What follows belongs to an exercise in optimizing a design on an open flow for small area and a short achievable clock period; a production flow would make more cautious choices.
RTL that was checked went through simulation tests only; none was proved equivalent to the original.
The series may have gaps, and a smaller design here may also do less where the tests do not look.
Function not checked in runs 4 to 6: the RTL went through the layout flow alone.
Power is estimated from default activity; no workload was simulated.

`flow/design.v`:
```
`timescale 1ns/10ps
module extend_unit #(parameter WIDTH_I) (in, sign, out);
    input  logic [WIDTH_I-1 :0] in;
    input  logic                sign;
    output logic [31:0]         out;
    assign out[WIDTH_I-1:0] = in;
    assign out[31:WIDTH_I] = sign ? in[WIDTH_I-1] ? '1 : '0 : '0;
endmodule
`timescale 1ns/10ps
module fw_unit (SourceReg, DestReg1, DestReg2, WrEn1, WrEn2, Fw_SourceReg);
	input  logic [3:0] SourceReg, DestReg1, DestReg2;
	input  logic       WrEn1, WrEn2;
	output logic [1:0] Fw_SourceReg;                         
	assign Fw_SourceReg[0] = (SourceReg == DestReg1) && WrEn1;
	assign Fw_SourceReg[1] = (SourceReg == DestReg2) && WrEn2;
endmodule
`timescale 1ns/10ps
module alu (A, B, ctrl, result, negative, zero, overflow, cout);
    input  logic [31:0] A, B;
    input  logic [ 2:0] ctrl;
    output logic [31:0] result;
    output logic        negative, zero, overflow, cout;
    logic [32:0] result_w_cout;
    always_comb begin
        case (ctrl)
            3'd0:    result_w_cout = {1'b0, A};
            3'd1:    result_w_cout = {1'b0, B};
            3'd2:    result_w_cout = A + B;
            3'd3:    result_w_cout = A - B;
            3'd4:    result_w_cout = ~A;
            3'd5:    result_w_cout = A & B;
            3'd6:    result_w_cout = A | B;
            3'd7:    result_w_cout = A ^ B;
            default: result_w_cout = '0;
        endcase
    end
    logic overflow_add, overflow_sub;
    assign overflow_add = (A[31] == B[31]) && (A[31] != result[31]); 
    assign overflow_sub = (A[31] != B[31]) && (A[31] != result[31]);
    assign result = result_w_cout[31:0];
    assign negative = result[31];
    assign zero     = (result == 0);
    always_comb begin
        case (ctrl)
            3'd2: overflow = overflow_add;
            3'd3: overflow = overflow_sub;
            default: overflow = 1'b0;
        endcase
    end
    assign cout = result_w_cout[32];
endmodule
`timescale 1ns/10ps
module shifter (in, op, shAmt, out);
    input  logic [31:0] in, shAmt;
    input  logic [ 1:0] op;      
    output logic [31:0] out;
    logic [127:0] temp;
    always_comb begin
        temp = '0;
        case(op)
            2'b00: out = in << shAmt;             
            2'b01: out = in >> shAmt;             
            2'b10: out = $signed(in) >>> shAmt;   
            2'b11: begin
                temp = {in, in} >> shAmt;
                out = temp[31:0];                 
            end
        endcase
    end
endmodule
`timescale 1ns/10ps
module regfile (rdAddr1, rdAddr2, rdData1, rdData2, rdPC, wrAddr, wrData, wrPC, wrEn, clk, rst);
    input  logic [ 3:0] rdAddr1, rdAddr2, wrAddr;
    input  logic        clk, rst, wrEn;
    input  logic [31:0] wrData, wrPC;
    output logic [31:0] rdData1, rdData2, rdPC;
    logic [15:0][31:0] mem;
    assign rdData1 = mem[rdAddr1];
    assign rdData2 = mem[rdAddr2];
    always_ff @(posedge clk)
        rdPC <= mem[15];
    always_ff @(negedge clk) begin
        if (rst) mem <= '0;
        else begin
            if (wrEn && wrAddr < 15) mem[wrAddr] <= wrData;
            mem[15] <= wrPC;
        end
    end
endmodule
`timescale 1ns/10ps
module instr_dec (instr, ctrl, cmp, addsub, movbx, zero, negative, overflow, carry, ctrl_flags);
    input  logic [15:0] instr;
    output logic [18:0] ctrl;                              
    input  logic        zero, negative, overflow, carry;   
    output logic        cmp, addsub, movbx;                
    output logic [ 3:0] ctrl_flags;                        
    parameter ALUOp = 16'b00xxxxxxxxxxxxxx,  
              DPOp  = 16'b010000xxxxxxxxxx,  
              SDIOp = 16'b010001xxxxxxxxxx,  
              LDROp = 16'b01101xxxxxxxxxxx,  
              STROp = 16'b01100xxxxxxxxxxx,  
              SPOp  = 16'b101100xxxxxxxxxx,  
              CBOp  = 16'b1101xxxxxxxxxxxx,  
              BOp   = 16'b11100xxxxxxxxxxx,  
              NOp   = 16'b1011111100000000;  
    assign cmp    = (instr[15:10] == 6'b010000) && (instr[9:6] == 4'b1010);                           
    assign addsub = (instr[15:14] == 2'b00) && (instr[13:9] == 5'b01100 || instr[13:9] == 5'b01101);  
    assign movbx  = (instr[15:10] == 6'b010001) && (instr[9:8] == 2'b10 || instr[9:7] == 3'b110);      
    always_comb begin
        casex (instr)
            ALUOp: begin
                casex (instr[13:9])
                    5'b011xx: ctrl_flags = 4'b1111;  
                    5'b100xx: ctrl_flags = 4'b1100;  
                    default:  ctrl_flags = 4'b0000;
                endcase
            end
            DPOp: begin
                case (instr[9:6])
                    4'b0000: ctrl_flags = 4'b1100;  
                    4'b0001: ctrl_flags = 4'b1100;  
                    4'b0010: ctrl_flags = 4'b1110;  
                    4'b0011: ctrl_flags = 4'b1110;  
                    4'b0100: ctrl_flags = 4'b1110;  
                    4'b0111: ctrl_flags = 4'b1110;  
                    4'b1010: ctrl_flags = 4'b1111;  
                    4'b1100: ctrl_flags = 4'b1100;  
                    4'b1111: ctrl_flags = 4'b1100;  
                    default: ctrl_flags = 4'b0000;  
                endcase
            end
            default: ctrl_flags = 4'b0000;  
        endcase 
    end
    always_comb begin
        casex (instr)
            ALUOp: begin
                casex (instr[13:9])
                    5'b01100: ctrl = 19'b111_00_0_010_0_00_0000000;  
                    5'b01101: ctrl = 19'b111_00_0_011_0_00_0000000;  
                    5'b01110: ctrl = 19'b101_00_1_010_0_00_0000000;  
                    5'b01111: ctrl = 19'b101_00_1_011_0_00_0000000;  
                    5'b100xx: ctrl = 19'b001_11_1_001_0_00_0000000;  
                    default:  ctrl = 19'b000_00_0_000_0_00_0000000;  
                endcase
            end
            DPOp: begin
                case (instr[9:6])
                    4'b0000: ctrl = 19'b001_00_0_101_0_00_0000000;  
                    4'b0001: ctrl = 19'b001_00_0_111_0_00_0000000;  
                    4'b0010: ctrl = 19'b001_00_0_000_1_00_0000000;  
                    4'b0011: ctrl = 19'b001_00_0_000_1_01_0000000;  
                    4'b0100: ctrl = 19'b001_00_0_000_1_10_0000000;  
                    4'b0111: ctrl = 19'b001_00_0_000_1_11_0000000;  
                    4'b1010: ctrl = 19'b110_00_0_011_0_00_0000000;  
                    4'b1100: ctrl = 19'b001_00_0_110_0_00_0000000;  
                    4'b1111: ctrl = 19'b001_00_0_100_0_00_0000000;  
                    default: ctrl = 19'b000_00_0_000_0_00_0000000;  
                endcase
            end
            SDIOp: begin
                casex (instr[9:6])
                    4'b10xx: ctrl = 19'b001_00_0_000_0_00_0000000;  
                    4'b110x: ctrl = 19'b000_00_0_000_0_00_0001000;  
                    4'b0100: ctrl = 19'b001_00_0_000_0_00_0000110;  
                    default: ctrl = 19'b000_00_0_000_0_00_0000000;  
                endcase
            end
            LDROp: ctrl = 19'b101_01_1_010_0_00_0100000;  
            STROp: ctrl = 19'b100_01_1_010_0_00_1000000;  
            SPOp: begin
                case (instr[9:7])
                    3'b000:  ctrl = 19'b101_10_1_010_0_00_0000001;  
                    3'b001:  ctrl = 19'b101_10_1_011_0_00_0000001;  
                    default: ctrl = 19'b000_00_0_000_0_00_0000000;  
                endcase
            end
            CBOp: begin
                ctrl[18:3] = 16'b000_00_0_000_0_00_0000;
                ctrl[ 1:0] = 2'b00;
                case (instr[11:8])  
                    4'b0000: ctrl[2] = zero;                               
                    4'b0001: ctrl[2] = ~zero;                              
                    4'b0010: ctrl[2] = carry;                              
                    4'b0011: ctrl[2] = ~carry;                             
                    4'b0100: ctrl[2] = negative;                           
                    4'b0101: ctrl[2] = ~negative;                          
                    4'b0110: ctrl[2] = overflow;                           
                    4'b0111: ctrl[2] = ~overflow;                          
                    4'b1000: ctrl[2] = (carry && ~zero);                   
                    4'b1001: ctrl[2] = (~carry || zero);                   
                    4'b1010: ctrl[2] = (negative == overflow);             
                    4'b1011: ctrl[2] = (negative != overflow);             
                    4'b1100: ctrl[2] = ~zero && (negative == overflow);    
                    4'b1101: ctrl[2] = zero || (negative != overflow);     
                    default: ctrl[2] = 1'b0;
                endcase
            end
            BOp:     ctrl = 19'b000_00_0_000_0_00_0010100;  
            NOp:     ctrl = 19'b000_00_0_000_0_00_0000000;  
            default: ctrl = 19'b000_00_0_000_0_00_0000000;  
        endcase
    end
 endmodule
`timescale 1ns/10ps
module cpu_top (
    input  logic clk,
    input  logic rst,
    input  logic activate,  
    input  logic isolate,
    output logic [31:0] imem_addr,
    input  logic [15:0] imem_data,
    output logic [31:0] dmem_addr,
    output logic        dmem_wren,
    output logic        dmem_rden,
    output logic [31:0] dmem_wrdata,
    input  logic [31:0] dmem_rddata
);
    logic [18:0] packed_ctrl;
    logic Reg1Loc, Reg2Loc, UncondBr, BX, BrTaken, SP;      
    logic [ 1:0] ImmSel;                                    
    logic [ 1:0][ 2:0] ALUOp;                               
    logic [ 1:0][ 1:0] ShiftOp;                             
    logic [ 1:0]       Shift;                               
    logic [ 1:0]       ALUSrc;                              
    logic [ 2:0]       MemWrite, MemToReg, BL;              
    logic [ 3:0]       RegWrite;                            
    always_ff @(posedge clk) begin
        ALUOp[1] <= rst ? '0 : ALUOp[0];
        ShiftOp[1] <= rst ? '0 : ShiftOp[0];
        Shift[1] <= rst ? '0 : Shift[0];
        ALUSrc[1] <= rst ? '0 : ALUSrc[0];
        MemWrite[2] <= rst ? '0 : MemWrite[1];
        MemWrite[1] <= rst ? '0 : MemWrite[0];
        MemToReg[2] <= rst ? '0 : MemToReg[1];
        MemToReg[1] <= rst ? '0 : MemToReg[0];
        BL[2] <= rst ? '0 : BL[1];
        BL[1] <= rst ? '0 : BL[0];
        RegWrite[3] <= rst ? '0 : RegWrite[2];
        RegWrite[2] <= rst ? '0 : RegWrite[1];
        RegWrite[1] <= rst ? '0 : RegWrite[0];
    end
    assign Reg1Loc     = packed_ctrl[18];
    assign Reg2Loc     = packed_ctrl[17];
    assign RegWrite[0] = packed_ctrl[16];
    assign ImmSel      = packed_ctrl[15:14];
    assign ALUSrc[0]   = packed_ctrl[13];
    assign ALUOp[0]    = packed_ctrl[12:10];
    assign Shift[0]    = packed_ctrl[9];
    assign ShiftOp[0]  = packed_ctrl[8:7];
    assign MemWrite[0] = packed_ctrl[6];
    assign MemToReg[0] = packed_ctrl[5];
    assign UncondBr    = packed_ctrl[4];
    assign BX          = packed_ctrl[3];
    assign BrTaken     = packed_ctrl[2];
    assign BL[0]       = packed_ctrl[1];
    assign SP          = packed_ctrl[0];
    logic [15:0] instr;                                 
    logic [ 3:0] Rd, Rn, Rm;
    logic        dec_cmp, dec_addsub, dec_movbx;        
    assign Rd = (instr[15:11] == 5'b00100) ? {1'b0, instr[10:8]} : {1'b0, instr[2:0]};       
    assign Rn = dec_cmp ? {1'b0, instr[2:0]} : {1'b0, instr[5:3]};
    assign Rm = (~dec_movbx) ? dec_addsub ? {1'b0, instr[8:6]} : {1'b0, instr[5:3]} : instr[6:3];
    logic [ 2:0] Imm3;
    logic [ 4:0] Imm5;
    logic [ 5:0] Imm6;
    logic [ 6:0] Imm7;
    logic [ 7:0] Imm8;
    logic [10:0] Imm11;
    assign Imm3 = instr[8:6];
    assign Imm5 = instr[10:6];
    assign Imm6 = instr[5:0];
    assign Imm7 = instr[6:0];
    assign Imm8 = instr[7:0];
    assign Imm11 = instr[10:0];
    logic [31:0] Imm3_extended, Imm5_extended, Imm6_extended,
                 Imm7_extended, Imm8_extendedz, Imm8_extendeds, Imm11_extended;  
    extend_unit #(3)  extend_imm3 (.in(Imm3), .sign(1'b0), .out(Imm3_extended));
    extend_unit #(5)  extend_imm5 (.in(Imm5), .sign(1'b0), .out(Imm5_extended));
    extend_unit #(6)  extend_imm6 (.in(Imm6), .sign(1'b1), .out(Imm6_extended));
    extend_unit #(7)  extend_imm7 (.in(Imm7), .sign(1'b0), .out(Imm7_extended));
    extend_unit #(8)  extend_imm8z (.in(Imm8), .sign(1'b0), .out(Imm8_extendedz));
    extend_unit #(8)  extend_imm8s (.in(Imm8), .sign(1'b1), .out(Imm8_extendeds));
    extend_unit #(11) extend_imm11 (.in(Imm11), .sign(1'b1), .out(Imm11_extended));
    logic [31:0] Imm_br, PC_nextval, reg_D1, PC_val, PC_prevval;
    always_ff @(posedge clk) 
        PC_prevval <= PC_val;                                    
    logic [2:0][31:0] PCplusone;                                 
    always_ff @(posedge clk) begin
        PCplusone[1] <= rst ? '0 : PCplusone[0];
        PCplusone[2] <= rst ? '0 : PCplusone[1];
    end
    assign PCplusone[0] = PC_val + 1;
    assign Imm_br = (~BL[0]) ? UncondBr ? Imm11_extended : Imm8_extendeds : Imm6_extended;
    logic [31:0] reg_D1_RD;                                     
    assign PC_nextval = (~BX) ? BrTaken ? (PC_prevval + Imm_br) : (PC_val + 1) : reg_D1_RD;
    assign imem_addr  = PC_val;
    logic [15:0] instr_IF;
    assign instr_IF = imem_data;
    logic alu_negative, alu_zero, alu_overflow, alu_cout;
    logic negative_reg, zero_reg, overflow_reg, cout_reg;
    logic [1:0][3:0] ctrl_flags;
    always_ff @(posedge clk)
        ctrl_flags[1] <= rst ? '0 : ctrl_flags[0];
    always_ff @(posedge clk) begin
        negative_reg <= (~rst) ? ctrl_flags[1][3] ? alu_negative : negative_reg : '0 ;
        zero_reg     <= (~rst) ? ctrl_flags[1][2] ? alu_zero : zero_reg : '0 ;
        cout_reg     <= (~rst) ? ctrl_flags[1][1] ? alu_cout : cout_reg : '0 ;
        overflow_reg <= (~rst) ? ctrl_flags[1][0] ? alu_overflow : overflow_reg : '0 ;
    end
    logic [15:0] instr_RD;
    always_ff @(posedge clk)
        instr_RD <= rst ? '0 : instr_IF;
    assign instr = instr_RD;
    instr_dec instr_dec1 (
        .instr,
        .ctrl       (packed_ctrl),
        .cmp        (dec_cmp),
        .addsub     (dec_addsub),
        .movbx      (dec_movbx),
        .zero       (ctrl_flags[1][2] ? alu_zero : zero_reg),
        .negative   (ctrl_flags[1][3] ? alu_negative : negative_reg),
        .overflow   (ctrl_flags[1][0] ? alu_overflow : overflow_reg),
        .carry      (ctrl_flags[1][1] ? alu_cout : cout_reg),            
        .ctrl_flags (ctrl_flags[0])
    );
    logic [ 3:0] rdAddr1, rdAddr2;
    logic [ 3:0][ 3:0] wrAddr;
    logic [31:0] reg_D2, reg_wrData; 
    assign rdAddr1 = Reg1Loc ? SP ? 4'd13 : Rn : Rm;
    assign rdAddr2 = Reg2Loc ? Rm : Rd;
    assign wrAddr[0]  = (~BL[0]) ? SP ? 4'd13 : Rd : 4'd14;
    always_ff @(posedge clk) begin
        wrAddr[1] <= rst ? '0 : wrAddr[0];
        wrAddr[2] <= rst ? '0 : wrAddr[1];
        wrAddr[3] <= rst ? '0 : wrAddr[2];
    end
    regfile regfile1(
        .rdAddr1,
        .rdAddr2,
        .rdData1(reg_D1),
        .rdData2(reg_D2),
        .rdPC   (PC_val),          
        .wrAddr (wrAddr[3]),
        .wrData (reg_wrData),
        .wrPC   (PC_nextval),      
        .wrEn   (RegWrite[3]),
        .clk,
        .rst
    );
    logic [31:0] Imm_RD, Imm_EX;
    always_comb begin
        case (ImmSel)
            2'b00: Imm_RD = Imm3_extended;
            2'b01: Imm_RD = Imm5_extended;
            2'b10: Imm_RD = Imm7_extended;
            2'b11: Imm_RD = Imm8_extendedz;
        endcase
    end
    logic [31:0] reg_D1_EX, reg_D2_RD, reg_D2_EX, reg_D2_MEM;
    logic [1:0] fwSel1, fwSel2;
    fw_unit fw_unit1 (
        .SourceReg(rdAddr1),
        .DestReg1(wrAddr[1]),
        .DestReg2(wrAddr[2]),
        .WrEn1(RegWrite[1]),
        .WrEn2(RegWrite[2]), 
        .Fw_SourceReg(fwSel1)
    );
    fw_unit fw_unit2 (
        .SourceReg(rdAddr2),
        .DestReg1(wrAddr[1]),
        .DestReg2(wrAddr[2]),
        .WrEn1(RegWrite[1]),
        .WrEn2(RegWrite[2]), 
        .Fw_SourceReg(fwSel2)
    );
    logic [31:0] ex_out_EX, mem_out_MEM;
    always_comb begin
        case (fwSel1)
            2'b00: reg_D1_RD = reg_D1;
            2'b01: reg_D1_RD = ex_out_EX;
            2'b10: reg_D1_RD = mem_out_MEM;
            2'b11: reg_D1_RD = ex_out_EX;
        endcase
        case (fwSel2)
            2'b00: reg_D2_RD = reg_D2;
            2'b01: reg_D2_RD = ex_out_EX;
            2'b10: reg_D2_RD = mem_out_MEM;
            2'b11: reg_D2_RD = ex_out_EX;
        endcase
    end
    always_ff @(posedge clk) begin
        reg_D1_EX <= rst ? '0 : reg_D1_RD;
        reg_D2_EX <= rst ? '0 : reg_D2_RD;
        Imm_EX    <= rst ? '0 : Imm_RD;
    end
    logic [31:0] op1, op2;
    assign op1 = reg_D1_EX;
    assign op2 = ALUSrc[1] ? Imm_EX : reg_D2_EX;
    logic [31:0] alu_out;
    alu alu1(
        .A       (op1),
        .B       (op2),
        .ctrl    (ALUOp[1]),
        .result  (alu_out),
        .negative(alu_negative),                  
        .zero    (alu_zero),
        .overflow(alu_overflow),
        .cout    (alu_cout)
    );
    logic [31:0] shifter_out;
    shifter shifter1(
        .in   (reg_D2_EX),
        .op   (ShiftOp[1]),
        .shAmt(reg_D1_EX),
        .out  (shifter_out)
    );
    logic [31:0] ex_out_MEM;
    assign ex_out_EX = Shift[1] ? shifter_out : alu_out;   
    always_ff @(posedge clk) begin
        ex_out_MEM <= rst ? '0 : ex_out_EX;
        reg_D2_MEM <= rst ? '0 : reg_D2_EX;
    end
    assign dmem_wrdata = ((wrAddr[3] == wrAddr[2]) && (RegWrite[3] == 1'b1)) ? reg_wrData : reg_D2_MEM;
    logic [31:0] mem_Data, mem_out_WB;
    assign dmem_addr  = ex_out_MEM;
    assign dmem_wren = MemWrite[2];
    assign dmem_rden = MemToReg[2];
    assign mem_Data = dmem_rddata; 
    assign mem_out_MEM = (~BL[2]) ? MemToReg[2] ? mem_Data : ex_out_MEM : PCplusone[2];
    always_ff @(posedge clk)
        mem_out_WB <= rst ? '0 : mem_out_MEM;
    assign reg_wrData = mem_out_WB;
endmodule
```
`flow/run.sh`:
```
#!/bin/bash
# synth_recipe.tcl (not shown) runs the flow's synth.tcl, then flattens the netlist and writes it again
# the make line also repeats each setting of config.mk as NAME=value (left out here)
make -C /OpenROAD-flow-scripts/flow DESIGN_CONFIG=/design/flow/config.mk WORK_HOME=/design/flow/orfs CLKGATE_MAP_FILE= SYNTH_SCRIPT=/design/flow/synth_recipe.tcl finish
```
`flow/config.mk`:
```
export PLATFORM = sky130hd
export DESIGN_NAME = cpu_top
export DESIGN_NICKNAME = cpu_top
export VERILOG_FILES = /design/flow/design.v
export SDC_FILE = /design/flow/constraint.sdc
export NUM_CORES = 4
export LEC_CHECK = 0
export CAP_MARGIN = 20
export CORE_MARGIN = 2
export CORE_UTILIZATION = 30
export SLEW_MARGIN = 20
```
`flow/constraint.sdc`:
```
create_clock -name core_clock -period 14.0 [get_ports {clk}]
set_input_delay 2.8000 -clock core_clock [delete_from_list [all_inputs] [get_ports {clk}]]
set_output_delay 2.8000 -clock core_clock [all_outputs]
set_load 0.01 [all_outputs]
```
==> notes.md, run 1 <==
Die X-Extent ~420 um; Yosys warning count 14; most frequent cells in the layout 1227 x nand2_1, 857 x dfxtp_1, 667 x nor2_1; Placement Setup Slack approximately 110 ps; RSZ-0062 raised after global routing false; GRT Total Usage between 20% and 30%; H-tree depth 3; post-route ant nets 0; Pint 4.86 mW; post-DR wirelength/cell roughly 25 um; Cell variety after synth approximately 100; synthesis-stage register bit count 870; status no timing/DRC/antenna violations; port bufs about 150; Largest stage delay, worst path around 570 ps; filler cell count about 18000; largest net degree at the start of global routing 158; Nets between 7000 and 8000; drt first pass iters 7; Worst Path Arrival around 7400 ps; DRC 0; Setup crit start kind register; total die area 174000 um^2; commonest non-fill, non-tap cell in the layout nand2_1; hold buffers post-CTS 0; final worst setup slack approximately 250 ps; initial core utilization 30.2%; top area cells in the synthesized netlist dfxtp_1 34%, nand2_1 9.1%, a21oi_1 5.2%; WP data required 7630 ps; P&R area growth vs syn 17.8%; Relative slew margins 16.8%; Post-synth top flop dfxtp_1; Ports 150; Top Registers regfile1.mem: 512 flops, PCplusone: 64 flops; Sequential Power Share a little over a third; Critical Path Fanout Max 19; gp weighted congestion just under 1; Max VDD drop 0.110 mV; Largest Register regfile1.mem; FF-to-FF Start ALUSrc[1]; Pwr Total about 7.4 mW; Synth Net Count between 6000 and 7000; top-area cell type share of the netlist area about a third; number of global-route vias before repair between 50000 and 60000; GRT overflow 0; HPWL after DPL 160 mm; Crit Path Class reg -> reg; Post-synth EDFFs 0; Clock Path Buffers 3; max-slew violations 0; met3 Use GR approximately 4.6%; first-pass GRT wire length roughly 340 mm; core area about 170000 um^2; # setup viols final 0; grt met1 use a little under a third; Slowest-stage cell, CP or4b_1
-- run 1: cell type report --
cell class	count	area (um^2)	area share (%)
clock inverters	580	2790	4.62
multi-input cells	5195	31100	51.6
clock buffers	117	2660	4.42
inverters	119	447	0.741
well taps	2218	2780	4.61
diodes	5	12.5	0.0208
repair buffers	333	3060	5.08
flip-flops and latches	870	17400	28.9
-- run 1: synthesized netlist by cell type (15+ instances only) --
cell	instances
a211oi_1	280
a21o_1	28
a21oi_1	528
a22o_1	22
a22oi_1	239
a311oi_1	95
a31oi_1	128
and2_1	217
and3_1	95
buf_1	81
buf_2	71
clkbuf_1	461
dfxtp_1	870
ha_1	137
inv_1	114
mux2_2	79
mux2i_1	159
mux4_2	28
nand2_1	1241
nand2b_1	48
nand3_1	177
nand4_1	34
nor2_1	671
nor2b_1	131
nor3_1	113
nor4_1	22
o2111ai_1	15
o211ai_1	36
o21a_1	28
o21ai_0	234
o22ai_1	31
o31ai_1	23
xnor2_1	78
xor2_1	55
-- run 1: critical path: cells and delay by family, from the launching register on --
kind	cells	cell delay, ps
DFF	1	400
muxes	2	470
AOI/OAI and AO/OA	8	1760
adders and majority gates	1	370
buffers and inverters	5	890
and+or+nand+nor	10	2580
xor gates and xnor gates	1	150
-- run 1: what timing repair did --
item,in CTS,in global routing
endpoints found under the setup margin,0,32
setup buffers,0,2
gates resized for setup,0,12
-- run 1: metal layers --
metal  up-vias  routed length (um)
li1      24667                   -
met1     25887               89800
met2      3063              103000
met3       662               21400
met4         6               18700
met5         -                  69
-- run 1: path summary, 6_finish.rpt --
path	end	depth (start not counted)
worst max-delay path	regfile1.mem[507]	27
worst min-delay path	PCplusone[92]	1
worst max register to register	regfile1.mem[507]	27
worst min register to register	PCplusone[92]	1
-- run 1: power groups by stage --
stage | registers, mW | logic [mW] | clock network [mW]
floorplan | 2.62 | 0.823 | 0.221
global placement | 2.68 | 1.31 | 0.221
detailed placement | 2.69 | 1.31 | 0.221
CTS | 2.64 | 1.32 | 3.45
global route | 2.65 | 1.44 | 3.67
finish | 2.65 | 1.37 | 3.42
-- run 1: through the flow --
stage | hold WS, ps | instance area, um^2 | std cells | util (%)
after floorplan | 393 | 51200 | 6807 | -
after global placement | 414 | 54700 | 8733 | 32.3
after detailed placement | 413 | 54700 | 8734 | 32.3
after CTS | 412 | 60200 | 9430 | 35.5
after global routing | 415 | 60300 | 9432 | 35.6
final | 414 | 60300 | 9437 | 35.6
-- run 1: cell families (layout without fill, tap and decap cells) --
group                    after synthesis  after routing  synth area share [%]
flip-flops                           870            870                  34.0
multiplexers                         267            267                  6.10
AO/OA/AOI/OAI                       1843           1843                  23.8
AND/OR/NAND/NOR                     2813           2813                  24.6
XOR/XNOR                             133            133                  2.28
other                                  0              5                     0
adder cells (fa/ha/maj)              139            139                  3.43
buffers and inverters                742           1149                  5.73
==> run_1/chip.png <==
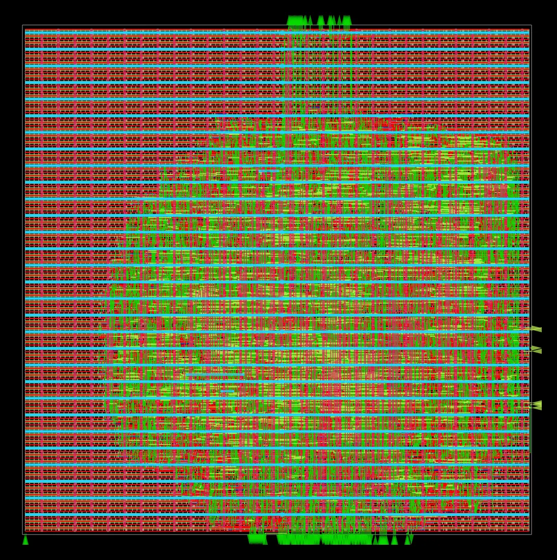
final wirelength: 233 mm
Cell Rows: 151
fin util: 35.6%

==> run_1/clock_nets.png <==
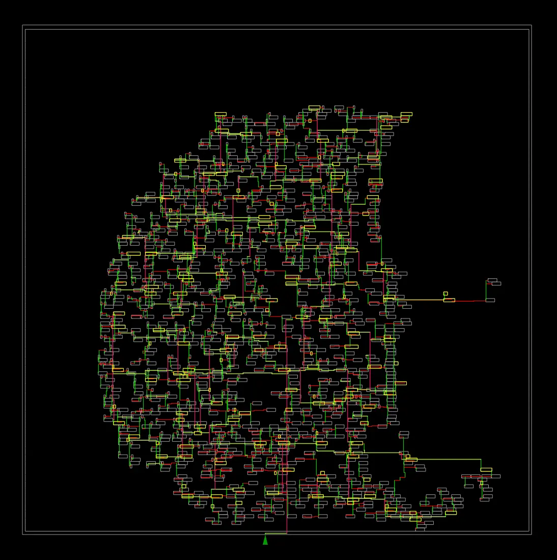
Num Clock Sinks: 870
skew final: 36.1 ps
CTS Buf Count: 98

==> run_1/port_trees.png <==
(1 px per um)
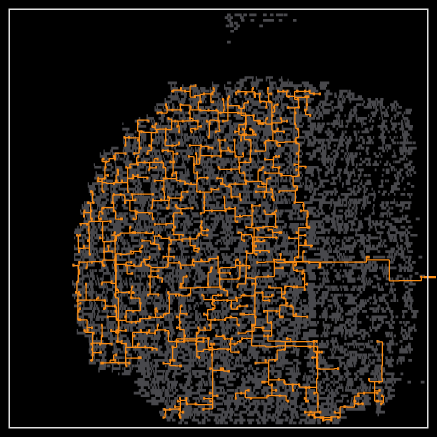
[rst] orange | bits: 1 | direction: input | end cells: 706 | wire: 7390 um

==> run 2: a larger rewrite; changed files in full <==
removed: flow/run.sh
==> flow/design.v <==
`timescale 1ns/10ps
module cpu_top (
    input  logic clk,
    input  logic rst,
    input  logic activate,  
    input  logic isolate,   
    output logic [31:0] imem_addr,
    input  logic [15:0] imem_data,
    output logic [31:0] dmem_addr,
    output logic        dmem_wren,
    output logic        dmem_rden,
    output logic [31:0] dmem_wrdata,
    input  logic [31:0] dmem_rddata
);
    logic [31:0] pc, pc_prev;
    logic [15:0] instr;
    logic [31:0] r [0:7];
    logic [31:0] r13, r14;
    logic        n_reg, z_reg, c_reg, v_reg;
    logic [31:0] a_ex, b_ex;
    logic [ 7:0] imm_ex;
    logic        alusrc_ex, add_ex, sub_ex, sh_ex;
    logic [ 3:0] lut_ex;         
    logic [ 1:0] shop_ex;        
    logic [ 3:0] fm_ex;          
    logic        rw_ex, mw_ex, mr_ex, bl_ex;
    logic [ 3:0] wa_ex;
    logic [31:0] exo_mem, wd_mem;
    logic        rw_mem, mw_mem, mr_mem, bl_mem;
    logic [ 3:0] wa_mem;
    logic [31:0] wb_val;
    logic        rw_wb;
    logic [ 3:0] wa_wb;
    logic d_addsub_reg, d_addsub_imm, d_movimm, d_dp, d_sdi, d_mov, d_bx, d_bl;
    logic d_ldr, d_str, d_sp, d_cb, d_b, d_cmp;
    logic [3:0] dpop;
    assign dpop         = instr[9:6];
    assign d_addsub_reg = instr[15:10] == 6'b000110;
    assign d_addsub_imm = instr[15:10] == 6'b000111;
    assign d_movimm     = instr[15:11] == 5'b00100;
    assign d_dp         = instr[15:10] == 6'b010000;
    assign d_sdi        = instr[15:10] == 6'b010001;
    assign d_mov        = d_sdi && instr[9:8] == 2'b10;
    assign d_bx         = d_sdi && instr[9:7] == 3'b110;
    assign d_bl         = d_sdi && instr[9:6] == 4'b0100;
    assign d_ldr        = instr[15:11] == 5'b01101;
    assign d_str        = instr[15:11] == 5'b01100;
    assign d_sp         = instr[15:8] == 8'b10110000;
    assign d_cb         = instr[15:12] == 4'b1101;
    assign d_b          = instr[15:11] == 5'b11100;
    assign d_cmp        = d_dp && dpop == 4'b1010;
    logic dp_and, dp_eor, dp_shift, dp_orr, dp_mvn;
    assign dp_and   = d_dp && dpop == 4'b0000;
    assign dp_eor   = d_dp && dpop == 4'b0001;
    assign dp_shift = d_dp && (dpop == 4'b0010 || dpop == 4'b0011 || dpop == 4'b0100 || dpop == 4'b0111);
    assign dp_orr   = d_dp && dpop == 4'b1100;
    assign dp_mvn   = d_dp && dpop == 4'b1111;
    logic [2:0] rd;
    logic [3:0] ra1, wa;
    logic [2:0] ra2;
    assign rd  = d_movimm ? instr[10:8] : instr[2:0];
    assign ra1 = d_sp ? 4'd13 : (d_mov || d_bx) ? instr[6:3] : d_cmp ? {1'b0, instr[2:0]} : {1'b0, instr[5:3]};
    assign ra2 = d_addsub_reg ? instr[8:6] : d_cmp ? instr[5:3] : instr[2:0];
    assign wa  = d_bl ? 4'd14 : d_sp ? 4'd13 : {1'b0, rd};
    logic dec_rw, dec_add, dec_sub, dec_alusrc;
    logic [3:0] dec_lut, dec_fm;
    logic [7:0] dec_imm;
    assign dec_rw = d_addsub_reg || d_addsub_imm || d_movimm || dp_and || dp_eor || dp_shift
                 || dp_orr || dp_mvn || d_mov || d_ldr || d_sp || d_bl;
    assign dec_add = ((d_addsub_reg || d_addsub_imm) && !instr[9]) || d_ldr || d_str || (d_sp && !instr[7]);
    assign dec_sub = ((d_addsub_reg || d_addsub_imm) &&  instr[9]) || d_cmp || (d_sp && instr[7]);
    assign dec_alusrc = d_addsub_imm || d_movimm || d_ldr || d_str || d_sp;
    always_comb begin
        if (d_movimm)    dec_lut = 4'b1010;  
        else if (dp_and) dec_lut = 4'b1000;
        else if (dp_eor) dec_lut = 4'b0110;
        else if (dp_orr) dec_lut = 4'b1110;
        else if (dp_mvn) dec_lut = 4'b0011;
        else             dec_lut = 4'b1100;  
    end
    always_comb begin
        if (d_addsub_reg || d_addsub_imm || d_cmp) dec_fm = 4'b1111;
        else if (dp_shift)                         dec_fm = 4'b1110;
        else if (d_movimm || dp_and || dp_eor || dp_orr || dp_mvn) dec_fm = 4'b1100;
        else                                       dec_fm = 4'b0000;
    end
    always_comb begin
        if (d_addsub_imm)        dec_imm = {5'b0, instr[8:6]};
        else if (d_ldr || d_str) dec_imm = {3'b0, instr[10:6]};
        else if (d_sp)           dec_imm = {1'b0, instr[6:0]};
        else                     dec_imm = instr[7:0];
    end
    logic [31:0] op2, b2;
    logic [32:0] sum;
    assign op2 = alusrc_ex ? {24'b0, imm_ex} : b_ex;
    assign b2  = sub_ex ? ~op2 : op2;
    assign sum = {1'b0, a_ex} + {1'b0, b2} + {32'b0, sub_ex};
    logic [31:0] lg;
    always_comb
        for (int i = 0; i < 32; i++)
            lg[i] = lut_ex[{a_ex[i], op2[i]}];
    logic [31:0] hx;
    logic        zsum;
    always_comb begin
        hx[0] = (a_ex[0] ^ b2[0]) ~^ sub_ex;
        for (int i = 1; i < 32; i++)
            hx[i] = (a_ex[i] ^ b2[i]) ~^ (a_ex[i-1] | b2[i-1]);
    end
    assign zsum = &hx;
    logic addsub_ex;
    assign addsub_ex = add_ex || sub_ex;
    logic alu_n, alu_z, alu_c, alu_v;
    assign alu_n = addsub_ex ? sum[31] : lg[31];
    assign alu_z = addsub_ex ? zsum : ~|lg;
    assign alu_c = addsub_ex && (sum[32] ^ sub_ex);
    assign alu_v = addsub_ex && (a_ex[31] == b2[31]) && (a_ex[31] != sum[31]);
    logic [4:0]  k, rot;
    logic        big, lsl, asr, ror, allfill, fill;
    logic [31:0] rv, wrapm, shr;
    assign k    = a_ex[4:0];
    assign big  = |a_ex[31:6];
    assign lsl  = shop_ex == 2'b00;
    assign asr  = shop_ex == 2'b10;
    assign ror  = shop_ex == 2'b11;
    assign rot  = lsl ? (5'd0 - k) : k;
    assign fill = asr && b_ex[31];
    assign allfill = big || (a_ex[5] && !ror);
    always_comb begin
        rv = b_ex;
        if (rot[0]) rv = {rv[ 0:0], rv[31: 1]};
        if (rot[1]) rv = {rv[ 1:0], rv[31: 2]};
        if (rot[2]) rv = {rv[ 3:0], rv[31: 4]};
        if (rot[3]) rv = {rv[ 7:0], rv[31: 8]};
        if (rot[4]) rv = {rv[15:0], rv[31:16]};
    end
    always_comb
        for (int i = 0; i < 32; i++)
            wrapm[i] = lsl ? (i < k) : ((i + k) >= 32 && !(ror && !a_ex[5]));
    always_comb
        for (int i = 0; i < 32; i++)
            shr[i] = (allfill || wrapm[i]) ? fill : rv[i];
    logic [31:0] ex_out;
    assign ex_out = addsub_ex ? sum[31:0] : sh_ex ? shr : lg;
    logic [31:0] mem_out;
    assign mem_out = mr_mem ? dmem_rddata : bl_mem ? wd_mem : exo_mem;
    assign dmem_addr   = exo_mem;
    assign dmem_wren   = mw_mem;
    assign dmem_rden   = mr_mem;
    assign dmem_wrdata = wd_mem;
    logic [31:0] rf1, rf2;
    always_comb begin
        case (ra1)
            4'd0, 4'd1, 4'd2, 4'd3, 4'd4, 4'd5, 4'd6, 4'd7: rf1 = r[ra1[2:0]];
            4'd13:   rf1 = r13;
            4'd14:   rf1 = r14;
            4'd15:   rf1 = pc;
            default: rf1 = 32'b0;
        endcase
    end
    assign rf2 = d_bl ? pc_inc : r[ra2];
    logic fe1, fm1, fw1, fe2, fm2, fw2;
    assign fe1 = rw_ex  && wa_ex  == ra1;
    assign fm1 = rw_mem && wa_mem == ra1;
    assign fw1 = rw_wb  && wa_wb  == ra1;
    assign fe2 = !d_bl && rw_ex  && wa_ex  == {1'b0, ra2};
    assign fm2 = !d_bl && rw_mem && wa_mem == {1'b0, ra2};
    assign fw2 = !d_bl && rw_wb  && wa_wb  == {1'b0, ra2};
    logic [31:0] pc_inc;
    assign pc_inc = pc + 32'd1;
    logic [31:0] d1_bx, d1, d2;
    assign d1_bx = fe1 ? ex_out : fm1 ? mem_out : rf1;
    assign d1    = fe1 ? ex_out : fm1 ? mem_out : fw1 ? wb_val : (ra1 == 4'd15) ? pc_inc : rf1;
    assign d2    = fe2 ? ex_out : fm2 ? mem_out : fw2 ? wb_val : rf2;
    logic fn, fz, fc, fv, cond;
    assign fn = fm_ex[3] ? alu_n : n_reg;
    assign fz = fm_ex[2] ? alu_z : z_reg;
    assign fc = fm_ex[1] ? alu_c : c_reg;
    assign fv = fm_ex[0] ? alu_v : v_reg;
    always_comb begin
        case (instr[11:8])
            4'b0000: cond = fz;
            4'b0001: cond = !fz;
            4'b0010: cond = fc;
            4'b0011: cond = !fc;
            4'b0100: cond = fn;
            4'b0101: cond = !fn;
            4'b0110: cond = fv;
            4'b0111: cond = !fv;
            4'b1000: cond = fc && !fz;
            4'b1001: cond = !fc || fz;
            4'b1010: cond = fn == fv;
            4'b1011: cond = fn != fv;
            4'b1100: cond = !fz && (fn == fv);
            4'b1101: cond = fz || (fn != fv);
            default: cond = 1'b0;
        endcase
    end
    logic [31:0] imm_br, br_tgt, pc_next;
    logic        taken;
    assign imm_br = d_bl ? {{26{instr[5]}}, instr[5:0]}
                  : d_b  ? {{21{instr[10]}}, instr[10:0]}
                  :        {{24{instr[7]}}, instr[7:0]};
    assign br_tgt = pc_prev + imm_br;
    assign taken  = d_b || d_bl || (d_cb && cond);
    assign pc_next = d_bx ? d1_bx : taken ? br_tgt : pc_inc;
    assign imem_addr = pc;
    always_ff @(posedge clk) begin
        pc      <= rst ? 32'b0 : pc_next;
        pc_prev <= pc;
        instr   <= rst ? 16'b0 : imem_data;
        a_ex      <= d1;
        b_ex      <= d2;
        imm_ex    <= dec_imm;
        alusrc_ex <= dec_alusrc;
        add_ex    <= dec_add;
        sub_ex    <= dec_sub;
        sh_ex     <= dp_shift;
        shop_ex   <= {dpop[2], dpop[0]};
        lut_ex    <= dec_lut;
        wa_ex     <= wa;
        fm_ex     <= rst ? 4'b0 : dec_fm;
        rw_ex     <= !rst && dec_rw;
        mw_ex     <= !rst && d_str;
        mr_ex     <= !rst && d_ldr;
        bl_ex     <= d_bl;
        exo_mem <= ex_out;
        wd_mem  <= (!bl_ex && rw_mem && wa_mem == wa_ex) ? mem_out : b_ex;
        rw_mem  <= rw_ex;
        mw_mem  <= mw_ex;
        mr_mem  <= mr_ex;
        bl_mem  <= bl_ex;
        wa_mem  <= wa_ex;
        wb_val <= mem_out;
        rw_wb  <= rw_mem;
        wa_wb  <= wa_mem;
        if (rst) begin
            n_reg <= 1'b0; z_reg <= 1'b0; c_reg <= 1'b0; v_reg <= 1'b0;
        end else begin
            if (fm_ex[3]) n_reg <= alu_n;
            if (fm_ex[2]) z_reg <= alu_z;
            if (fm_ex[1]) c_reg <= alu_c;
            if (fm_ex[0]) v_reg <= alu_v;
        end
        if (rst) begin
            for (int i = 0; i < 8; i++) r[i] <= 32'b0;
            r13 <= 32'b0;
            r14 <= 32'b0;
        end else if (rw_wb) begin
            if (wa_wb == 4'd13)     r13 <= wb_val;
            else if (wa_wb[3]) r14 <= wb_val;
            else          r[wa_wb[2:0]] <= wb_val;
        end
    end
endmodule
==> flow/flow/run.sh <==
#!/bin/bash
# Standard ORFS layout (standard.sh, unchanged synthesis), with the
# timing repair steps asked to leave setup slack margin so that they
# optimise for a shorter period than the 14 ns constraint.
set -euo pipefail
bash standard.sh SETUP_SLACK_MARGIN=10 finish > standard_flow.log 2>&1
==> flow/standard.sh <==
#!/bin/bash
# synth_recipe.tcl (not shown) runs the flow's synth.tcl, then flattens the netlist and writes it again
# the make line also repeats each setting of config.mk as NAME=value (left out here)
make -C /OpenROAD-flow-scripts/flow DESIGN_CONFIG=/design/flow/config.mk WORK_HOME=/design/flow/orfs CLKGATE_MAP_FILE= SYNTH_SCRIPT=/design/flow/synth_recipe.tcl "${@:-finish}"
==> run 2 against run 1 <==
Area after synthesis fell by 25%. Critical path type unchanged. Clock skew down 3.4 ps. Cell area shrank 20%. Core utilization rose by 2.8 points. Die area down 25%. Critical endpoint is now pc[0]. Sequential power shrank 17%. Routed wire length is 28% lower. Via count fell by 34%.
==> notes.md, run 2 <==
drt first pass iters 12 (was 7); largest net degree at the start of global routing 79 (was 158); Pwr Total 6.18 mW (was 7.44 mW); P&R area growth vs syn 26.8% (was 17.8%); Post-synth EDFFs 256 (was 0); max frequency ~0.21 GHz; top-area cell type share of the netlist area 20.2% (was 34.0%); Die X-Extent 361 um (was 417 um); Multi-input gate area 24200 um^2 (was 31100 um^2); Placement Setup Slack 7800 ps (was 115 ps); DRC 0 (unchanged); Largest Register r (was regfile1.mem); Critical Path Fanout Max 8 (was 19); H-tree depth 3 (unchanged); max-slew violations 0 (unchanged); Cell variety after synth 98 (was 104); synthesis-stage register bit count 606 (was 870); core area 126000 um^2 (was 169000 um^2); RSZ-0062 raised after global routing true (was false); status no timing/DRC/antenna violations (unchanged); Crit Path Class reg -> reg (unchanged); Setup crit start kind register (unchanged); # setup viols final 0 (unchanged); GRT Total Usage 24.7% (was 25.6%); commonest non-fill, non-tap cell in the layout nand2_1 (unchanged); Num Clock Sinks 606 (was 870); commonest cells in the netlist 690 x nand2_1, 350 x dfxtp_1, 320 x a21oi_1, 296 x clkbuf_1, 275 x and2_1 (was 1241 x nand2_1, 870 x dfxtp_1, 671 x nor2_1, 528 x a21oi_1, 461 x clkbuf_1); Hold WS 325 ps (was 414 ps); top area cells in the synthesized netlist edfxtp_1 20%, dfxtp_1 18%, mux4_2 6.9% (was dfxtp_1 34%, nand2_1 9.1%, a21oi_1 5.2%); Synth Net Count 4473 (was 6998); filler cell count 12425 (was 17766); Relative slew margins 20.4% (was 16.8%); hold buffers post-CTS 0 (unchanged); DP Area 41500 um^2 (was 54700 um^2); post-route ant nets 0 (unchanged); port bufs 147 (unchanged); first-pass GRT wire length 239 mm (was 336 mm); skew final 32.7 ps (was 36.1 ps); number of global-route vias before repair 34121 (was 50317); Nets 4668 (was 7320); Finished Cell Area 48400 um^2 (was 60300 um^2); Post-synth top flop dfxtp_1 (unchanged); initial core utilization 30.3% (was 30.2%); gp weighted congestion 0.999 (was 0.991); WP data required 14510 ps (was 7630 ps); final worst setup slack 9330 ps (was 247 ps); Max VDD drop 0.0863 mV (was 0.110 mV); most frequent cells in the layout 682 x nand2_1, 296 x a21oi_1, 271 x and2_1 (was 1227 x nand2_1, 857 x dfxtp_1, 667 x nor2_1); post-DR wirelength/cell 26.9 um (was 24.7 um); Worst Path Arrival 5180 ps (was 7380 ps); Clock Path Buffers 3 (unchanged); CTS Buf Count 72 (was 98)
[run 2: cell types whose count changed in the layout (fill, tap and decap cells not counted), moves of 88 or more]
cell	previous run	this run
a211oi_1	280	116
dfxtp_1	857	266
edfxtp_1	0	256
nor2_1	667	165
clkdlybuf4s50_1	146	48
a22oi_1	239	4
mux4_2	28	117
a21oi_1	525	296
a31oi_1	127	18
a311oi_1	95	1
nor2b_1	130	42
inv_1	633	109
nand2_1	1227	682
[run 2: critical path, cell delays in order (launching register included)]
cell,delay (ps)
dfxtp_4,380
buf_12,140
buf_16,170
mux2i_4,280
xnor2_2,120
ha_2,220
a211oi_4,280
buf_4,170
o211ai_1,90
o21ai_2,260
o32ai_2,120
buf_4,170
or3_4,340
a41oi_4,290
nor3_2,80
or3_4,360
a31oi_4,240
buf_6,160
buf_16,130
or3_1,100
o31ai_1,90
a2111oi_2,310
[run 2: worst paths after layout]
path | cells after the start | to | from | slack [ps]
hold reg to reg | 0 | mr_mem | mr_ex | 320
setup reg to reg | 21 | pc[0] | alusrc_ex | 9330
hold / removal | 0 | mr_mem | mr_ex | 320
setup / recovery | 21 | pc[0] | alusrc_ex | 9330
[run 2: layout make-up]
cell class | instances | share of cell area, %
well taps | 1650 | 4.27
inverters | 121 | 1.06
multi-input cells | 3248 | 50.1
repair buffers | 468 | 8.69
diodes | 2 | 0.0103
clock inverters | 38 | 0.906
clock buffers | 91 | 4.06
repair inverters | 2 | 0.0569
flip-flops and latches | 606 | 30.8
[run 2: per-layer routing]
layer	vias to the layer above	routed length, um	global-route usage, %
li1	15951	-	-
met1	17537	64800	31.7
met2	2089	75100	39.0
met3	442	17500	5.41
met4	4	9880	12.3
met5	-	26	0
[run 2: kinds of logic (layout without fill, tap and decap cells)]
| group | Yosys count | in the layout | synth area share (%) |
|---|---|---|---|
| AOI/OAI and AO/OA | 979 | 981 | 16.4 |
| DFF | 606 | 606 | 38.5 |
| muxes | 283 | 284 | 11.4 |
| buffers and inverters | 484 | 720 | 4.92 |
| adders and majority gates | 97 | 97 | 3.22 |
| xor gates and xnor gates | 178 | 178 | 4.09 |
| and+or+nand+nor | 1697 | 1708 | 21.4 |
| other | 0 | 2 | 0 |
[run 2: report_power, final]
part           total (mW)  switching, mW  internal (mW)
clock                1.96          0.824           1.13
combinational        2.01           1.17          0.844
sequential           2.21          0.239           1.97
[run 2: repair_timing]
item | in CTS | in global routing
cloned | 23 | 3
pin swaps | 94 | 50
setup endpoints to repair | 387 | 209
buffers inserted | 148 | 72
gates resized for setup | 872 | 139
==> run_2/ff_map.png <==
(1 px per um) Other sequential cells in the stronger gray, the rest of the logic in the fainter gray.
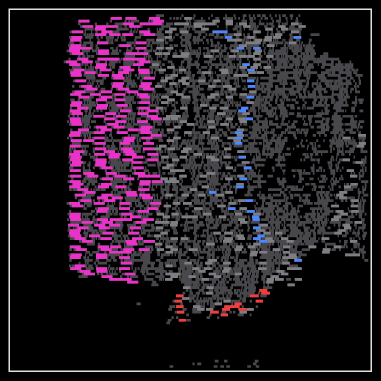
[b_ex] blue | placed flops: 32
[instr] red | placed flops: 16 | where: bottom middle
[r] magenta | placed flops: 256
not colored: 302
Seq/total area: 30.8%
fin util: 38.4%
register area: 14900 um^2

==> run_2/chip.png <==
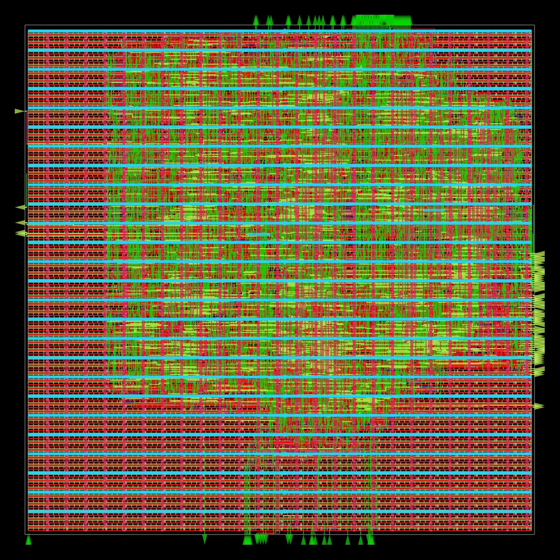
Non-Filler Instances: 6226
Ports: 150
Cell Rows: 130
final wirelength: 167 mm

==> run_2/util_map.png <==
(1 px per um) The die is cut into 36 by 36 equal tiles; white is low, dark blue is high, 0 to 100% covered.
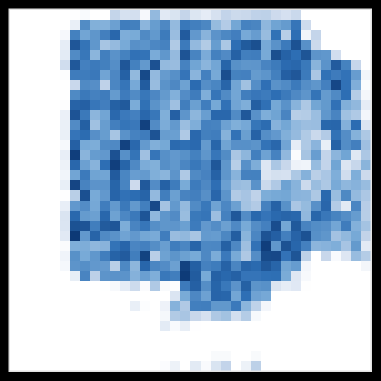
tiles over 75% full: 11%
emptiest ninth of the die: bottom left
fullest tile: 96%
nearly empty tiles: 34%

==> inputs of run 3 (changes only) <==
==> flow/run.sh (new file) <==
#!/bin/bash
# synth_recipe.tcl (not shown) runs the flow's synth.tcl, then flattens the netlist and writes it again
# the make line also repeats each setting of config.mk as NAME=value (left out here)
make -C /OpenROAD-flow-scripts/flow DESIGN_CONFIG=/design/flow/config.mk WORK_HOME=/design/flow/orfs CLKGATE_MAP_FILE= SYNTH_SCRIPT=/design/flow/synth_recipe.tcl finish
removed: flow/flow/run.sh
removed: flow/standard.sh
==> run 3 against run 2 <==
Final cell count decreased by 3.9%. Clock-buffer cell count decreased by 7. Hold slack about the same. Core utilization decreased by 3.7 points. Worst setup slack got worse by 1500 ps. Non-clock buffer count decreased by 222. Combinational power decreased by 19%. Register-to-register slack got worse by 1500 ps. Die area unchanged.
==> notes.md, run 3 <==
CP top delay family compound AO/OA/AOI/OAI gates (unchanged); worst r2r path cells 20 (was 21); Crit Path Class reg -> reg (unchanged); # setup viols final 0 (unchanged); Setup crit start kind register (unchanged); Largest stage delay, worst path 750 ps (was 380 ps); Relative slew margins 15.5% (was 20.4%); post-DR wirelength/cell 25.1 um (was 26.9 um); H-tree depth 3 (unchanged); Worst Path Arrival 6660 ps (was 5180 ps); DP Area 41300 um^2 (was 41500 um^2); max-slew violations 0 (unchanged); status no timing/DRC/antenna violations (unchanged); Placement Setup Slack 7950 ps (was 7800 ps); port bufs 147 (unchanged); Ports 150 (unchanged); post-CTS sizing 0 (was 872); skew final 30.3 ps (was 32.7 ps); hold buffers post-CTS 0 (unchanged); RSZ-0062 raised after global routing false (was true); Sequential Power Share 37.9% (was 35.8%); Clock Path Buffers 3 (unchanged); count leader, synth nand2_1 (unchanged); commonest cells in the netlist 690 x nand2_1, 350 x dfxtp_1, 320 x a21oi_1, 296 x clkbuf_1, 275 x and2_1 (unchanged); first-pass GRT wire length 218 mm (was 239 mm); total die area 130000 um^2 (unchanged); Yosys warning count 1 (unchanged); drt first pass iters 6 (was 12); gp weighted congestion 0.995 (was 0.999); most frequent cells in the layout 689 x nand2_1, 347 x dfxtp_1, 316 x a21oi_1 (was 682 x nand2_1, 296 x a21oi_1, 271 x and2_1); r2r endpoint pc[31] (was pc[0]); post-route ant nets 0 (unchanged); initial core utilization 30.3% (unchanged); Nets 4429 (was 4668); CP Buf/Inv Count 3 (was 6); Pint 3.80 mW (was 3.95 mW); Largest Register r (unchanged); switching pwr 2.00 mW (was 2.23 mW); number of global-route vias before repair 31990 (was 34121); final worst setup slack 7870 ps (was 9330 ps)
[run 3: cell counts after synthesis]
No cell type changed its count.
[run 3: logic make-up after synthesis]
group	Yosys count	share of synthesized area (%)
buffers and inverters	484	4.92
adders and majority gates	97	3.22
xor gates and xnor gates	178	4.09
DFF	606	38.5
muxes	283	11.4
and+or+nand+nor	1697	21.4
AOI/OAI and AO/OA	979	16.4
[run 3: worst max-delay path by stage]
| stage | to | cells past startpoint | start |
|---|---|---|---|
| 2_1_floorplan | r[4][0] | 3 | rst |
| 3_3_place_gp | pc[31] | 20 | instr[14] |
| 3_5_place_dp | pc[31] | 20 | instr[14] |
| 4_1_cts | pc[31] | 20 | instr[14] |
| 5_1_grt | pc[31] | 20 | instr[14] |
| 6_report | pc[31] | 20 | instr[14] |
[run 3: power by group through the flow]
stage	clock, mW	combinational [mW]	sequential (mW)
finish	1.98	1.63	2.20
global placement	0	1.59	2.22
floorplan	0	1.05	2.10
CTS	2.01	1.60	2.19
detailed placement	0	1.59	2.23
global route	2.08	1.72	2.21
[run 3: area by class of cell]
cell class,count,area (um^2)
Timing Repair Buffer,246,2220
Inverter,121,454
Fill cell,12933,82100
Clock buffer,84,1940
Tap cell,1650,2060
Multi-Input combinational cell,3234,21800
Clock inverter,41,533
Sequential cell,606,14700
Antenna cell,2,5.00
[run 3: metal layers]
metal | wire length [um] | vias up | global-route usage, %
met2 | 68000 | 1734 | 35.3
met1 | 62600 | 16505 | 29.9
met5 | 13 | - | 0
li1 | - | 15446 | -
met4 | 6810 | 2 | 9.84
met3 | 12800 | 295 | 3.49
==> run_3/closeup.png <==
Region (170, 170) to (190, 190) um. Cells in gray, sequential cells in the stronger gray; small squares are vias.
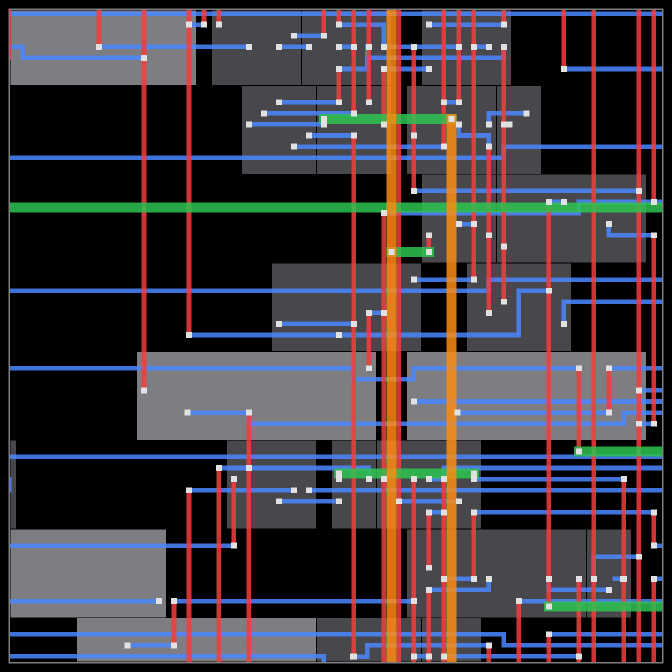
[M3] green
[M2] red
[M4] orange
[M1] blue
most frequent: dfxtp_1 (5)
cells with their middle in the window: 23
netlist names of flops here include: pc_prev (3)
sequential cells in the window: 5

==> run_3/chip.png <==
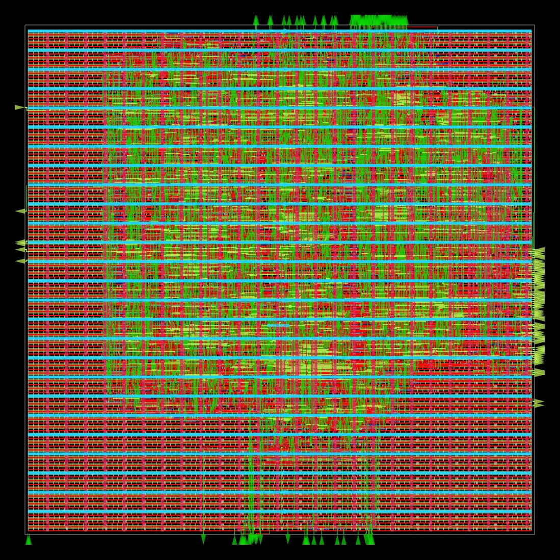
floorplan die height: 361 um
fin util: 34.8%
Die X-Extent: 361 um
final wirelength: 150 mm

==> run_3/ff_map.png <==
(1 px per um) Other sequential cells in the stronger gray, the rest of the logic in the fainter gray.
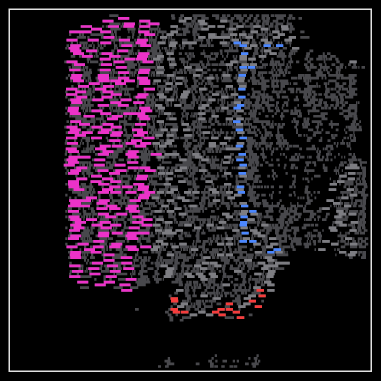
[r] magenta | placed flops: 256
[b_ex] blue | placed flops: 32
[instr] red | placed flops: 16 | where: bottom middle
not colored: 302
Seq/total area: 33.6%
seq pwr: 2.20 mW
register area: 14700 um^2

--- run 4 (changed files replaced; the others as in run 3) ---
removed: flow/run.sh
==> flow/design.v <==
`timescale 1ns/10ps
module branch_cond (
    input  logic [3:0] cc,
    input  logic       n, z, c, v,
    output logic       taken
);
    always_comb begin
        case (cc)
            4'b0000: taken = z;
            4'b0001: taken = !z;
            4'b0010: taken = c;
            4'b0011: taken = !c;
            4'b0100: taken = n;
            4'b0101: taken = !n;
            4'b0110: taken = v;
            4'b0111: taken = !v;
            4'b1000: taken = c && !z;
            4'b1001: taken = !c || z;
            4'b1010: taken = n == v;
            4'b1011: taken = n != v;
            4'b1100: taken = !z && (n == v);
            4'b1101: taken = z || (n != v);
            default: taken = 1'b0;
        endcase
    end
endmodule
`timescale 1ns/10ps
module cpu_top (
    input  logic clk,
    input  logic rst,
    input  logic activate,  
    input  logic isolate,   
    output logic [31:0] imem_addr,
    input  logic [15:0] imem_data,
    output logic [31:0] dmem_addr,
    output logic        dmem_wren,
    output logic        dmem_rden,
    output logic [31:0] dmem_wrdata,
    input  logic [31:0] dmem_rddata
);
    logic [31:0] pc, pc_prev;
    logic [15:0] instr;
    logic [31:0] r [0:7];
    logic [31:0] r13, r14;
    logic        n_reg, z_reg, c_reg, v_reg;
    logic        rst_q;      
    logic [31:0] a_ex, b_ex;
    logic [ 7:0] imm_ex;
    logic        alusrc_ex, add_ex, sub_ex, sh_ex;
    logic [ 3:0] lut_ex;         
    logic [ 1:0] shop_ex;        
    logic [ 3:0] fm_ex;          
    logic        rw_ex, mw_ex, mr_ex, bl_ex;
    logic [ 3:0] wa_ex;
    logic [31:0] exo_mem, wd_mem;
    logic        rw_mem, mw_mem, mr_mem, bl_mem;
    logic [ 3:0] wa_mem;
    logic [31:0] wb_val;
    logic        rw_wb;
    logic [ 3:0] wa_wb;
    logic d_addsub_reg, d_addsub_imm, d_movimm, d_dp, d_sdi, d_mov, d_bx, d_bl;
    logic d_ldr, d_str, d_sp, d_cb, d_b, d_cmp;
    logic [3:0] dpop;
    assign dpop         = instr[9:6];
    assign d_addsub_reg = instr[15:10] == 6'b000110;
    assign d_addsub_imm = instr[15:10] == 6'b000111;
    assign d_movimm     = instr[15:11] == 5'b00100;
    assign d_dp         = instr[15:10] == 6'b010000;
    assign d_sdi        = instr[15:10] == 6'b010001;
    assign d_mov        = d_sdi && instr[9:8] == 2'b10;
    assign d_bx         = d_sdi && instr[9:7] == 3'b110;
    assign d_bl         = d_sdi && instr[9:6] == 4'b0100;
    assign d_ldr        = instr[15:11] == 5'b01101;
    assign d_str        = instr[15:11] == 5'b01100;
    assign d_sp         = instr[15:8] == 8'b10110000;
    assign d_cb         = instr[15:12] == 4'b1101;
    assign d_b          = instr[15:11] == 5'b11100;
    assign d_cmp        = d_dp && dpop == 4'b1010;
    logic dp_and, dp_eor, dp_shift, dp_orr, dp_mvn;
    assign dp_and   = d_dp && dpop == 4'b0000;
    assign dp_eor   = d_dp && dpop == 4'b0001;
    assign dp_shift = d_dp && (dpop == 4'b0010 || dpop == 4'b0011 || dpop == 4'b0100 || dpop == 4'b0111);
    assign dp_orr   = d_dp && dpop == 4'b1100;
    assign dp_mvn   = d_dp && dpop == 4'b1111;
    logic [2:0] rd;
    logic [3:0] ra1, wa;
    logic [2:0] ra2;
    assign rd  = d_movimm ? instr[10:8] : instr[2:0];
    assign ra1 = d_sp ? 4'd13 : (d_mov || d_bx) ? instr[6:3] : d_cmp ? {1'b0, instr[2:0]} : {1'b0, instr[5:3]};
    assign ra2 = d_addsub_reg ? instr[8:6] : d_cmp ? instr[5:3] : instr[2:0];
    assign wa  = d_bl ? 4'd14 : d_sp ? 4'd13 : {1'b0, rd};
    logic dec_rw, dec_add, dec_sub, dec_alusrc;
    logic [3:0] dec_lut, dec_fm;
    logic [7:0] dec_imm;
    assign dec_rw = d_addsub_reg || d_addsub_imm || d_movimm || dp_and || dp_eor || dp_shift
                 || dp_orr || dp_mvn || d_mov || d_ldr || d_sp || d_bl;
    assign dec_add = ((d_addsub_reg || d_addsub_imm) && !instr[9]) || d_ldr || d_str || (d_sp && !instr[7]);
    assign dec_sub = ((d_addsub_reg || d_addsub_imm) &&  instr[9]) || d_cmp || (d_sp && instr[7]);
    assign dec_alusrc = d_addsub_imm || d_movimm || d_ldr || d_str || d_sp;
    always_comb begin
        if (d_movimm)    dec_lut = 4'b1010;  
        else if (dp_and) dec_lut = 4'b1000;
        else if (dp_eor) dec_lut = 4'b0110;
        else if (dp_orr) dec_lut = 4'b1110;
        else if (dp_mvn) dec_lut = 4'b0011;
        else             dec_lut = 4'b1100;  
    end
    always_comb begin
        if (d_addsub_reg || d_addsub_imm || d_cmp) dec_fm = 4'b1111;
        else if (dp_shift)                         dec_fm = 4'b1110;
        else if (d_movimm || dp_and || dp_eor || dp_orr || dp_mvn) dec_fm = 4'b1100;
        else                                       dec_fm = 4'b0000;
    end
    always_comb begin
        if (d_addsub_imm)        dec_imm = {5'b0, instr[8:6]};
        else if (d_ldr || d_str) dec_imm = {3'b0, instr[10:6]};
        else if (d_sp)           dec_imm = {1'b0, instr[6:0]};
        else                     dec_imm = instr[7:0];
    end
    logic [31:0] op2, b2, sum;
    logic [31:0] low;            
    logic        c31, c32;
    assign op2 = alusrc_ex ? {24'b0, imm_ex} : b_ex;
    assign b2  = sub_ex ? ~op2 : op2;
    assign low = {1'b0, a_ex[30:0]} + {1'b0, b2[30:0]} + {31'b0, sub_ex};
    assign c31 = low[31];
    assign sum = {a_ex[31] ^ b2[31] ^ c31, low[30:0]};
    assign c32 = (a_ex[31] & b2[31]) | ((a_ex[31] | b2[31]) & c31);
    logic [31:0] lg;
    always_comb
        for (int i = 0; i < 32; i++)
            lg[i] = lut_ex[{a_ex[i], op2[i]}];
    logic [31:0] hx;
    logic        zsum;
    always_comb begin
        hx[0] = (a_ex[0] ^ b2[0]) ~^ sub_ex;
        for (int i = 1; i < 32; i++)
            hx[i] = (a_ex[i] ^ b2[i]) ~^ (a_ex[i-1] | b2[i-1]);
    end
    assign zsum = &hx;
    logic addsub_ex;
    assign addsub_ex = add_ex || sub_ex;
    logic alu_n, alu_z, alu_c, alu_v;
    assign alu_n = addsub_ex ? sum[31] : lg[31];
    assign alu_z = addsub_ex ? zsum : ~|lg;
    assign alu_c = addsub_ex && (c32 ^ sub_ex);
    assign alu_v = addsub_ex && (a_ex[31] == b2[31]) && (a_ex[31] != sum[31]);
    logic [1:0] fn_x, fc_x, fv_x;
    logic       fz;
    always_comb
        for (int x = 0; x < 2; x++) begin
            fn_x[x] = fm_ex[3] ? (addsub_ex ? (a_ex[31] ^ b2[31] ^ x[0]) : lg[31]) : n_reg;
            fc_x[x] = fm_ex[1] ? (addsub_ex && (((a_ex[31] & b2[31]) | ((a_ex[31] | b2[31]) & x[0])) ^ sub_ex)) : c_reg;
            fv_x[x] = fm_ex[0] ? (addsub_ex && (a_ex[31] == b2[31]) && (a_ex[31] != (a_ex[31] ^ b2[31] ^ x[0]))) : v_reg;
        end
    assign fz = fm_ex[2] ? alu_z : z_reg;
    logic [4:0]  k, rot;
    logic        big, lsl, asr, ror, allfill, fill;
    logic [31:0] rv, wrapm, shr;
    assign k    = a_ex[4:0];
    assign big  = |a_ex[31:6];
    assign lsl  = shop_ex == 2'b00;
    assign asr  = shop_ex == 2'b10;
    assign ror  = shop_ex == 2'b11;
    assign rot  = k ^ {5{lsl}};
    assign fill = asr && b_ex[31];
    assign allfill = big || (a_ex[5] && !ror);
    always_comb begin
        rv = lsl ? {b_ex[0], b_ex[31:1]} : b_ex;
        if (rot[0]) rv = {rv[ 0:0], rv[31: 1]};
        if (rot[1]) rv = {rv[ 1:0], rv[31: 2]};
        if (rot[2]) rv = {rv[ 3:0], rv[31: 4]};
        if (rot[3]) rv = {rv[ 7:0], rv[31: 8]};
        if (rot[4]) rv = {rv[15:0], rv[31:16]};
    end
    always_comb
        for (int i = 0; i < 32; i++)
            wrapm[i] = lsl ? (i < k) : ((i + k) >= 32 && !(ror && !a_ex[5]));
    always_comb
        for (int i = 0; i < 32; i++)
            shr[i] = (allfill || wrapm[i]) ? fill : rv[i];
    logic [31:0] ex_out;
    assign ex_out = addsub_ex ? sum[31:0] : sh_ex ? shr : lg;
    logic [31:0] mem_out, mem_nold;
    assign mem_nold = bl_mem ? wd_mem : exo_mem;
    assign mem_out  = mr_mem ? dmem_rddata : mem_nold;
    assign dmem_addr   = exo_mem;
    assign dmem_wren   = mw_mem;
    assign dmem_rden   = mr_mem;
    assign dmem_wrdata = wd_mem;
    logic [31:0] rf1, rf2;
    always_comb begin
        case (ra1)
            4'd0, 4'd1, 4'd2, 4'd3, 4'd4, 4'd5, 4'd6, 4'd7: rf1 = r[ra1[2:0]];
            4'd13:   rf1 = r13;
            4'd14:   rf1 = r14;
            4'd15:   rf1 = pc;
            default: rf1 = 32'b0;
        endcase
    end
    assign rf2 = d_bl ? pc_inc : r[ra2];
    logic fe1, fm1, fw1, fe2, fm2, fw2;
    assign fe1 = rw_ex  && wa_ex  == ra1;
    assign fm1 = rw_mem && wa_mem == ra1;
    assign fw1 = rw_wb  && wa_wb  == ra1;
    assign fe2 = !d_bl && rw_ex  && wa_ex  == {1'b0, ra2};
    assign fm2 = !d_bl && rw_mem && wa_mem == {1'b0, ra2};
    assign fw2 = !d_bl && rw_wb  && wa_wb  == {1'b0, ra2};
    logic [31:0] pc_inc;
    assign pc_inc = pc + 32'd1;
    logic        ld1, ld2;
    logic [31:0] d1_bx, d1, d2;
    assign ld1   = !fe1 && fm1 && mr_mem;
    assign ld2   = !fe2 && fm2 && mr_mem;
    assign d1_bx = fe1 ? ex_out : fm1 ? mem_nold : rf1;
    assign d1    = ld1 ? dmem_rddata : fe1 ? ex_out : fm1 ? mem_nold : fw1 ? wb_val : (ra1 == 4'd15) ? pc_inc : rf1;
    assign d2    = ld2 ? dmem_rddata : fe2 ? ex_out : fm2 ? mem_nold : fw2 ? wb_val : rf2;
    logic [1:0] cond_x;
    logic       cond;
    branch_cond bc0 (.cc(instr[11:8]), .n(fn_x[0]), .z(fz), .c(fc_x[0]), .v(fv_x[0]), .taken(cond_x[0]));
    branch_cond bc1 (.cc(instr[11:8]), .n(fn_x[1]), .z(fz), .c(fc_x[1]), .v(fv_x[1]), .taken(cond_x[1]));
    assign cond = c31 ? cond_x[1] : cond_x[0];
    logic [31:0] imm_br, br_tgt, pc_next;
    logic        taken;
    assign imm_br = d_bl ? {{26{instr[5]}}, instr[5:0]}
                  : d_b  ? {{21{instr[10]}}, instr[10:0]}
                  :        {{24{instr[7]}}, instr[7:0]};
    assign br_tgt = pc_prev + imm_br;
    assign taken  = d_b || d_bl || (d_cb && cond);
    assign pc_next = (d_bx && ld1) ? dmem_rddata : taken ? br_tgt : d_bx ? d1_bx : pc_inc;
    assign imem_addr = pc;
    always_ff @(posedge clk) begin
        pc      <= rst ? 32'b0 : pc_next;
        pc_prev <= pc;
        instr   <= rst ? 16'b0 : imem_data;
        rst_q   <= rst;
        a_ex      <= d1;
        b_ex      <= d2;
        imm_ex    <= dec_imm;
        alusrc_ex <= dec_alusrc;
        add_ex    <= dec_add;
        sub_ex    <= dec_sub;
        sh_ex     <= dp_shift;
        shop_ex   <= {dpop[2], dpop[0]};
        lut_ex    <= dec_lut;
        wa_ex     <= wa;
        fm_ex     <= rst ? 4'b0 : dec_fm;
        rw_ex     <= !rst && dec_rw;
        mw_ex     <= !rst && d_str;
        mr_ex     <= !rst && d_ldr;
        bl_ex     <= d_bl;
        exo_mem <= ex_out;
        wd_mem  <= (!bl_ex && rw_mem && wa_mem == wa_ex) ? mem_out : b_ex;
        rw_mem  <= rw_ex;
        mw_mem  <= mw_ex;
        mr_mem  <= mr_ex;
        bl_mem  <= bl_ex;
        wa_mem  <= wa_ex;
        wb_val <= mem_out;
        rw_wb  <= rw_mem;
        wa_wb  <= wa_mem;
        if (rst_q) begin
            n_reg <= 1'b0; z_reg <= 1'b0; c_reg <= 1'b0; v_reg <= 1'b0;
        end else begin
            if (fm_ex[3]) n_reg <= alu_n;
            if (fm_ex[2]) z_reg <= alu_z;
            if (fm_ex[1]) c_reg <= alu_c;
            if (fm_ex[0]) v_reg <= alu_v;
        end
        if (rst_q) begin
            for (int i = 0; i < 8; i++) r[i] <= 32'b0;
            r13 <= 32'b0;
            r14 <= 32'b0;
        end else if (rw_wb) begin
            if (wa_wb == 4'd13)     r13 <= wb_val;
            else if (wa_wb[3]) r14 <= wb_val;
            else          r[wa_wb[2:0]] <= wb_val;
        end
    end
endmodule
==> flow/flow/run.sh <==
#!/bin/bash
# Standard ORFS layout (standard.sh, unchanged synthesis), with the
# timing repair steps asked to leave setup slack margin so that they
# optimise for a shorter period than the 14 ns constraint.
set -euo pipefail
bash standard.sh SETUP_SLACK_MARGIN=10.4 finish > standard_flow.log 2>&1
==> flow/standard.sh <==
#!/bin/bash
# synth_recipe.tcl (not shown) runs the flow's synth.tcl, then flattens the netlist and writes it again
# the make line also repeats each setting of config.mk as NAME=value (left out here)
make -C /OpenROAD-flow-scripts/flow DESIGN_CONFIG=/design/flow/config.mk WORK_HOME=/design/flow/orfs CLKGATE_MAP_FILE= SYNTH_SCRIPT=/design/flow/synth_recipe.tcl "${@:-finish}"
==> flow/config.mk <==
export PLATFORM = sky130hd
export DESIGN_NAME = cpu_top
export DESIGN_NICKNAME = cpu_top
export VERILOG_FILES = /design/flow/design.v
export SDC_FILE = /design/flow/constraint.sdc
export NUM_CORES = 4
export LEC_CHECK = 0
export CAP_MARGIN = 20
export CORE_MARGIN = 2
export CORE_UTILIZATION = 50
export CTS_CLUSTER_DIAMETER = 60
export CTS_CLUSTER_SIZE = 30
export SLEW_MARGIN = 20
==> run 4 against run 3 <==
Critical path depth fell by 1. Worst setup slack improved by 1500 ps. Global-route usage rose by 22 points. Maximum frequency rose by 32%. Die area fell by 38%. Total power rose by 2.5%.
==> notes.md, run 4 <==
Hold WS 329 ps (was 325 ps); HP Start mr_ex (unchanged); Post-synth EDFFs 256 (unchanged); adder-cell area share of the yosys netlist 3.14% (was 3.22%); HPWL after DPL 120 mm (was 105 mm); post-synthesis mux area share 14.2% (was 11.4%); number of global-route vias before repair 35215 (was 31990); final worst setup slack 9360 ps (was 7870 ps); Finished Cell Area 50800 um^2 (was 43800 um^2); final wirelength 192 mm (was 150 mm); Synth Area in Simple Gates 19.1% (was 21.4%); register area 15100 um^2 (was 14700 um^2); # setup viols final 0 (unchanged); Die X-Extent 284 um (was 361 um); most frequent cells in the layout 526 x nand2_1, 283 x buf_4, 275 x a21oi_1 (was 689 x nand2_1, 347 x dfxtp_1, 316 x a21oi_1); Sw Share 37.8% (was 34.5%); Non-Filler Instances 5640 (was 5984); RSZ-0062 raised after global routing true (was false); commonest cells in the netlist 535 x nand2_1, 351 x dfxtp_1, 308 x a21oi_1, 293 x clkbuf_1, 269 x and2_1 (was 690 x nand2_1, 350 x dfxtp_1, 320 x a21oi_1, 296 x clkbuf_1, 275 x and2_1); post-synthesis xor/xnor area fraction 3.88% (was 4.09%); Critical Path Fanout Max 7 (was 46); top-area cell type share of the netlist area 19.6% (was 20.2%); Largest Register r (unchanged); commonest non-fill, non-tap cell in the layout nand2_1 (unchanged); count leader, synth nand2_1 (unchanged); floorplan die height 284 um (was 361 um); drt first pass iters 7 (was 6); port bufs 147 (unchanged); Setup crit start kind register (unchanged); switching pwr 2.25 mW (was 2.00 mW); status no timing/DRC/antenna violations (unchanged); clock share of power 26.8% (was 34.1%); Cell Rows 102 (was 130); post-DR wirelength/cell 34.1 um (was 25.1 um); post-route ant nets 0 (unchanged); Yosys warning count 2 (was 1)
==> run 4: worst max path at each step <==
stage               from  cells after the start  endpoint
2_1_floorplan  alusrc_ex                     21    pc[29]
3_3_place_gp   alusrc_ex                     16    pc[14]
3_5_place_dp   alusrc_ex                     16    pc[14]
4_1_cts           sub_ex                     14    pc[22]
5_1_grt        alusrc_ex                     17    pc[15]
6_report       alusrc_ex                     19    pc[15]
==> run 4: kinds of logic (layout without fill, tap and decap cells) <==
kind of cell               count (synthesis)  count (layout)
adders and majority gates                 97              97
AOI/OAI and AO/OA                       1063            1063
xor gates and xnor gates                 174             174
muxes                                    384             384
other                                      0               4
DFF                                      607             607
buffers and inverters                    465             765
and+or+nand+nor                         1492            1506
==> run 4: layout make-up <==
cell class	instances	area share, %
tap	1040	2.56
timing repair buffer	560	12.2
inverter	107	0.827
sequential	607	29.6
clock buffer	60	2.72
antenna	4	0.0197
multi-input combinational	3224	51.1
clock inverter	38	0.896
==> run 4: layer usage <==
| metal | vias up | part of all wire, % | global-route usage, % |
|---|---|---|---|
| met1 | 18713 | 36 | 56.3 |
| met4 | 12 | 9.4 | 30.0 |
| met5 | - | 0.043 | 0 |
| met2 | 2755 | 42 | 66.7 |
| li1 | 16283 | - | - |
| met3 | 793 | 12 | 12.7 |
==> run 4: power by group through the flow <==
stage	combinational (mW)	sequential (mW)	clock (mW)
floorplan	1.05	2.10	0
global placement	1.53	2.26	0
detailed placement	1.53	2.26	0
CTS	1.88	2.24	1.59
global route	2.17	2.27	1.66
finish	2.08	2.27	1.60
==> run 4: repair_timing <==
action / CTS / global route
buffers inserted: 154 / 116
gates resized for setup: 1182 / 248
gates cloned: 28 / 18
setup endpoints to repair: 232 / 218
pin swaps: 114 / 94
==> run 4: worst max-delay path, stage by stage, from the launching register on <==
cell	delay [ps]
dfxtp_4	380
buf_12	160
buf_16	150
mux2i_4	310
xnor2_2	160
inv_2	60
ha_4	310
buf_4	120
buf_4	100
buf_4	100
o211a_1	170
o211ai_1	190
a21oi_2	320
or2_4	200
a41oi_4	140
buf_4	170
or4_4	630
and3_4	300
a22oi_2	410
a21oi_1	120
==> run_4/util_map.png <==
(1.5 px per um) The die is cut into 28 by 28 equal tiles; white is low, dark blue is high, 0 to 100% covered.
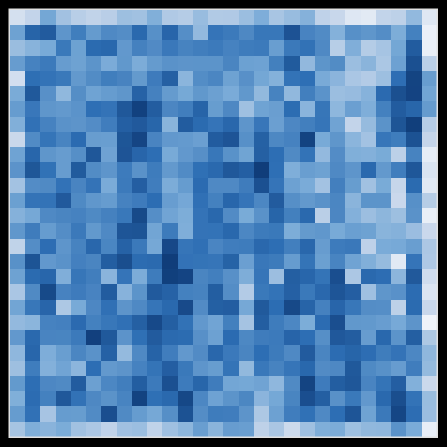
fullest tile: 95%
tiles over 75% full: 21%
mean over tiles: 61%
initial core utilization: 50.7%
fin util: 65.5%
core area: 77600 um^2

==> run_4/clock_nets.png <==
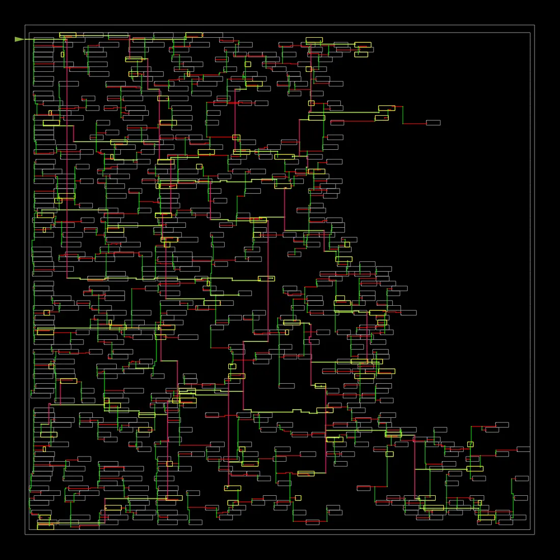
P_clk: 1.60 mW
CTS Buf Count: 52
skew final: 42.6 ps
Num Clock Sinks: 607
Worst-Skew Late Latency: 680 ps

==> run_4/port_trees.png <==
(1.5 px per um)
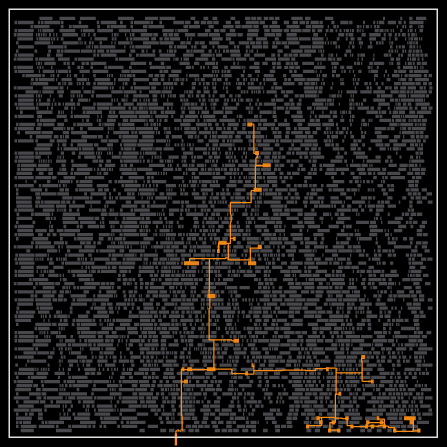
[rst] orange | bits: 1 | direction: input | end cells: 40 | wire: 686 um

==> inputs of run 5 (changes only) <==
--- a/flow/config.mk
+++ b/flow/config.mk
@@ -8,6 +8,4 @@
 export CAP_MARGIN = 20
 export CORE_MARGIN = 2
 export CORE_UTILIZATION = 50
-export CTS_CLUSTER_DIAMETER = 60
-export CTS_CLUSTER_SIZE = 30
 export SLEW_MARGIN = 20
==> run 5 against run 4 <==
Still clean. Synthesized cell count unchanged. Worst setup slack lost 39 ps. Sequential power about the same. Maximum frequency is 0.83% lower.
==> notes.md, run 5 <==
status no timing/DRC/antenna violations (unchanged); r2r endpoint pc[8] (was pc[15]); Most Crowded Layer GR met2 (unchanged); Worst-Skew Late Latency 660 ps (was 680 ps); Post-Place Cells 5222 (unchanged); worst r2r path cells 20 (was 19); total die area 80900 um^2 (unchanged); Largest Register r (unchanged); register area 15000 um^2 (was 15100 um^2); floorplan die height 284 um (unchanged); DRC 0 (unchanged); Yosys warning count 2 (unchanged); post-DR wirelength/cell 34.8 um (was 34.1 um); Critical Path Fanout Max 6 (was 7); drt first pass iters 9 (was 7); Worst Path Arrival 5150 ps (was 5170 ps); RSZ-0062 raised after global routing true (unchanged); Max VDD drop 0.106 mV (was 0.119 mV); Hold WS 326 ps (was 329 ps); H-tree depth 3 (was 2); final wirelength 200 mm (was 192 mm); Relative slew margins 23.7% (was 25.9%); Hold Path Depth 0 (unchanged); crit path from alusrc_ex (unchanged); hold buffers post-CTS 0 (unchanged); fin util 68.4% (was 65.5%); Nets 4783 (was 4701); count leader, synth nand2_1 (unchanged); port bufs 147 (unchanged); grt met1 use 57.0% (was 56.3%); GRT overflow 0 (unchanged); M2 GR Usage 67.0% (was 66.7%); synthesis-stage register bit count 607 (unchanged); HP Start mr_ex (unchanged); Non-Filler Instances 5741 (was 5640); Post-synth EDFFs 256 (unchanged); Die X-Extent 284 um (unchanged); Clock Path Buffers 3 (unchanged); Pwr Total 6.52 mW (was 5.95 mW); number of global-route vias before repair 35786 (was 35215); Cell variety after synth 100 (unchanged); top area cells in the synthesized netlist edfxtp_1 20%, dfxtp_1 18%, mux4_2 7.3% (unchanged); Cell Rows 102 (unchanged); met3 Use GR 13.6% (was 12.7%); Synth Net Count 4431 (unchanged); CTS Buf Count 70 (was 52); Multi-input gate area 26600 um^2 (was 26000 um^2); max frequency 0.214 GHz (was 0.215 GHz); first-pass GRT wire length 266 mm (was 261 mm); HPWL after DPL 120 mm (unchanged); commonest non-fill, non-tap cell in the layout nand2_1 (unchanged); Crit Path Class reg -> reg (unchanged); Setup crit start kind register (unchanged); core area 77600 um^2 (unchanged); largest net degree at the start of global routing 55 (unchanged); commonest cells in the netlist 535 x nand2_1, 351 x dfxtp_1, 308 x a21oi_1, 293 x clkbuf_1, 269 x and2_1 (unchanged); Num Clock Sinks 607 (unchanged); GRT Total Usage 45.7% (was 44.7%)
-- run 5: area by class of cell --
cell class,instances,area share (%)
timing repair buffer,625,13.5
inverter,107,0.785
clock buffer,88,3.54
sequential,607,28.3
tap,1040,2.45
antenna,10,0.0471
clock inverter,41,1.14
multi-input combinational,3223,50.2
-- run 5: worst max-delay path by stage --
stage	end	slack, ps	depth (start not counted)
finish	pc[8]	9320	20
global route	pc[8]	9260	19
CTS	pc[8]	9570	19
detailed placement	pc[14]	8110	16
global placement	pc[14]	8110	16
floorplan	pc[29]	9840	21
-- run 5: per-stage QoR --
stage / area (um^2) / setup WS (ps)
global placement: 41900 / 8110
detailed placement: 41900 / 8110
finish: 53100 / 9320
CTS: 49900 / 9570
global route: 53100 / 9260
floorplan: 39600 / 9840
-- run 5: worst max-delay path, cell delays in order, from the launching register on --
cell and delay [ps]:
dfxtp_4 440, buf_12 180, buf_12 110, mux2i_4 290, xnor2_2 160, inv_2 80, ha_4 330, xnor2_4 130
nor4_1 80, and3_4 170, a31oi_4 320, nand2b_4 220, o2111ai_4 100, a2111o_1 420, or4b_4 620, buf_12 180
a31oi_4 180, buf_12 150, buf_8 130, buf_12 120, a221oi_2 50
-- run 5: report_power, final --
part,switching (mW),internal [mW]
Clock,0.823,1.20
Combinational,1.20,1.01
Sequential,0.298,1.98
-- run 5: cell families (layout without fill, tap and decap cells) --
kind of cell | count (synthesis) | count (layout) | synth area share (%)
AND/OR/NAND/NOR | 1492 | 1505 | 19.1
AO/OA/AOI/OAI | 1063 | 1063 | 17.7
flip-flops | 607 | 607 | 37.4
buffers and inverters | 465 | 861 | 4.66
multiplexers | 384 | 384 | 14.2
XOR/XNOR | 174 | 174 | 3.88
adder cells (fa/ha/maj) | 97 | 97 | 3.14
other | 0 | 10 | 0
-- run 5: what timing repair did --
| action | CTS | global route |
|---|---|---|
| pin swaps | 146 | 139 |
| setup endpoints to repair | 235 | 220 |
| cloned | 35 | 20 |
| gates resized for setup | 1226 | 332 |
| setup buffers | 177 | 147 |
-- run 5: per-layer routing --
metal  up-vias  share of wire (%)
met1     19087                 34
met4         8                 10
li1      16476                  -
met5         -              0.029
met2      3187                 42
met3       969                 14
==> run_5/util_map.png <==
(1.5 px per um) The die is cut into 28 by 28 equal tiles; white is low, dark blue is high, 0 to 100% covered.
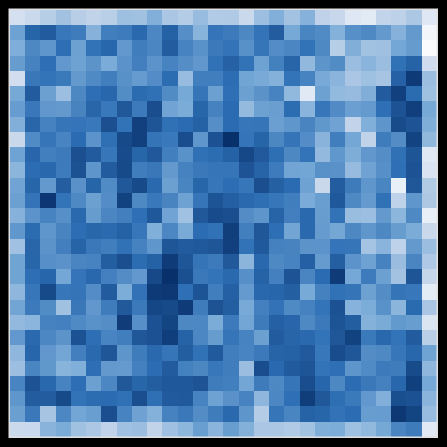
tiles over 75% full: 28%
mean over tiles: 64%
fullest tile: 100%

==> run_5/closeup.png <==
Region (132, 132) to (152, 152) um. Cells in gray, sequential cells in the stronger gray; small squares are vias.
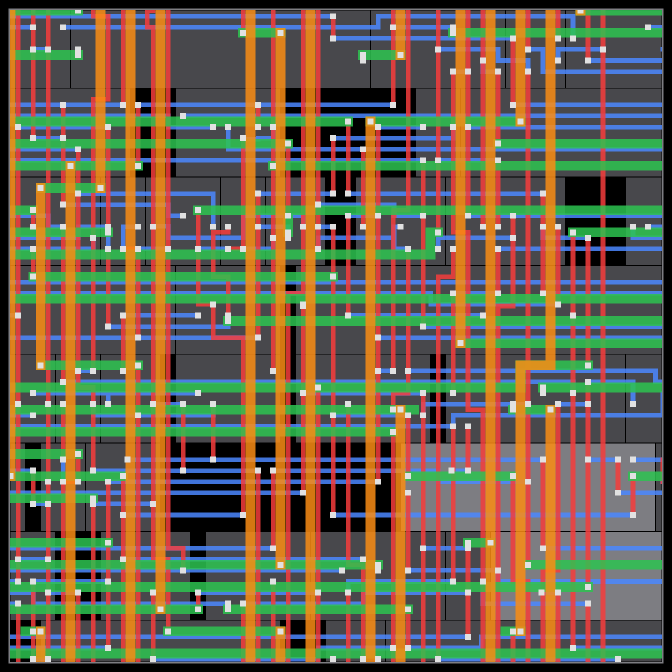
[M1] blue
[M3] green
[M4] orange
[M2] red
most frequent: nand2_1 (5)
netlist names of flops here include: pc (2)
cells with their middle in the window: 35
sequential cells in the window: 2

==> run_5/port_trees.png <==
(1.5 px per um)
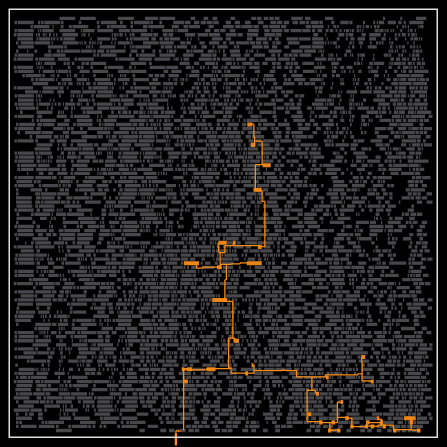
[rst] orange | bits: 1 | direction: input | end cells: 40 | wire: 690 um

==> inputs of run 6 (changes only) <==
--- a/flow/design.v
+++ b/flow/design.v
@@ -45,8 +45,8 @@
     logic        n_reg, z_reg, c_reg, v_reg;
     logic        rst_q;      
     logic [31:0] a_ex, b_ex;
-    logic [ 7:0] imm_ex;
-    logic        alusrc_ex, add_ex, sub_ex, sh_ex;
+    logic [ 4:0] imm_ex;         
+    logic        str_ex, add_ex, sub_ex, sh_ex;
     logic [ 3:0] lut_ex;         
     logic [ 1:0] shop_ex;        
     logic [ 3:0] fm_ex;          
@@ -96,7 +96,7 @@
                  || dp_orr || dp_mvn || d_mov || d_ldr || d_sp || d_bl;
     assign dec_add = ((d_addsub_reg || d_addsub_imm) && !instr[9]) || d_ldr || d_str || (d_sp && !instr[7]);
     assign dec_sub = ((d_addsub_reg || d_addsub_imm) &&  instr[9]) || d_cmp || (d_sp && instr[7]);
-    assign dec_alusrc = d_addsub_imm || d_movimm || d_ldr || d_str || d_sp;
+    assign dec_alusrc = d_addsub_imm || d_movimm || d_ldr || d_sp;
     always_comb begin
         if (d_movimm)    dec_lut = 4'b1010;  
         else if (dp_and) dec_lut = 4'b1000;
@@ -117,19 +117,37 @@
         else if (d_sp)           dec_imm = {1'b0, instr[6:0]};
         else                     dec_imm = instr[7:0];
     end
-    logic [31:0] op2, b2, sum;
+    logic [31:0] b2, sum;
     logic [31:0] low;            
     logic        c31, c32;
-    assign op2 = alusrc_ex ? {24'b0, imm_ex} : b_ex;
-    assign b2  = sub_ex ? ~op2 : op2;
-    assign low = {1'b0, a_ex[30:0]} + {1'b0, b2[30:0]} + {31'b0, sub_ex};
+    assign b2  = b_ex;
+    logic [31:0] pg, pp, hp;
+    always_comb begin
+        pg[0] = sub_ex;
+        pp[0] = 1'b0;
+        for (int k = 1; k < 32; k++) begin
+            pg[k] = a_ex[k-1] & b2[k-1];
+            pp[k] = a_ex[k-1] ^ b2[k-1];
+        end
+        hp = pp;
+        for (int l = 0; l < 5; l++)
+            for (int k = 0; k < 32; k++)
+                if ((k >> l) & 1) begin
+                    pg[k] = pg[k] | (hp[k] & pg[((k >> l) << l) - 1]);
+                    hp[k] = hp[k] & hp[((k >> l) << l) - 1];
+                end
+    end
+    always_comb
+        for (int k = 0; k < 31; k++)
+            low[k] = a_ex[k] ^ b2[k] ^ pg[k];
+    assign low[31] = pg[31];
     assign c31 = low[31];
     assign sum = {a_ex[31] ^ b2[31] ^ c31, low[30:0]};
     assign c32 = (a_ex[31] & b2[31]) | ((a_ex[31] | b2[31]) & c31);
     logic [31:0] lg;
     always_comb
         for (int i = 0; i < 32; i++)
-            lg[i] = lut_ex[{a_ex[i], op2[i]}];
+            lg[i] = lut_ex[{a_ex[i], b_ex[i]}];
     logic [31:0] hx;
     logic        zsum;
     always_comb begin
@@ -145,15 +163,15 @@
     assign alu_z = addsub_ex ? zsum : ~|lg;
     assign alu_c = addsub_ex && (c32 ^ sub_ex);
     assign alu_v = addsub_ex && (a_ex[31] == b2[31]) && (a_ex[31] != sum[31]);
-    logic [1:0] fn_x, fc_x, fv_x;
-    logic       fz;
+    logic [1:0] fn_x, fc_x, fv_x, fz_y;
     always_comb
         for (int x = 0; x < 2; x++) begin
             fn_x[x] = fm_ex[3] ? (addsub_ex ? (a_ex[31] ^ b2[31] ^ x[0]) : lg[31]) : n_reg;
             fc_x[x] = fm_ex[1] ? (addsub_ex && (((a_ex[31] & b2[31]) | ((a_ex[31] | b2[31]) & x[0])) ^ sub_ex)) : c_reg;
             fv_x[x] = fm_ex[0] ? (addsub_ex && (a_ex[31] == b2[31]) && (a_ex[31] != (a_ex[31] ^ b2[31] ^ x[0]))) : v_reg;
         end
-    assign fz = fm_ex[2] ? alu_z : z_reg;
+    assign fz_y[0] = fm_ex[2] ? 1'b0 : z_reg;
+    assign fz_y[1] = fm_ex[2] ? 1'b1 : z_reg;
     logic [4:0]  k, rot;
     logic        big, lsl, asr, ror, allfill, fill;
     logic [31:0] rv, wrapm, shr;
@@ -179,7 +197,8 @@
     always_comb
         for (int i = 0; i < 32; i++)
             shr[i] = (allfill || wrapm[i]) ? fill : rv[i];
-    logic [31:0] ex_out;
+    logic [31:0] ex_out, str_addr;
+    assign str_addr = a_ex + {27'b0, imm_ex};
     assign ex_out = addsub_ex ? sum[31:0] : sh_ex ? shr : lg;
     logic [31:0] mem_out, mem_nold;
     assign mem_nold = bl_mem ? wd_mem : exo_mem;
@@ -198,14 +217,16 @@
             default: rf1 = 32'b0;
         endcase
     end
-    assign rf2 = d_bl ? pc_inc : r[ra2];
+    logic [31:0] imm32;
+    assign imm32 = {24'b0, dec_imm};
+    assign rf2 = dec_alusrc ? imm32 : d_bl ? pc_inc : r[ra2];
     logic fe1, fm1, fw1, fe2, fm2, fw2;
     assign fe1 = rw_ex  && wa_ex  == ra1;
     assign fm1 = rw_mem && wa_mem == ra1;
     assign fw1 = rw_wb  && wa_wb  == ra1;
-    assign fe2 = !d_bl && rw_ex  && wa_ex  == {1'b0, ra2};
-    assign fm2 = !d_bl && rw_mem && wa_mem == {1'b0, ra2};
-    assign fw2 = !d_bl && rw_wb  && wa_wb  == {1'b0, ra2};
+    assign fe2 = !d_bl && !dec_alusrc && rw_ex  && wa_ex  == {1'b0, ra2};
+    assign fm2 = !d_bl && !dec_alusrc && rw_mem && wa_mem == {1'b0, ra2};
+    assign fw2 = !d_bl && !dec_alusrc && rw_wb  && wa_wb  == {1'b0, ra2};
     logic [31:0] pc_inc;
     assign pc_inc = pc + 32'd1;
     logic        ld1, ld2;
@@ -215,11 +236,13 @@
     assign d1_bx = fe1 ? ex_out : fm1 ? mem_nold : rf1;
     assign d1    = ld1 ? dmem_rddata : fe1 ? ex_out : fm1 ? mem_nold : fw1 ? wb_val : (ra1 == 4'd15) ? pc_inc : rf1;
     assign d2    = ld2 ? dmem_rddata : fe2 ? ex_out : fm2 ? mem_nold : fw2 ? wb_val : rf2;
-    logic [1:0] cond_x;
+    logic [3:0] cond_xy;
     logic       cond;
-    branch_cond bc0 (.cc(instr[11:8]), .n(fn_x[0]), .z(fz), .c(fc_x[0]), .v(fv_x[0]), .taken(cond_x[0]));
-    branch_cond bc1 (.cc(instr[11:8]), .n(fn_x[1]), .z(fz), .c(fc_x[1]), .v(fv_x[1]), .taken(cond_x[1]));
-    assign cond = c31 ? cond_x[1] : cond_x[0];
+    branch_cond bc0 (.cc(instr[11:8]), .n(fn_x[0]), .z(fz_y[0]), .c(fc_x[0]), .v(fv_x[0]), .taken(cond_xy[0]));
+    branch_cond bc1 (.cc(instr[11:8]), .n(fn_x[1]), .z(fz_y[0]), .c(fc_x[1]), .v(fv_x[1]), .taken(cond_xy[1]));
+    branch_cond bc2 (.cc(instr[11:8]), .n(fn_x[0]), .z(fz_y[1]), .c(fc_x[0]), .v(fv_x[0]), .taken(cond_xy[2]));
+    branch_cond bc3 (.cc(instr[11:8]), .n(fn_x[1]), .z(fz_y[1]), .c(fc_x[1]), .v(fv_x[1]), .taken(cond_xy[3]));
+    assign cond = cond_xy[{alu_z, c31}];
     logic [31:0] imm_br, br_tgt, pc_next;
     logic        taken;
     assign imm_br = d_bl ? {{26{instr[5]}}, instr[5:0]}
@@ -235,9 +258,9 @@
         instr   <= rst ? 16'b0 : imem_data;
         rst_q   <= rst;
         a_ex      <= d1;
-        b_ex      <= d2;
-        imm_ex    <= dec_imm;
-        alusrc_ex <= dec_alusrc;
+        b_ex      <= d2 ^ {32{dec_sub}};
+        imm_ex    <= instr[10:6];
+        str_ex    <= d_str;
         add_ex    <= dec_add;
         sub_ex    <= dec_sub;
         sh_ex     <= dp_shift;
@@ -249,7 +272,7 @@
         mw_ex     <= !rst && d_str;
         mr_ex     <= !rst && d_ldr;
         bl_ex     <= d_bl;
-        exo_mem <= ex_out;
+        exo_mem <= str_ex ? str_addr : ex_out;
         wd_mem  <= (!bl_ex && rw_mem && wa_mem == wa_ex) ? mem_out : b_ex;
         rw_mem  <= rw_ex;
         mw_mem  <= mw_ex;
--- a/flow/config.mk
+++ b/flow/config.mk
@@ -9,3 +9,4 @@
 export CORE_MARGIN = 2
 export CORE_UTILIZATION = 50
 export SLEW_MARGIN = 20
+export TNS_END_PERCENT = 5
==> run 6 against run 5 <==
Still clean. Sequential share of layout area increased by 0.076 points. Critical path depth down 7. Cell area decreased by 0.15%. Largest cell class unchanged. Highest routed layer unchanged. Maximum frequency is 15% higher. Critical endpoint is now pc[17].
==> notes.md, run 6 <==
top-area cell type share of the netlist area 18.7% (was 19.6%); P&R area growth vs syn 28.9% (was 35.0%); status no timing/DRC/antenna violations (unchanged); DRC 0 (unchanged); GRT overflow 0 (unchanged); total die area 84500 um^2 (was 80900 um^2); WP data required 14520 ps (was 14460 ps); FF-to-FF Start imm_ex[2] (was alusrc_ex); port bufs 147 (unchanged); most frequent cells in the layout 619 x nand2_1, 314 x buf_4, 270 x a21oi_1 (was 525 x nand2_1, 293 x buf_4, 268 x a21oi_1); core area 81700 um^2 (was 77600 um^2); commonest cells in the netlist 632 x nand2_1, 346 x dfxtp_1, 297 x a21oi_1, 273 x clkbuf_1, 256 x edfxtp_1 (was 535 x nand2_1, 351 x dfxtp_1, 308 x a21oi_1, 293 x clkbuf_1, 269 x and2_1); worst r2r path cells 13 (was 20); Setup crit start kind register (unchanged); Critical Path End pc[17] (was pc[8]); Finished Cell Area 53000 um^2 (was 53100 um^2); Nets 5104 (was 4783); RSZ-0062 raised after global routing true (unchanged); # setup viols final 0 (unchanged); Largest Register r (unchanged); Cell variety after synth 103 (was 100); first-pass GRT wire length 286 mm (was 266 mm); largest net degree at the start of global routing 110 (was 55); Clock Path Buffers 3 (unchanged); max frequency 0.245 GHz (was 0.214 GHz); initial core utilization 50.3% (was 50.7%); post-route ant nets 0 (unchanged); gp weighted congestion 1.04 (about the same); H-tree depth 3 (unchanged); Yosys warning count 3 (was 2); Worst Path Arrival 4600 ps (was 5150 ps); drt first pass iters 9 (unchanged); Die X-Extent 291 um (was 284 um); Synth Net Count 4799 (was 4431); final wirelength 208 mm (was 200 mm); DP Area 43400 um^2 (was 41900 um^2); commonest non-fill, non-tap cell in the layout nand2_1 (unchanged); Critical Path Fanout Max 6 (unchanged); GRT Total Usage 46.4% (was 45.7%); r2r endpoint pc[17] (was pc[8]); crit path from imm_ex[2] (was alusrc_ex)
-- run 6: cell count changes in the layout (fill, tap and decap cells not counted), sizes merged, moves of 34 or more --
| cell | before | now |
|---|---|---|
| a221o | 19 | 53 |
| a311oi | 8 | 46 |
| buf | 548 | 510 |
| mux4 | 128 | 87 |
| nand2 | 535 | 633 |
| nor2 | 196 | 248 |
| nor3 | 50 | 94 |
| o21ai | 233 | 173 |
-- run 6: metal layers --
layer | GRT usage [%] | vias to the layer above | part of all wire, %
li1 | - | 17828 | -
met1 | 58.5 | 20350 | 35
met2 | 68.4 | 3483 | 42
met3 | 13.3 | 986 | 13
met4 | 32.8 | 10 | 9.5
met5 | 0 | - | 0.037
-- run 6: metrics by stage --
step / utilization (%) / power [mW] / worst slack [ps] / hold slack [ps] / cells
final: 64.9 / 6.42 / 9920 / 323 / 6073
after global routing: 64.9 / 6.56 / 9870 / 326 / 6071
after CTS: 62.5 / 6.19 / 9990 / 320 / 5949
after detailed placement: 53.1 / 3.96 / 8300 / 313 / 5569
after global placement: 53.1 / 3.96 / 8250 / 313 / 5569
after floorplan: - / 3.24 / 10190 / 310 / 4639
-- run 6: power by group --
part	internal [mW]	switching [mW]	leakage (nW)
Sequential	1.99	0.290	5.56
Combinational	0.934	1.29	13.3
Clock	1.09	0.824	1.14
-- run 6: critical path, cell delays in order, from the launching register on --
cell and delay [ps]:
dfxtp_4 390, buf_12 150, or2_4 300, buf_16 160, buf_6 130, a221o_1 350, mux4_2 660, mux2i_4 240
nand2_2 90, a311oi_4 460, o32a_1 340, nor3_2 80, a211o_1 250, a221o_1 320
-- run 6: logic make-up (layout without fill, tap and decap cells) --
group | Yosys count | count (layout) | share of synthesized area (%)
AO/OA/AOI/OAI | 1178 | 1181 | 19.9
XOR/XNOR | 193 | 193 | 4.15
adder cells (fa/ha/maj) | 108 | 108 | 3.43
buffers and inverters | 513 | 865 | 5.16
flip-flops | 602 | 602 | 35.5
multiplexers | 331 | 334 | 10.9
other | 0 | 2 | 0
AND/OR/NAND/NOR | 1714 | 1718 | 20.9
-- run 6: cell type report --
class | instances | area, um^2
fillers | 6596 | 28700
multi-input cells | 3534 | 27100
flip-flops and latches | 602 | 15100
repair buffers | 614 | 6670
clock buffers | 95 | 1970
well taps | 1070 | 1340
inverters | 120 | 507
clock inverters | 35 | 379
repair inverters | 1 | 8.76
diodes | 2 | 5.00
-- run 6: worst min path at each step --
stage / slack (ps) / startpoint / to / depth (start not counted)
after global placement: 310 / mr_ex / mr_mem / 0
final: 320 / mr_ex / mr_mem / 0
after detailed placement: 310 / mr_ex / mr_mem / 0
after floorplan: 310 / mr_ex / mr_mem / 0
after CTS: 320 / mr_ex / mr_mem / 0
after global routing: 330 / mr_ex / mr_mem / 0
-- run 6: timing repair --
item | 4_1_cts | 5_1_grt
pin swaps | 94 | 84
setup buffers | 201 | 109
cloned | 49 | 13
endpoints found under the setup margin | 231 | 220
hold buffers | 0 | 0
gates resized for setup | 1082 | 179
==> run_6/clock_nets.png <==
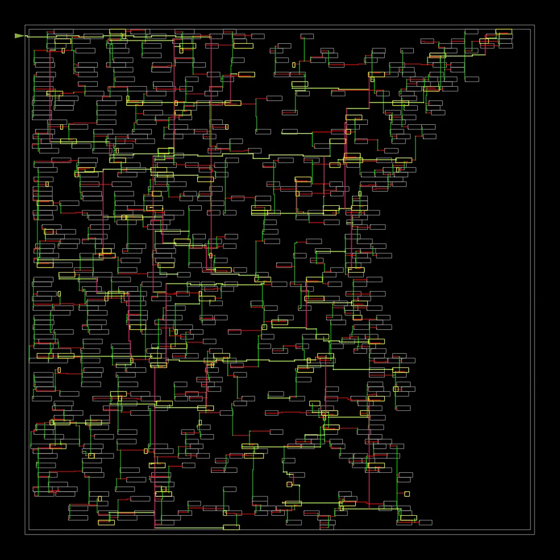
Seq Cell Count: 602
CTS Buf Count: 71
skew final: 34.8 ps
Worst-Skew Late Latency: 660 ps
P_clk: 1.92 mW

==> run_6/port_trees.png <==
(1.5 px per um)
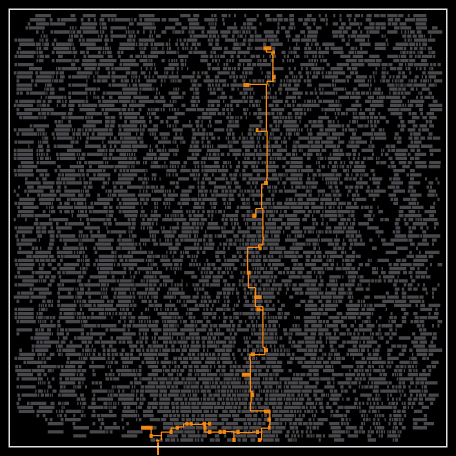
[rst] orange | bits: 1 | direction: input | end cells: 36 | wire: 499 um

==> run_6/ff_map.png <==
(1 px per um) Other sequential cells in the stronger gray, the rest of the logic in the fainter gray.
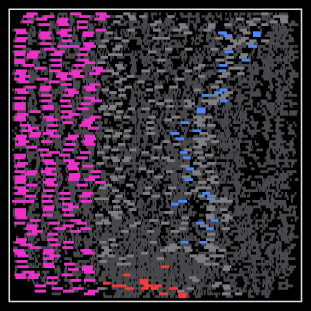
[b_ex] blue | placed flops: 32
[instr] red | placed flops: 16 | where: bottom middle
[r] magenta | placed flops: 256 | where: a vertical strip on the left

==> inputs of run 7 (changes only) <==
--- a/flow/design.v
+++ b/flow/design.v
@@ -1,4 +1,31 @@
 `timescale 1ns/10ps
+module prefix_add #(parameter int W = 32) (
+    input  logic [W-1:0] a, b,
+    input  logic         cin,
+    output logic [W-1:0] sum,
+    output logic         cout
+);
+    logic [W:0] g, p;
+    always_comb begin
+        g[0] = cin;
+        p[0] = 1'b0;
+        for (int k = 1; k <= W; k++) begin
+            g[k] = a[k-1] & b[k-1];
+            p[k] = a[k-1] ^ b[k-1];
+        end
+        for (int l = 0; (1 << l) <= W; l++)
+            for (int k = 0; k <= W; k++)
+                if ((k >> l) & 1) begin
+                    g[k] = g[k] | (p[k] & g[((k >> l) << l) - 1]);
+                    p[k] = p[k] & p[((k >> l) << l) - 1];
+                end
+    end
+    always_comb
+        for (int i = 0; i < W; i++)
+            sum[i] = a[i] ^ b[i] ^ g[i];
+    assign cout = g[W];
+endmodule
+`timescale 1ns/10ps
 module branch_cond (
     input  logic [3:0] cc,
     input  logic       n, z, c, v,
@@ -53,7 +80,7 @@
     logic        rw_ex, mw_ex, mr_ex, bl_ex;
     logic [ 3:0] wa_ex;
     logic [31:0] exo_mem, wd_mem;
-    logic        rw_mem, mw_mem, mr_mem, bl_mem;
+    logic        rw_mem, mw_mem, mr_mem;
     logic [ 3:0] wa_mem;
     logic [31:0] wb_val;
     logic        rw_wb;
@@ -198,10 +225,10 @@
         for (int i = 0; i < 32; i++)
             shr[i] = (allfill || wrapm[i]) ? fill : rv[i];
     logic [31:0] ex_out, str_addr;
-    assign str_addr = a_ex + {27'b0, imm_ex};
+    prefix_add #(32) add_str (.a(a_ex), .b({27'b0, imm_ex}), .cin(1'b0), .sum(str_addr), .cout());
     assign ex_out = addsub_ex ? sum[31:0] : sh_ex ? shr : lg;
     logic [31:0] mem_out, mem_nold;
-    assign mem_nold = bl_mem ? wd_mem : exo_mem;
+    assign mem_nold = exo_mem;
     assign mem_out  = mr_mem ? dmem_rddata : mem_nold;
     assign dmem_addr   = exo_mem;
     assign dmem_wren   = mw_mem;
@@ -213,7 +240,7 @@
             4'd0, 4'd1, 4'd2, 4'd3, 4'd4, 4'd5, 4'd6, 4'd7: rf1 = r[ra1[2:0]];
             4'd13:   rf1 = r13;
             4'd14:   rf1 = r14;
-            4'd15:   rf1 = pc;
+            4'd15:   rf1 = d_bx ? pc : pc_inc;   
             default: rf1 = 32'b0;
         endcase
     end
@@ -228,13 +255,12 @@
     assign fm2 = !d_bl && !dec_alusrc && rw_mem && wa_mem == {1'b0, ra2};
     assign fw2 = !d_bl && !dec_alusrc && rw_wb  && wa_wb  == {1'b0, ra2};
     logic [31:0] pc_inc;
-    assign pc_inc = pc + 32'd1;
+    prefix_add #(32) add_inc (.a(pc), .b(32'b0), .cin(1'b1), .sum(pc_inc), .cout());
     logic        ld1, ld2;
-    logic [31:0] d1_bx, d1, d2;
+    logic [31:0] d1, d2;
     assign ld1   = !fe1 && fm1 && mr_mem;
     assign ld2   = !fe2 && fm2 && mr_mem;
-    assign d1_bx = fe1 ? ex_out : fm1 ? mem_nold : rf1;
-    assign d1    = ld1 ? dmem_rddata : fe1 ? ex_out : fm1 ? mem_nold : fw1 ? wb_val : (ra1 == 4'd15) ? pc_inc : rf1;
+    assign d1    = ld1 ? dmem_rddata : fe1 ? ex_out : fm1 ? mem_nold : (fw1 && !d_bx) ? wb_val : rf1;
     assign d2    = ld2 ? dmem_rddata : fe2 ? ex_out : fm2 ? mem_nold : fw2 ? wb_val : rf2;
     logic [3:0] cond_xy;
     logic       cond;
@@ -248,9 +274,9 @@
     assign imm_br = d_bl ? {{26{instr[5]}}, instr[5:0]}
                   : d_b  ? {{21{instr[10]}}, instr[10:0]}
                   :        {{24{instr[7]}}, instr[7:0]};
-    assign br_tgt = pc_prev + imm_br;
+    prefix_add #(32) add_br (.a(pc_prev), .b(imm_br), .cin(1'b0), .sum(br_tgt), .cout());
     assign taken  = d_b || d_bl || (d_cb && cond);
-    assign pc_next = (d_bx && ld1) ? dmem_rddata : taken ? br_tgt : d_bx ? d1_bx : pc_inc;
+    assign pc_next = taken ? br_tgt : d_bx ? d1 : pc_inc;
     assign imem_addr = pc;
     always_ff @(posedge clk) begin
         pc      <= rst ? 32'b0 : pc_next;
@@ -272,12 +298,11 @@
         mw_ex     <= !rst && d_str;
         mr_ex     <= !rst && d_ldr;
         bl_ex     <= d_bl;
-        exo_mem <= str_ex ? str_addr : ex_out;
-        wd_mem  <= (!bl_ex && rw_mem && wa_mem == wa_ex) ? mem_out : b_ex;
+        exo_mem <= bl_ex ? b_ex : str_ex ? str_addr : ex_out;
+        wd_mem  <= (rw_mem && wa_mem == wa_ex) ? mem_out : b_ex;
         rw_mem  <= rw_ex;
         mw_mem  <= mw_ex;
         mr_mem  <= mr_ex;
-        bl_mem  <= bl_ex;
         wa_mem  <= wa_ex;
         wb_val <= mem_out;
         rw_wb  <= rw_mem;
@@ -290,14 +315,20 @@
             if (fm_ex[1]) c_reg <= alu_c;
             if (fm_ex[0]) v_reg <= alu_v;
         end
-        if (rst_q) begin
-            for (int i = 0; i < 8; i++) r[i] <= 32'b0;
-            r13 <= 32'b0;
-            r14 <= 32'b0;
-        end else if (rw_wb) begin
-            if (wa_wb == 4'd13)     r13 <= wb_val;
-            else if (wa_wb[3]) r14 <= wb_val;
-            else          r[wa_wb[2:0]] <= wb_val;
-        end
+    end
+    logic [31:0] rf_wd;
+    logic [ 9:0] rf_we;      
+    assign rf_wd = rst_q ? 32'b0 : wb_val;
+    always_comb begin
+        for (int i = 0; i < 8; i++)
+            rf_we[i] = rst_q || (rw_wb && wa_wb == i);
+        rf_we[8] = rst_q || (rw_wb && wa_wb == 4'd13);
+        rf_we[9] = rst_q || (rw_wb && wa_wb == 4'd14);
+    end
+    always_ff @(posedge clk) begin
+        for (int i = 0; i < 8; i++)
+            if (rf_we[i]) r[i] <= rf_wd;
+        if (rf_we[8]) r13 <= rf_wd;
+        if (rf_we[9]) r14 <= rf_wd;
     end
 endmodule
==> flow/flow/run.sh (replaced) <==
#!/bin/bash
# Standard ORFS layout (standard.sh, unchanged synthesis), with the
# timing repair steps asked to leave setup slack margin so that they
# optimise for a shorter period than the 14 ns constraint.
set -euo pipefail
bash standard.sh SETUP_SLACK_MARGIN=9.7 finish > standard_flow.log 2>&1
==> run 7 against run 6 <==
Still clean on timing, DRC and antenna. Routed wire length down 16%. Die area down 7.1%. Global-route usage down 2.6 points. Largest power group unchanged.
==> notes.md, run 7 <==
status no timing/DRC/antenna violations (unchanged); H-tree depth 3 (unchanged); post-DR wirelength/cell 34.1 um (was 34.3 um); Hold WS 322 ps (was 323 ps); Synth Area in Simple Gates 16.7% (was 20.9%); Relative slew margins 20.6% (was 28.2%); most frequent cells in the layout 421 x nand2_1, 320 x edfxtp_1, 230 x nor2_1 (was 619 x nand2_1, 314 x buf_4, 270 x a21oi_1); Synth Net Count 4196 (was 4799); WP data required 14460 ps (was 14520 ps); commonest non-fill, non-tap cell in the layout nand2_1 (unchanged); largest family of logic cells by synthesized area compound AO/OA/AOI/OAI gates (was simple AND/OR/NAND/NOR gates); Yosys warning count 5 (was 3); drt first pass iters 8 (was 9); Die X-Extent 280 um (was 291 um); Ports 150 (unchanged); HPWL after DPL 122 mm (was 124 mm); GRT Total Usage 43.8% (was 46.4%); gp weighted congestion 1.05 (was 1.04); Synth Area in Compound Gates 20.2% (was 19.9%); floorplan die height 280 um (was 291 um); first-pass GRT wire length 247 mm (was 286 mm); Slowest-stage cell, CP a211oi_1 (was mux4_2); worst r2r path cells 13 (unchanged); # setup viols final 0 (unchanged); final worst setup slack 9390 ps (was 9920 ps); post-synthesis xor/xnor area fraction 5.08% (was 4.15%); max-slew violations 0 (unchanged); post-synthesis mux area share 9.37% (was 10.9%); r2r endpoint exo_mem[18] (was pc[17]); Post-Place Cells 4950 (was 5569); total die area 78500 um^2 (was 84500 um^2); Non-Filler Instances 5135 (was 6073); CTS Buf Count 68 (was 71); DRC 0 (unchanged); Nets 4273 (was 5104); RSZ-0062 raised after global routing true (unchanged); Cell Rows 101 (was 105); synthesis-stage register bit count 601 (was 602); number of global-route vias before repair 33294 (was 39031); Worst Path Arrival 5070 ps (was 4600 ps); Post-synth top flop edfxtp_1 (was dfxtp_1); top-area cell type share of the netlist area 25.2% (was 18.7%); Worst R2R Setup Slack 9390 ps (was 9920 ps); Worst-Skew Late Latency 630 ps (was 660 ps); Critical Path Fanout Max 55 (was 6); Crit Path Class reg -> reg (unchanged); P&R area growth vs syn 16.2% (was 28.9%); Clock Path Buffers 3 (unchanged); filler cell count 6729 (was 6596); worst hold path endpoint mw_mem (was mr_mem); Pwr Total 6.68 mW (was 6.42 mW)
run 7: kinds of logic after synthesis:
logic type | after synthesis
AND/OR/NAND/NOR | 1290
buffers and inverters | 439
adder cells (fa/ha/maj) | 117
AO/OA/AOI/OAI | 1112
flip-flops | 601
XOR/XNOR | 221
multiplexers | 247
run 7: per-layer routing:
layer	share of wire [%]	up-vias	routed length, um	GRT usage, %
met2	42	2609	74200	65.0
met5	0.015	-	27	0
met3	12	564	21100	10.2
met4	7.5	4	13100	26.3
met1	38	17689	66700	58.2
li1	-	15402	-	-
run 7: worst max-delay path by stage:
stage	cells after the start	endpoint
6_report	13	exo_mem[18]
5_1_grt	18	pc[31]
4_1_cts	1	imem_addr[24]
3_5_place_dp	16	pc[31]
3_3_place_gp	16	pc[31]
2_1_floorplan	18	pc[31]
run 7: layout make-up:
class                      instances  area share (%)
clock buffer                      87            4.16
clock inverter                    32           0.638
sequential                       601            34.7
timing repair buffer             321            6.98
multi-input combinational       2991            49.7
inverter                         121            1.08
tap                              978            2.76
antenna                            4          0.0226
run 7: worst max-delay path: cells and delay by family (launching register included):
kind | cells | cell delay, ps
AOI/OAI and AO/OA | 4 | 1570
xor gates and xnor gates | 1 | 160
buffers and inverters | 3 | 990
DFF | 1 | 290
muxes | 3 | 950
and+or+nand+nor | 2 | 320
run 7: timing repair:
item                                   4_1_cts  5_1_grt
gates resized for setup                    192       86
pin swaps                                   17       11
cloned                                       8        0
buffers inserted                            37       17
endpoints found under the hold margin        0        0
setup endpoints to repair                  188      179
run 7: report_power, final:
part | switching [mW] | internal (mW)
logic | 1.48 | 0.970
clock network | 0.779 | 0.978
registers | 0.301 | 2.17
total | 2.56 | 4.11
==> run_7/port_trees.png <==
(1.5 px per um)
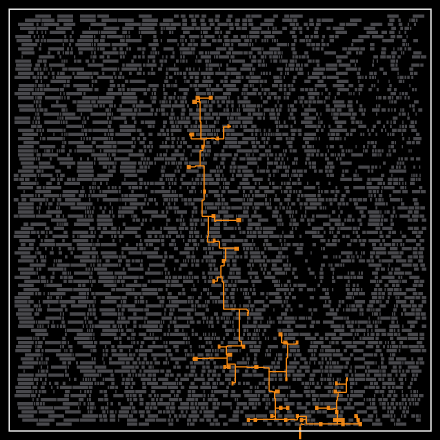
[rst] orange | bits: 1 | direction: input | end cells: 49 | wire: 680 um

==> run_7/util_map.png <==
(1.5 px per um) The die is cut into 28 by 28 equal tiles; white is low, dark blue is high, 0 to 100% covered.
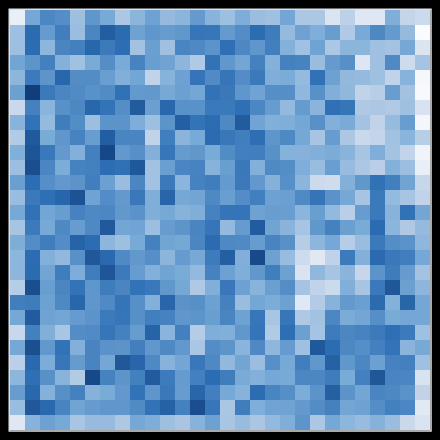
tiles over 75% full: 8.8%
fullest tile: 95%
mean over tiles: 55%
initial core utilization: 50.4%
core area: 75700 um^2
fin util: 58.6%

==> run_7/ff_map.png <==
(1.5 px per um) Other sequential cells in the stronger gray, the rest of the logic in the fainter gray.
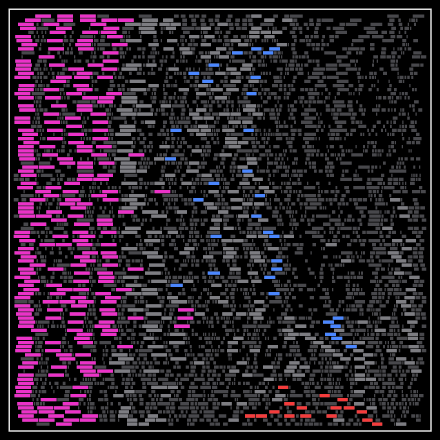
[r] magenta | placed flops: 256 | where: a vertical strip on the left
[b_ex] blue | placed flops: 32
[instr] red | placed flops: 16 | where: bottom right
not colored: 297
seq pwr: 2.47 mW
Seq/total area: 34.7%
register area: 15400 um^2

==> inputs of run 8 (changes only) <==
==> flow/flow/run.sh (replaced) <==
#!/bin/bash
# Standard ORFS layout (standard.sh, unchanged synthesis), with the
# timing repair steps asked to leave setup slack margin so that they
# optimise for a shorter period than the 14 ns constraint.
set -euo pipefail
bash standard.sh SETUP_SLACK_MARGIN=10.4 finish > standard_flow.log 2>&1
==> run 8 against run 7 <==
Critical path depth shrank 12. Sequential power is essentially flat. Still clean. First-iteration DRC count grew 11%. Core utilization grew 3.5 points. Cell area grew 6.0%. Routed wire length grew 5.8%. Final cell count grew 2.6%. Highest routed layer unchanged. Clock-buffer cell count grew 5. Largest power group is now combinational cells.
==> notes.md, run 8 <==
top-area cell type share of the netlist area 25.2% (unchanged); final worst setup slack 9750 ps (was 9390 ps); Critical Path Fanout Max 6 (was 55); Cell Rows 101 (unchanged); WP data required 11200 ps (was 14460 ps); Synth Area in Simple Gates 16.7% (unchanged); Setup crit start kind register (unchanged); drt first pass iters 6 (was 8); Largest stage delay, worst path 470 ps (was 800 ps); Synth Net Count 4196 (unchanged); first-pass GRT wire length 256 mm (was 247 mm); floorplan die height 280 um (unchanged); final wirelength 185 mm (was 175 mm); DRC 0 (unchanged); H-tree depth 3 (unchanged); Clock Path Buffers 3 (unchanged); Cell variety after synth 99 (unchanged); FF-to-FF Start a_ex[0] (was imm_ex[2]); CTS Buf Count 69 (was 68); GRT overflow 0 (unchanged); HPWL after DPL 122 mm (about the same); Post-synth top flop edfxtp_1 (unchanged); worst hold path endpoint mw_mem (unchanged); P&R area growth vs syn 23.2% (was 16.2%); Non-Filler Instances 5266 (was 5135); Placement Setup Slack 8220 ps (was 7890 ps); commonest cells in the netlist 429 x nand2_1, 320 x edfxtp_1, 281 x dfxtp_1, 237 x nor2_1 (unchanged); status no timing/DRC/antenna violations (unchanged); GRT Total Usage 45.7% (was 43.8%); Nets 4391 (was 4273); most frequent cells in the layout 422 x nand2_1, 320 x edfxtp_1, 225 x nor2_1 (was 421 x nand2_1, 320 x edfxtp_1, 230 x nor2_1); Crit Path Class reg -> out (was reg -> reg); number of global-route vias before repair 34266 (was 33294); Largest Register r (unchanged); adder-cell area share of the yosys netlist 4.07% (unchanged); Num Clock Sinks 601 (unchanged); Slowest-stage cell, CP dfxtp_2 (was a211oi_1); gp weighted congestion 1.00 (was 1.05)
## run 8: cell counts after synthesis
Identical to the previous run, type by type.
## run 8: cell type report
class	count	area, um^2	share of cell area (%)
clock inverters	33	334	0.711
repair inverters	1	8.76	0.0186
repair buffers	432	4550	9.69
multi-input cells	2996	22900	48.7
clock buffers	92	1940	4.13
well taps	978	1220	2.60
inverters	121	503	1.07
flip-flops and latches	601	15500	33.0
diodes	12	30.0	0.0639
## run 8: metal layers
| layer | global-route usage (%) | routed length (um) | vias to the layer above |
|---|---|---|---|
| met3 | 13.0 | 24100 | 721 |
| met5 | 0 | 77 | - |
| met2 | 67.5 | 77700 | 2960 |
| li1 | - | - | 15682 |
| met4 | 30.9 | 16600 | 12 |
| met1 | 58.0 | 66800 | 18020 |
## run 8: worst max path at each step
stage               from             to  slack, ps  cells after the start
3_5_place_dp     a_ex[0]         pc[31]       8220                     16
4_1_cts          a_ex[0]         pc[31]       9760                     17
5_1_grt          a_ex[0]         pc[31]       9730                     17
2_1_floorplan  instr[13]         pc[31]       9920                     17
3_3_place_gp     a_ex[0]         pc[31]       8230                     16
6_report          pc[15]  imem_addr[15]       9750                      1
## run 8: through the flow
stage          util, %  cell area (um^2)
6_report          62.1             47000
5_1_grt           62.0             47000
3_3_place_gp      53.7             40700
4_1_cts           60.6             45900
2_1_floorplan        -             38300
3_5_place_dp      53.7             40700
## run 8: power breakdown
part           switching [mW]  internal (mW)  total [mW]
Sequential              0.294           2.17        2.47
Combinational            1.56           1.03        2.58
Clock                   0.796           1.06        1.86
## run 8: repair_timing
action                                  4_1_cts  5_1_grt
pin swaps                                    52       39
endpoints found under the setup margin      235      237
hold buffers                                  0        0
cloned                                       25        5
gates resized for setup                     525      154
setup buffers                               118       38
## run 8: kinds of logic (layout without fill, tap and decap cells)
family / after synthesis / after routing
AO/OA/AOI/OAI: 1112 / 1114
XOR/XNOR: 221 / 221
adder cells (fa/ha/maj): 117 / 117
buffers and inverters: 439 / 679
flip-flops: 601 / 601
multiplexers: 247 / 247
other: 0 / 12
AND/OR/NAND/NOR: 1290 / 1297
==> run_8/port_trees.png <==
(1.5 px per um)
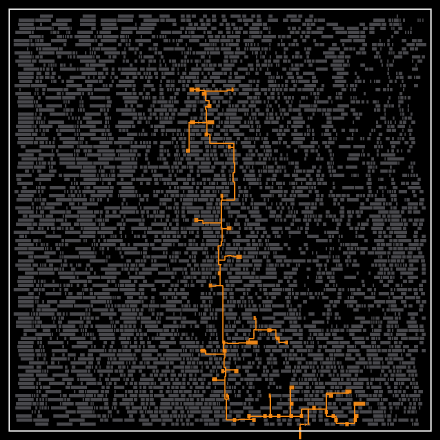
[rst] orange | bits: 1 | direction: input | end cells: 50 | wire: 692 um

==> run_8/ff_map.png <==
(1.5 px per um) Other sequential cells in the stronger gray, the rest of the logic in the fainter gray.
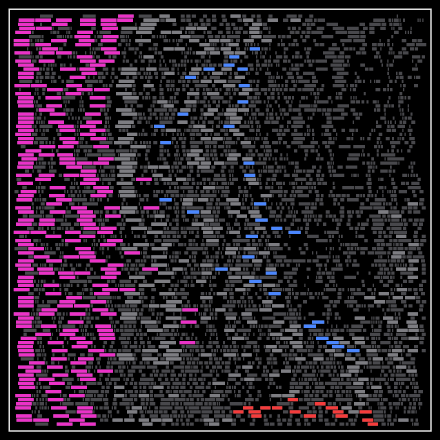
[instr] red | placed flops: 16
[r] magenta | placed flops: 256 | where: a vertical strip on the left
[b_ex] blue | placed flops: 32
register area: 15500 um^2
fin util: 62.1%
Seq/total area: 33.0%

==> run_8/util_map.png <==
(1.5 px per um) The die is cut into 28 by 28 equal tiles; white is low, dark blue is high, 0 to 100% covered.
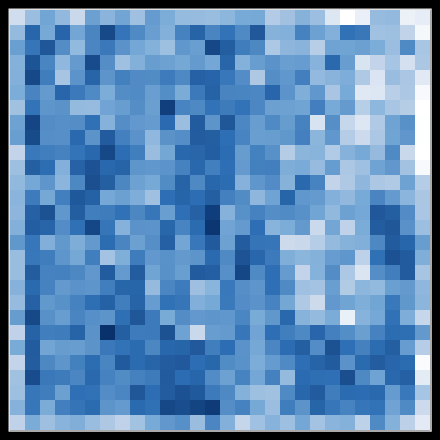
tiles over 75% full: 20%
emptiest ninth of the die: top right
fullest tile: 100%
nearly empty tiles: 0.60%
mean over tiles: 58%

==> inputs of run 9 (changes only) <==
==> flow/flow/run.sh (replaced) <==
#!/bin/bash
# Standard ORFS layout (standard.sh, unchanged synthesis), with the
# timing repair steps asked to leave setup slack margin so that they
# optimise for a shorter period than the 14 ns constraint, and the port
# buffers made as plain buf_2 cells (the resizer still sizes them).
set -euo pipefail
bash standard.sh SETUP_SLACK_MARGIN=10.4 \
  "BUFFER_PORTS_ARGS=-buffer_cell sky130_fd_sc_hd__buf_2" finish > standard_flow.log 2>&1
==> run 9 against run 8 <==
Final cell count increased by 0.66%. Global-route usage decreased by 0.78 points. Non-clock buffer count increased by 44. Area after synthesis unchanged. Hold slack improved by 13 ps. Flip-flop and latch count unchanged. Sequential share of layout area decreased by 0.40 points. Total power increased by 1.0%. Routed wire length decreased by 0.52%. Critical path type is now reg -> reg.
==> notes.md, run 9 <==
floorplan die height 280 um (unchanged); Post-Place Cells 4946 (was 4942); HPWL after DPL 120 mm (was 122 mm); CTS Buf Count 70 (was 69); Worst R2R Setup Slack 9710 ps (was 9780 ps); Pwr Total 6.98 mW (was 6.91 mW); FF-to-FF Start instr[11] (was a_ex[0]); max frequency 0.233 GHz (was 0.235 GHz); first-pass GRT wire length 253 mm (was 256 mm); top-area cell type share of the netlist area 25.2% (unchanged); port bufs 147 (unchanged); total die area 78500 um^2 (unchanged); drt first pass iters 6 (unchanged); clock share of power 26.6% (was 26.9%); Yosys warning count 5 (unchanged); Post-synth top flop edfxtp_1 (unchanged); commonest non-fill, non-tap cell in the layout nand2_1 (unchanged); Cell Rows 101 (unchanged); Placement Setup Slack 7800 ps (was 8220 ps); GRT overflow 0 (unchanged); Finished Cell Area 47200 um^2 (was 47000 um^2); status no timing/DRC/antenna violations (unchanged); synthesis-stage register bit count 601 (unchanged); Ports 150 (unchanged); gp weighted congestion 1.05 (was 1.00); crit path from instr[11] (was pc[15]); HP Start mr_ex (was mw_ex); Nets 4432 (was 4391); GRT Total Usage 44.9% (was 45.7%); Pint 4.29 mW (was 4.26 mW); Worst Path Arrival 4840 ps (was 1450 ps); DRC 0 (unchanged)
run 9: changes by cell type in the layout (fill, tap and decap cells not counted), sizes merged, moves of 5 or more:
cell / before / now
buf: 270 / 448
bufbuf: 11 / 18
clkbuf: 98 / 103
clkdlybuf4s50: 47 / 0
diode: 12 / 7
dlygate4sd2: 94 / 0
inv: 118 / 113
run 9: area by class of cell:
class | count | area [um^2]
antenna | 7 | 17.5
multi-input combinational | 2992 | 23000
timing repair inverter | 1 | 16.3
sequential | 601 | 15400
tap | 978 | 1220
timing repair buffer | 476 | 4720
inverter | 121 | 541
clock inverter | 32 | 379
clock buffer | 93 | 1930
fill | 6294 | 28500
run 9: worst paths after layout:
path | endpoint | cells after the start
max | pc[24] | 10
min | mr_mem | 0
max reg2reg | pc[24] | 10
min reg2reg | mr_mem | 0
run 9: cell families after synthesis:
| group | after synthesis | synth area share [%] |
|---|---|---|
| flip-flops | 601 | 39.9 |
| buffers and inverters | 439 | 4.62 |
| AND/OR/NAND/NOR | 1290 | 16.7 |
| XOR/XNOR | 221 | 5.08 |
| adder cells (fa/ha/maj) | 117 | 4.07 |
| multiplexers | 247 | 9.37 |
| AO/OA/AOI/OAI | 1112 | 20.2 |
run 9: worst max-delay path, stage by stage (launching register included):
cell	delay (ps)
dfxtp_4	440
nor2_2	520
nand4_1	510
nand3_4	430
buf_6	470
nand2_4	240
o22ai_1	530
a2111oi_0	170
o31a_1	370
a211o_1	240
a221oi_1	250
run 9: layer usage:
layer / up-vias / wire length, um / track usage, %
met3: 844 / 25600 / 13.3
met4: 10 / 17300 / 32.0
met2: 3176 / 76800 / 65.6
met1: 18235 / 64700 / 56.7
met5: - / 64 / 0
li1: 15737 / - / -
run 9: what timing repair did:
item	CTS	global route
gates resized for setup	394	188
buffers inserted	125	60
hold buffers	0	0
setup endpoints to repair	230	227
pin swaps	60	61
hold endpoints to repair	0	0
cloned	27	11
run 9: power groups by stage:
stage | logic [mW] | registers [mW] | clock network [mW]
global placement | 2.15 | 2.45 | 0
floorplan | 1.39 | 2.36 | 0
finish | 2.67 | 2.46 | 1.85
CTS | 2.43 | 2.43 | 1.85
detailed placement | 2.15 | 2.45 | 0
global route | 2.76 | 2.47 | 1.92
==> run_9/port_trees.png <==
(1.5 px per um)
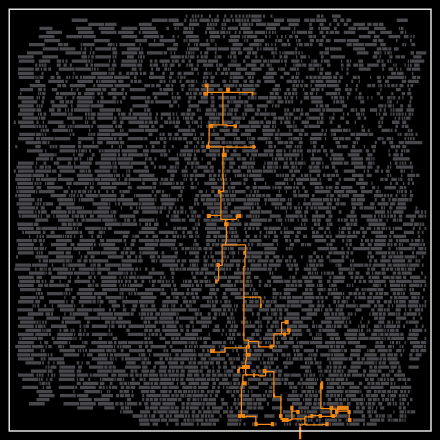
[rst] orange | bits: 1 | direction: input | end cells: 50 | wire: 712 um

==> run_9/closeup.png <==
Region (130, 130) to (150, 150) um. Cells in gray, sequential cells in the stronger gray; small squares are vias.
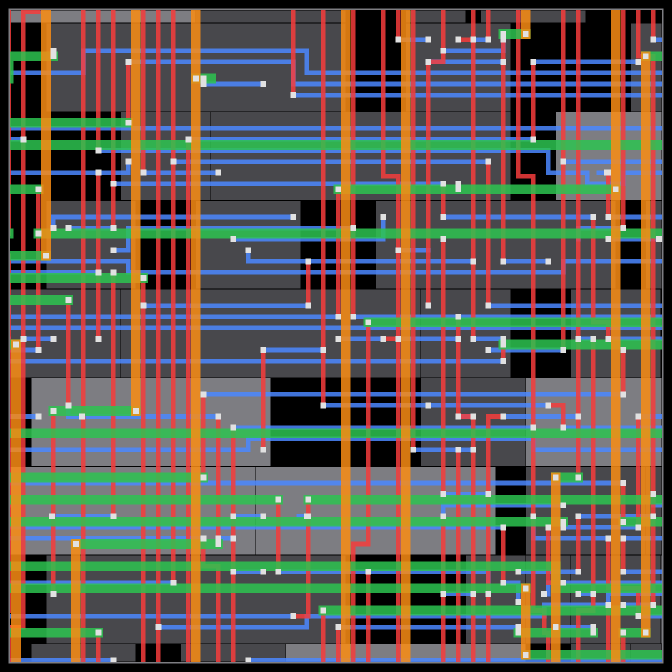
[M1] blue
[M4] orange
[M2] red
[M3] green
cells with their middle in the window: 20
sequential cells in the window: 3
most frequent: clkbuf_16 (3), buf_4 (3), dfxtp_1 (2)
netlist names of flops here include: pc_prev (2), pc (1)

==> run_9/clock_nets.png <==
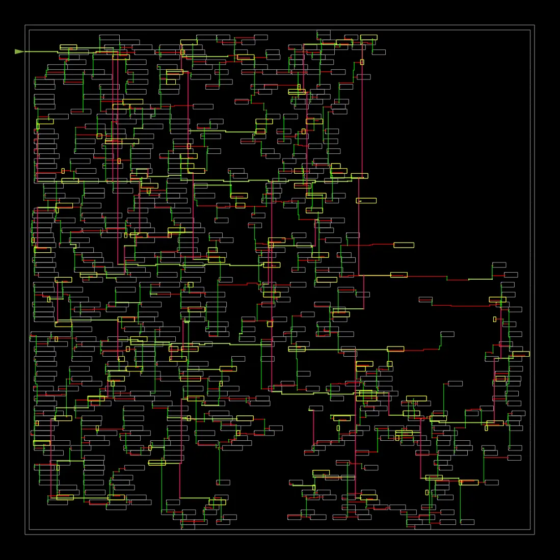
Num Clock Sinks: 601
clk_buf instances: 93
skew final: 50.5 ps

## port drivers added, routing unchanged
In the flow no input, the clock included, has a driving cell. The finished layouts below were timed again as built, in two steps. Step 1, drivers: a clkbuf_16 drives clk and a buf_2 each remaining input, both assumed. Step 2, shift: input delay + t, output delay - t, t = (earliest + latest rising clock arrival at the registers) / 2. This alone moves slack from input paths to output paths. a / b / c = ideal / step 1 / step 2; a / b = the first two.
| run | shift t [ns] | setup WS [ns] | latest minus earliest clock arrival (ns) | worst slew at a driven data input, ns | cell pins on the clock port's net |
|---|---|---|---|---|---|
| run 2 | 0.730 | 9.333 / 9.333 / 8.843 | 0.033 / 0.033 | 0.17 | 1 |
| run 3 | 0.694 | 7.873 / 7.873 / 7.873 | 0.032 / 0.032 | 0.06 | 1 |
| run 4 | 0.730 | 9.357 / 9.357 / 9.357 | 0.047 / 0.047 | 0.09 | 1 |
| run 5 | 0.717 | 9.318 / 9.318 / 9.318 | 0.036 / 0.036 | 0.09 | 1 |
| run 6 | 0.716 | 9.916 / 9.890 / 9.334 | 0.038 / 0.037 | 0.05 | 1 |
| run 7 | 0.688 | 9.393 / 9.349 / 8.984 | 0.036 / 0.036 | 0.08 | 1 |
| run 8 | 0.689 | 9.748 / 9.676 / 9.183 | 0.032 / 0.032 | 0.09 | 1 |
| run 9 | 0.704 | 9.714 / 9.662 / 9.331 | 0.055 / 0.055 | 0.08 | 1 |
After both steps every run listed still meets setup and hold. For run 6, which loses most, drivers alone change the setup slack by -0.026 ns; drivers and shift together by -0.582 ns.
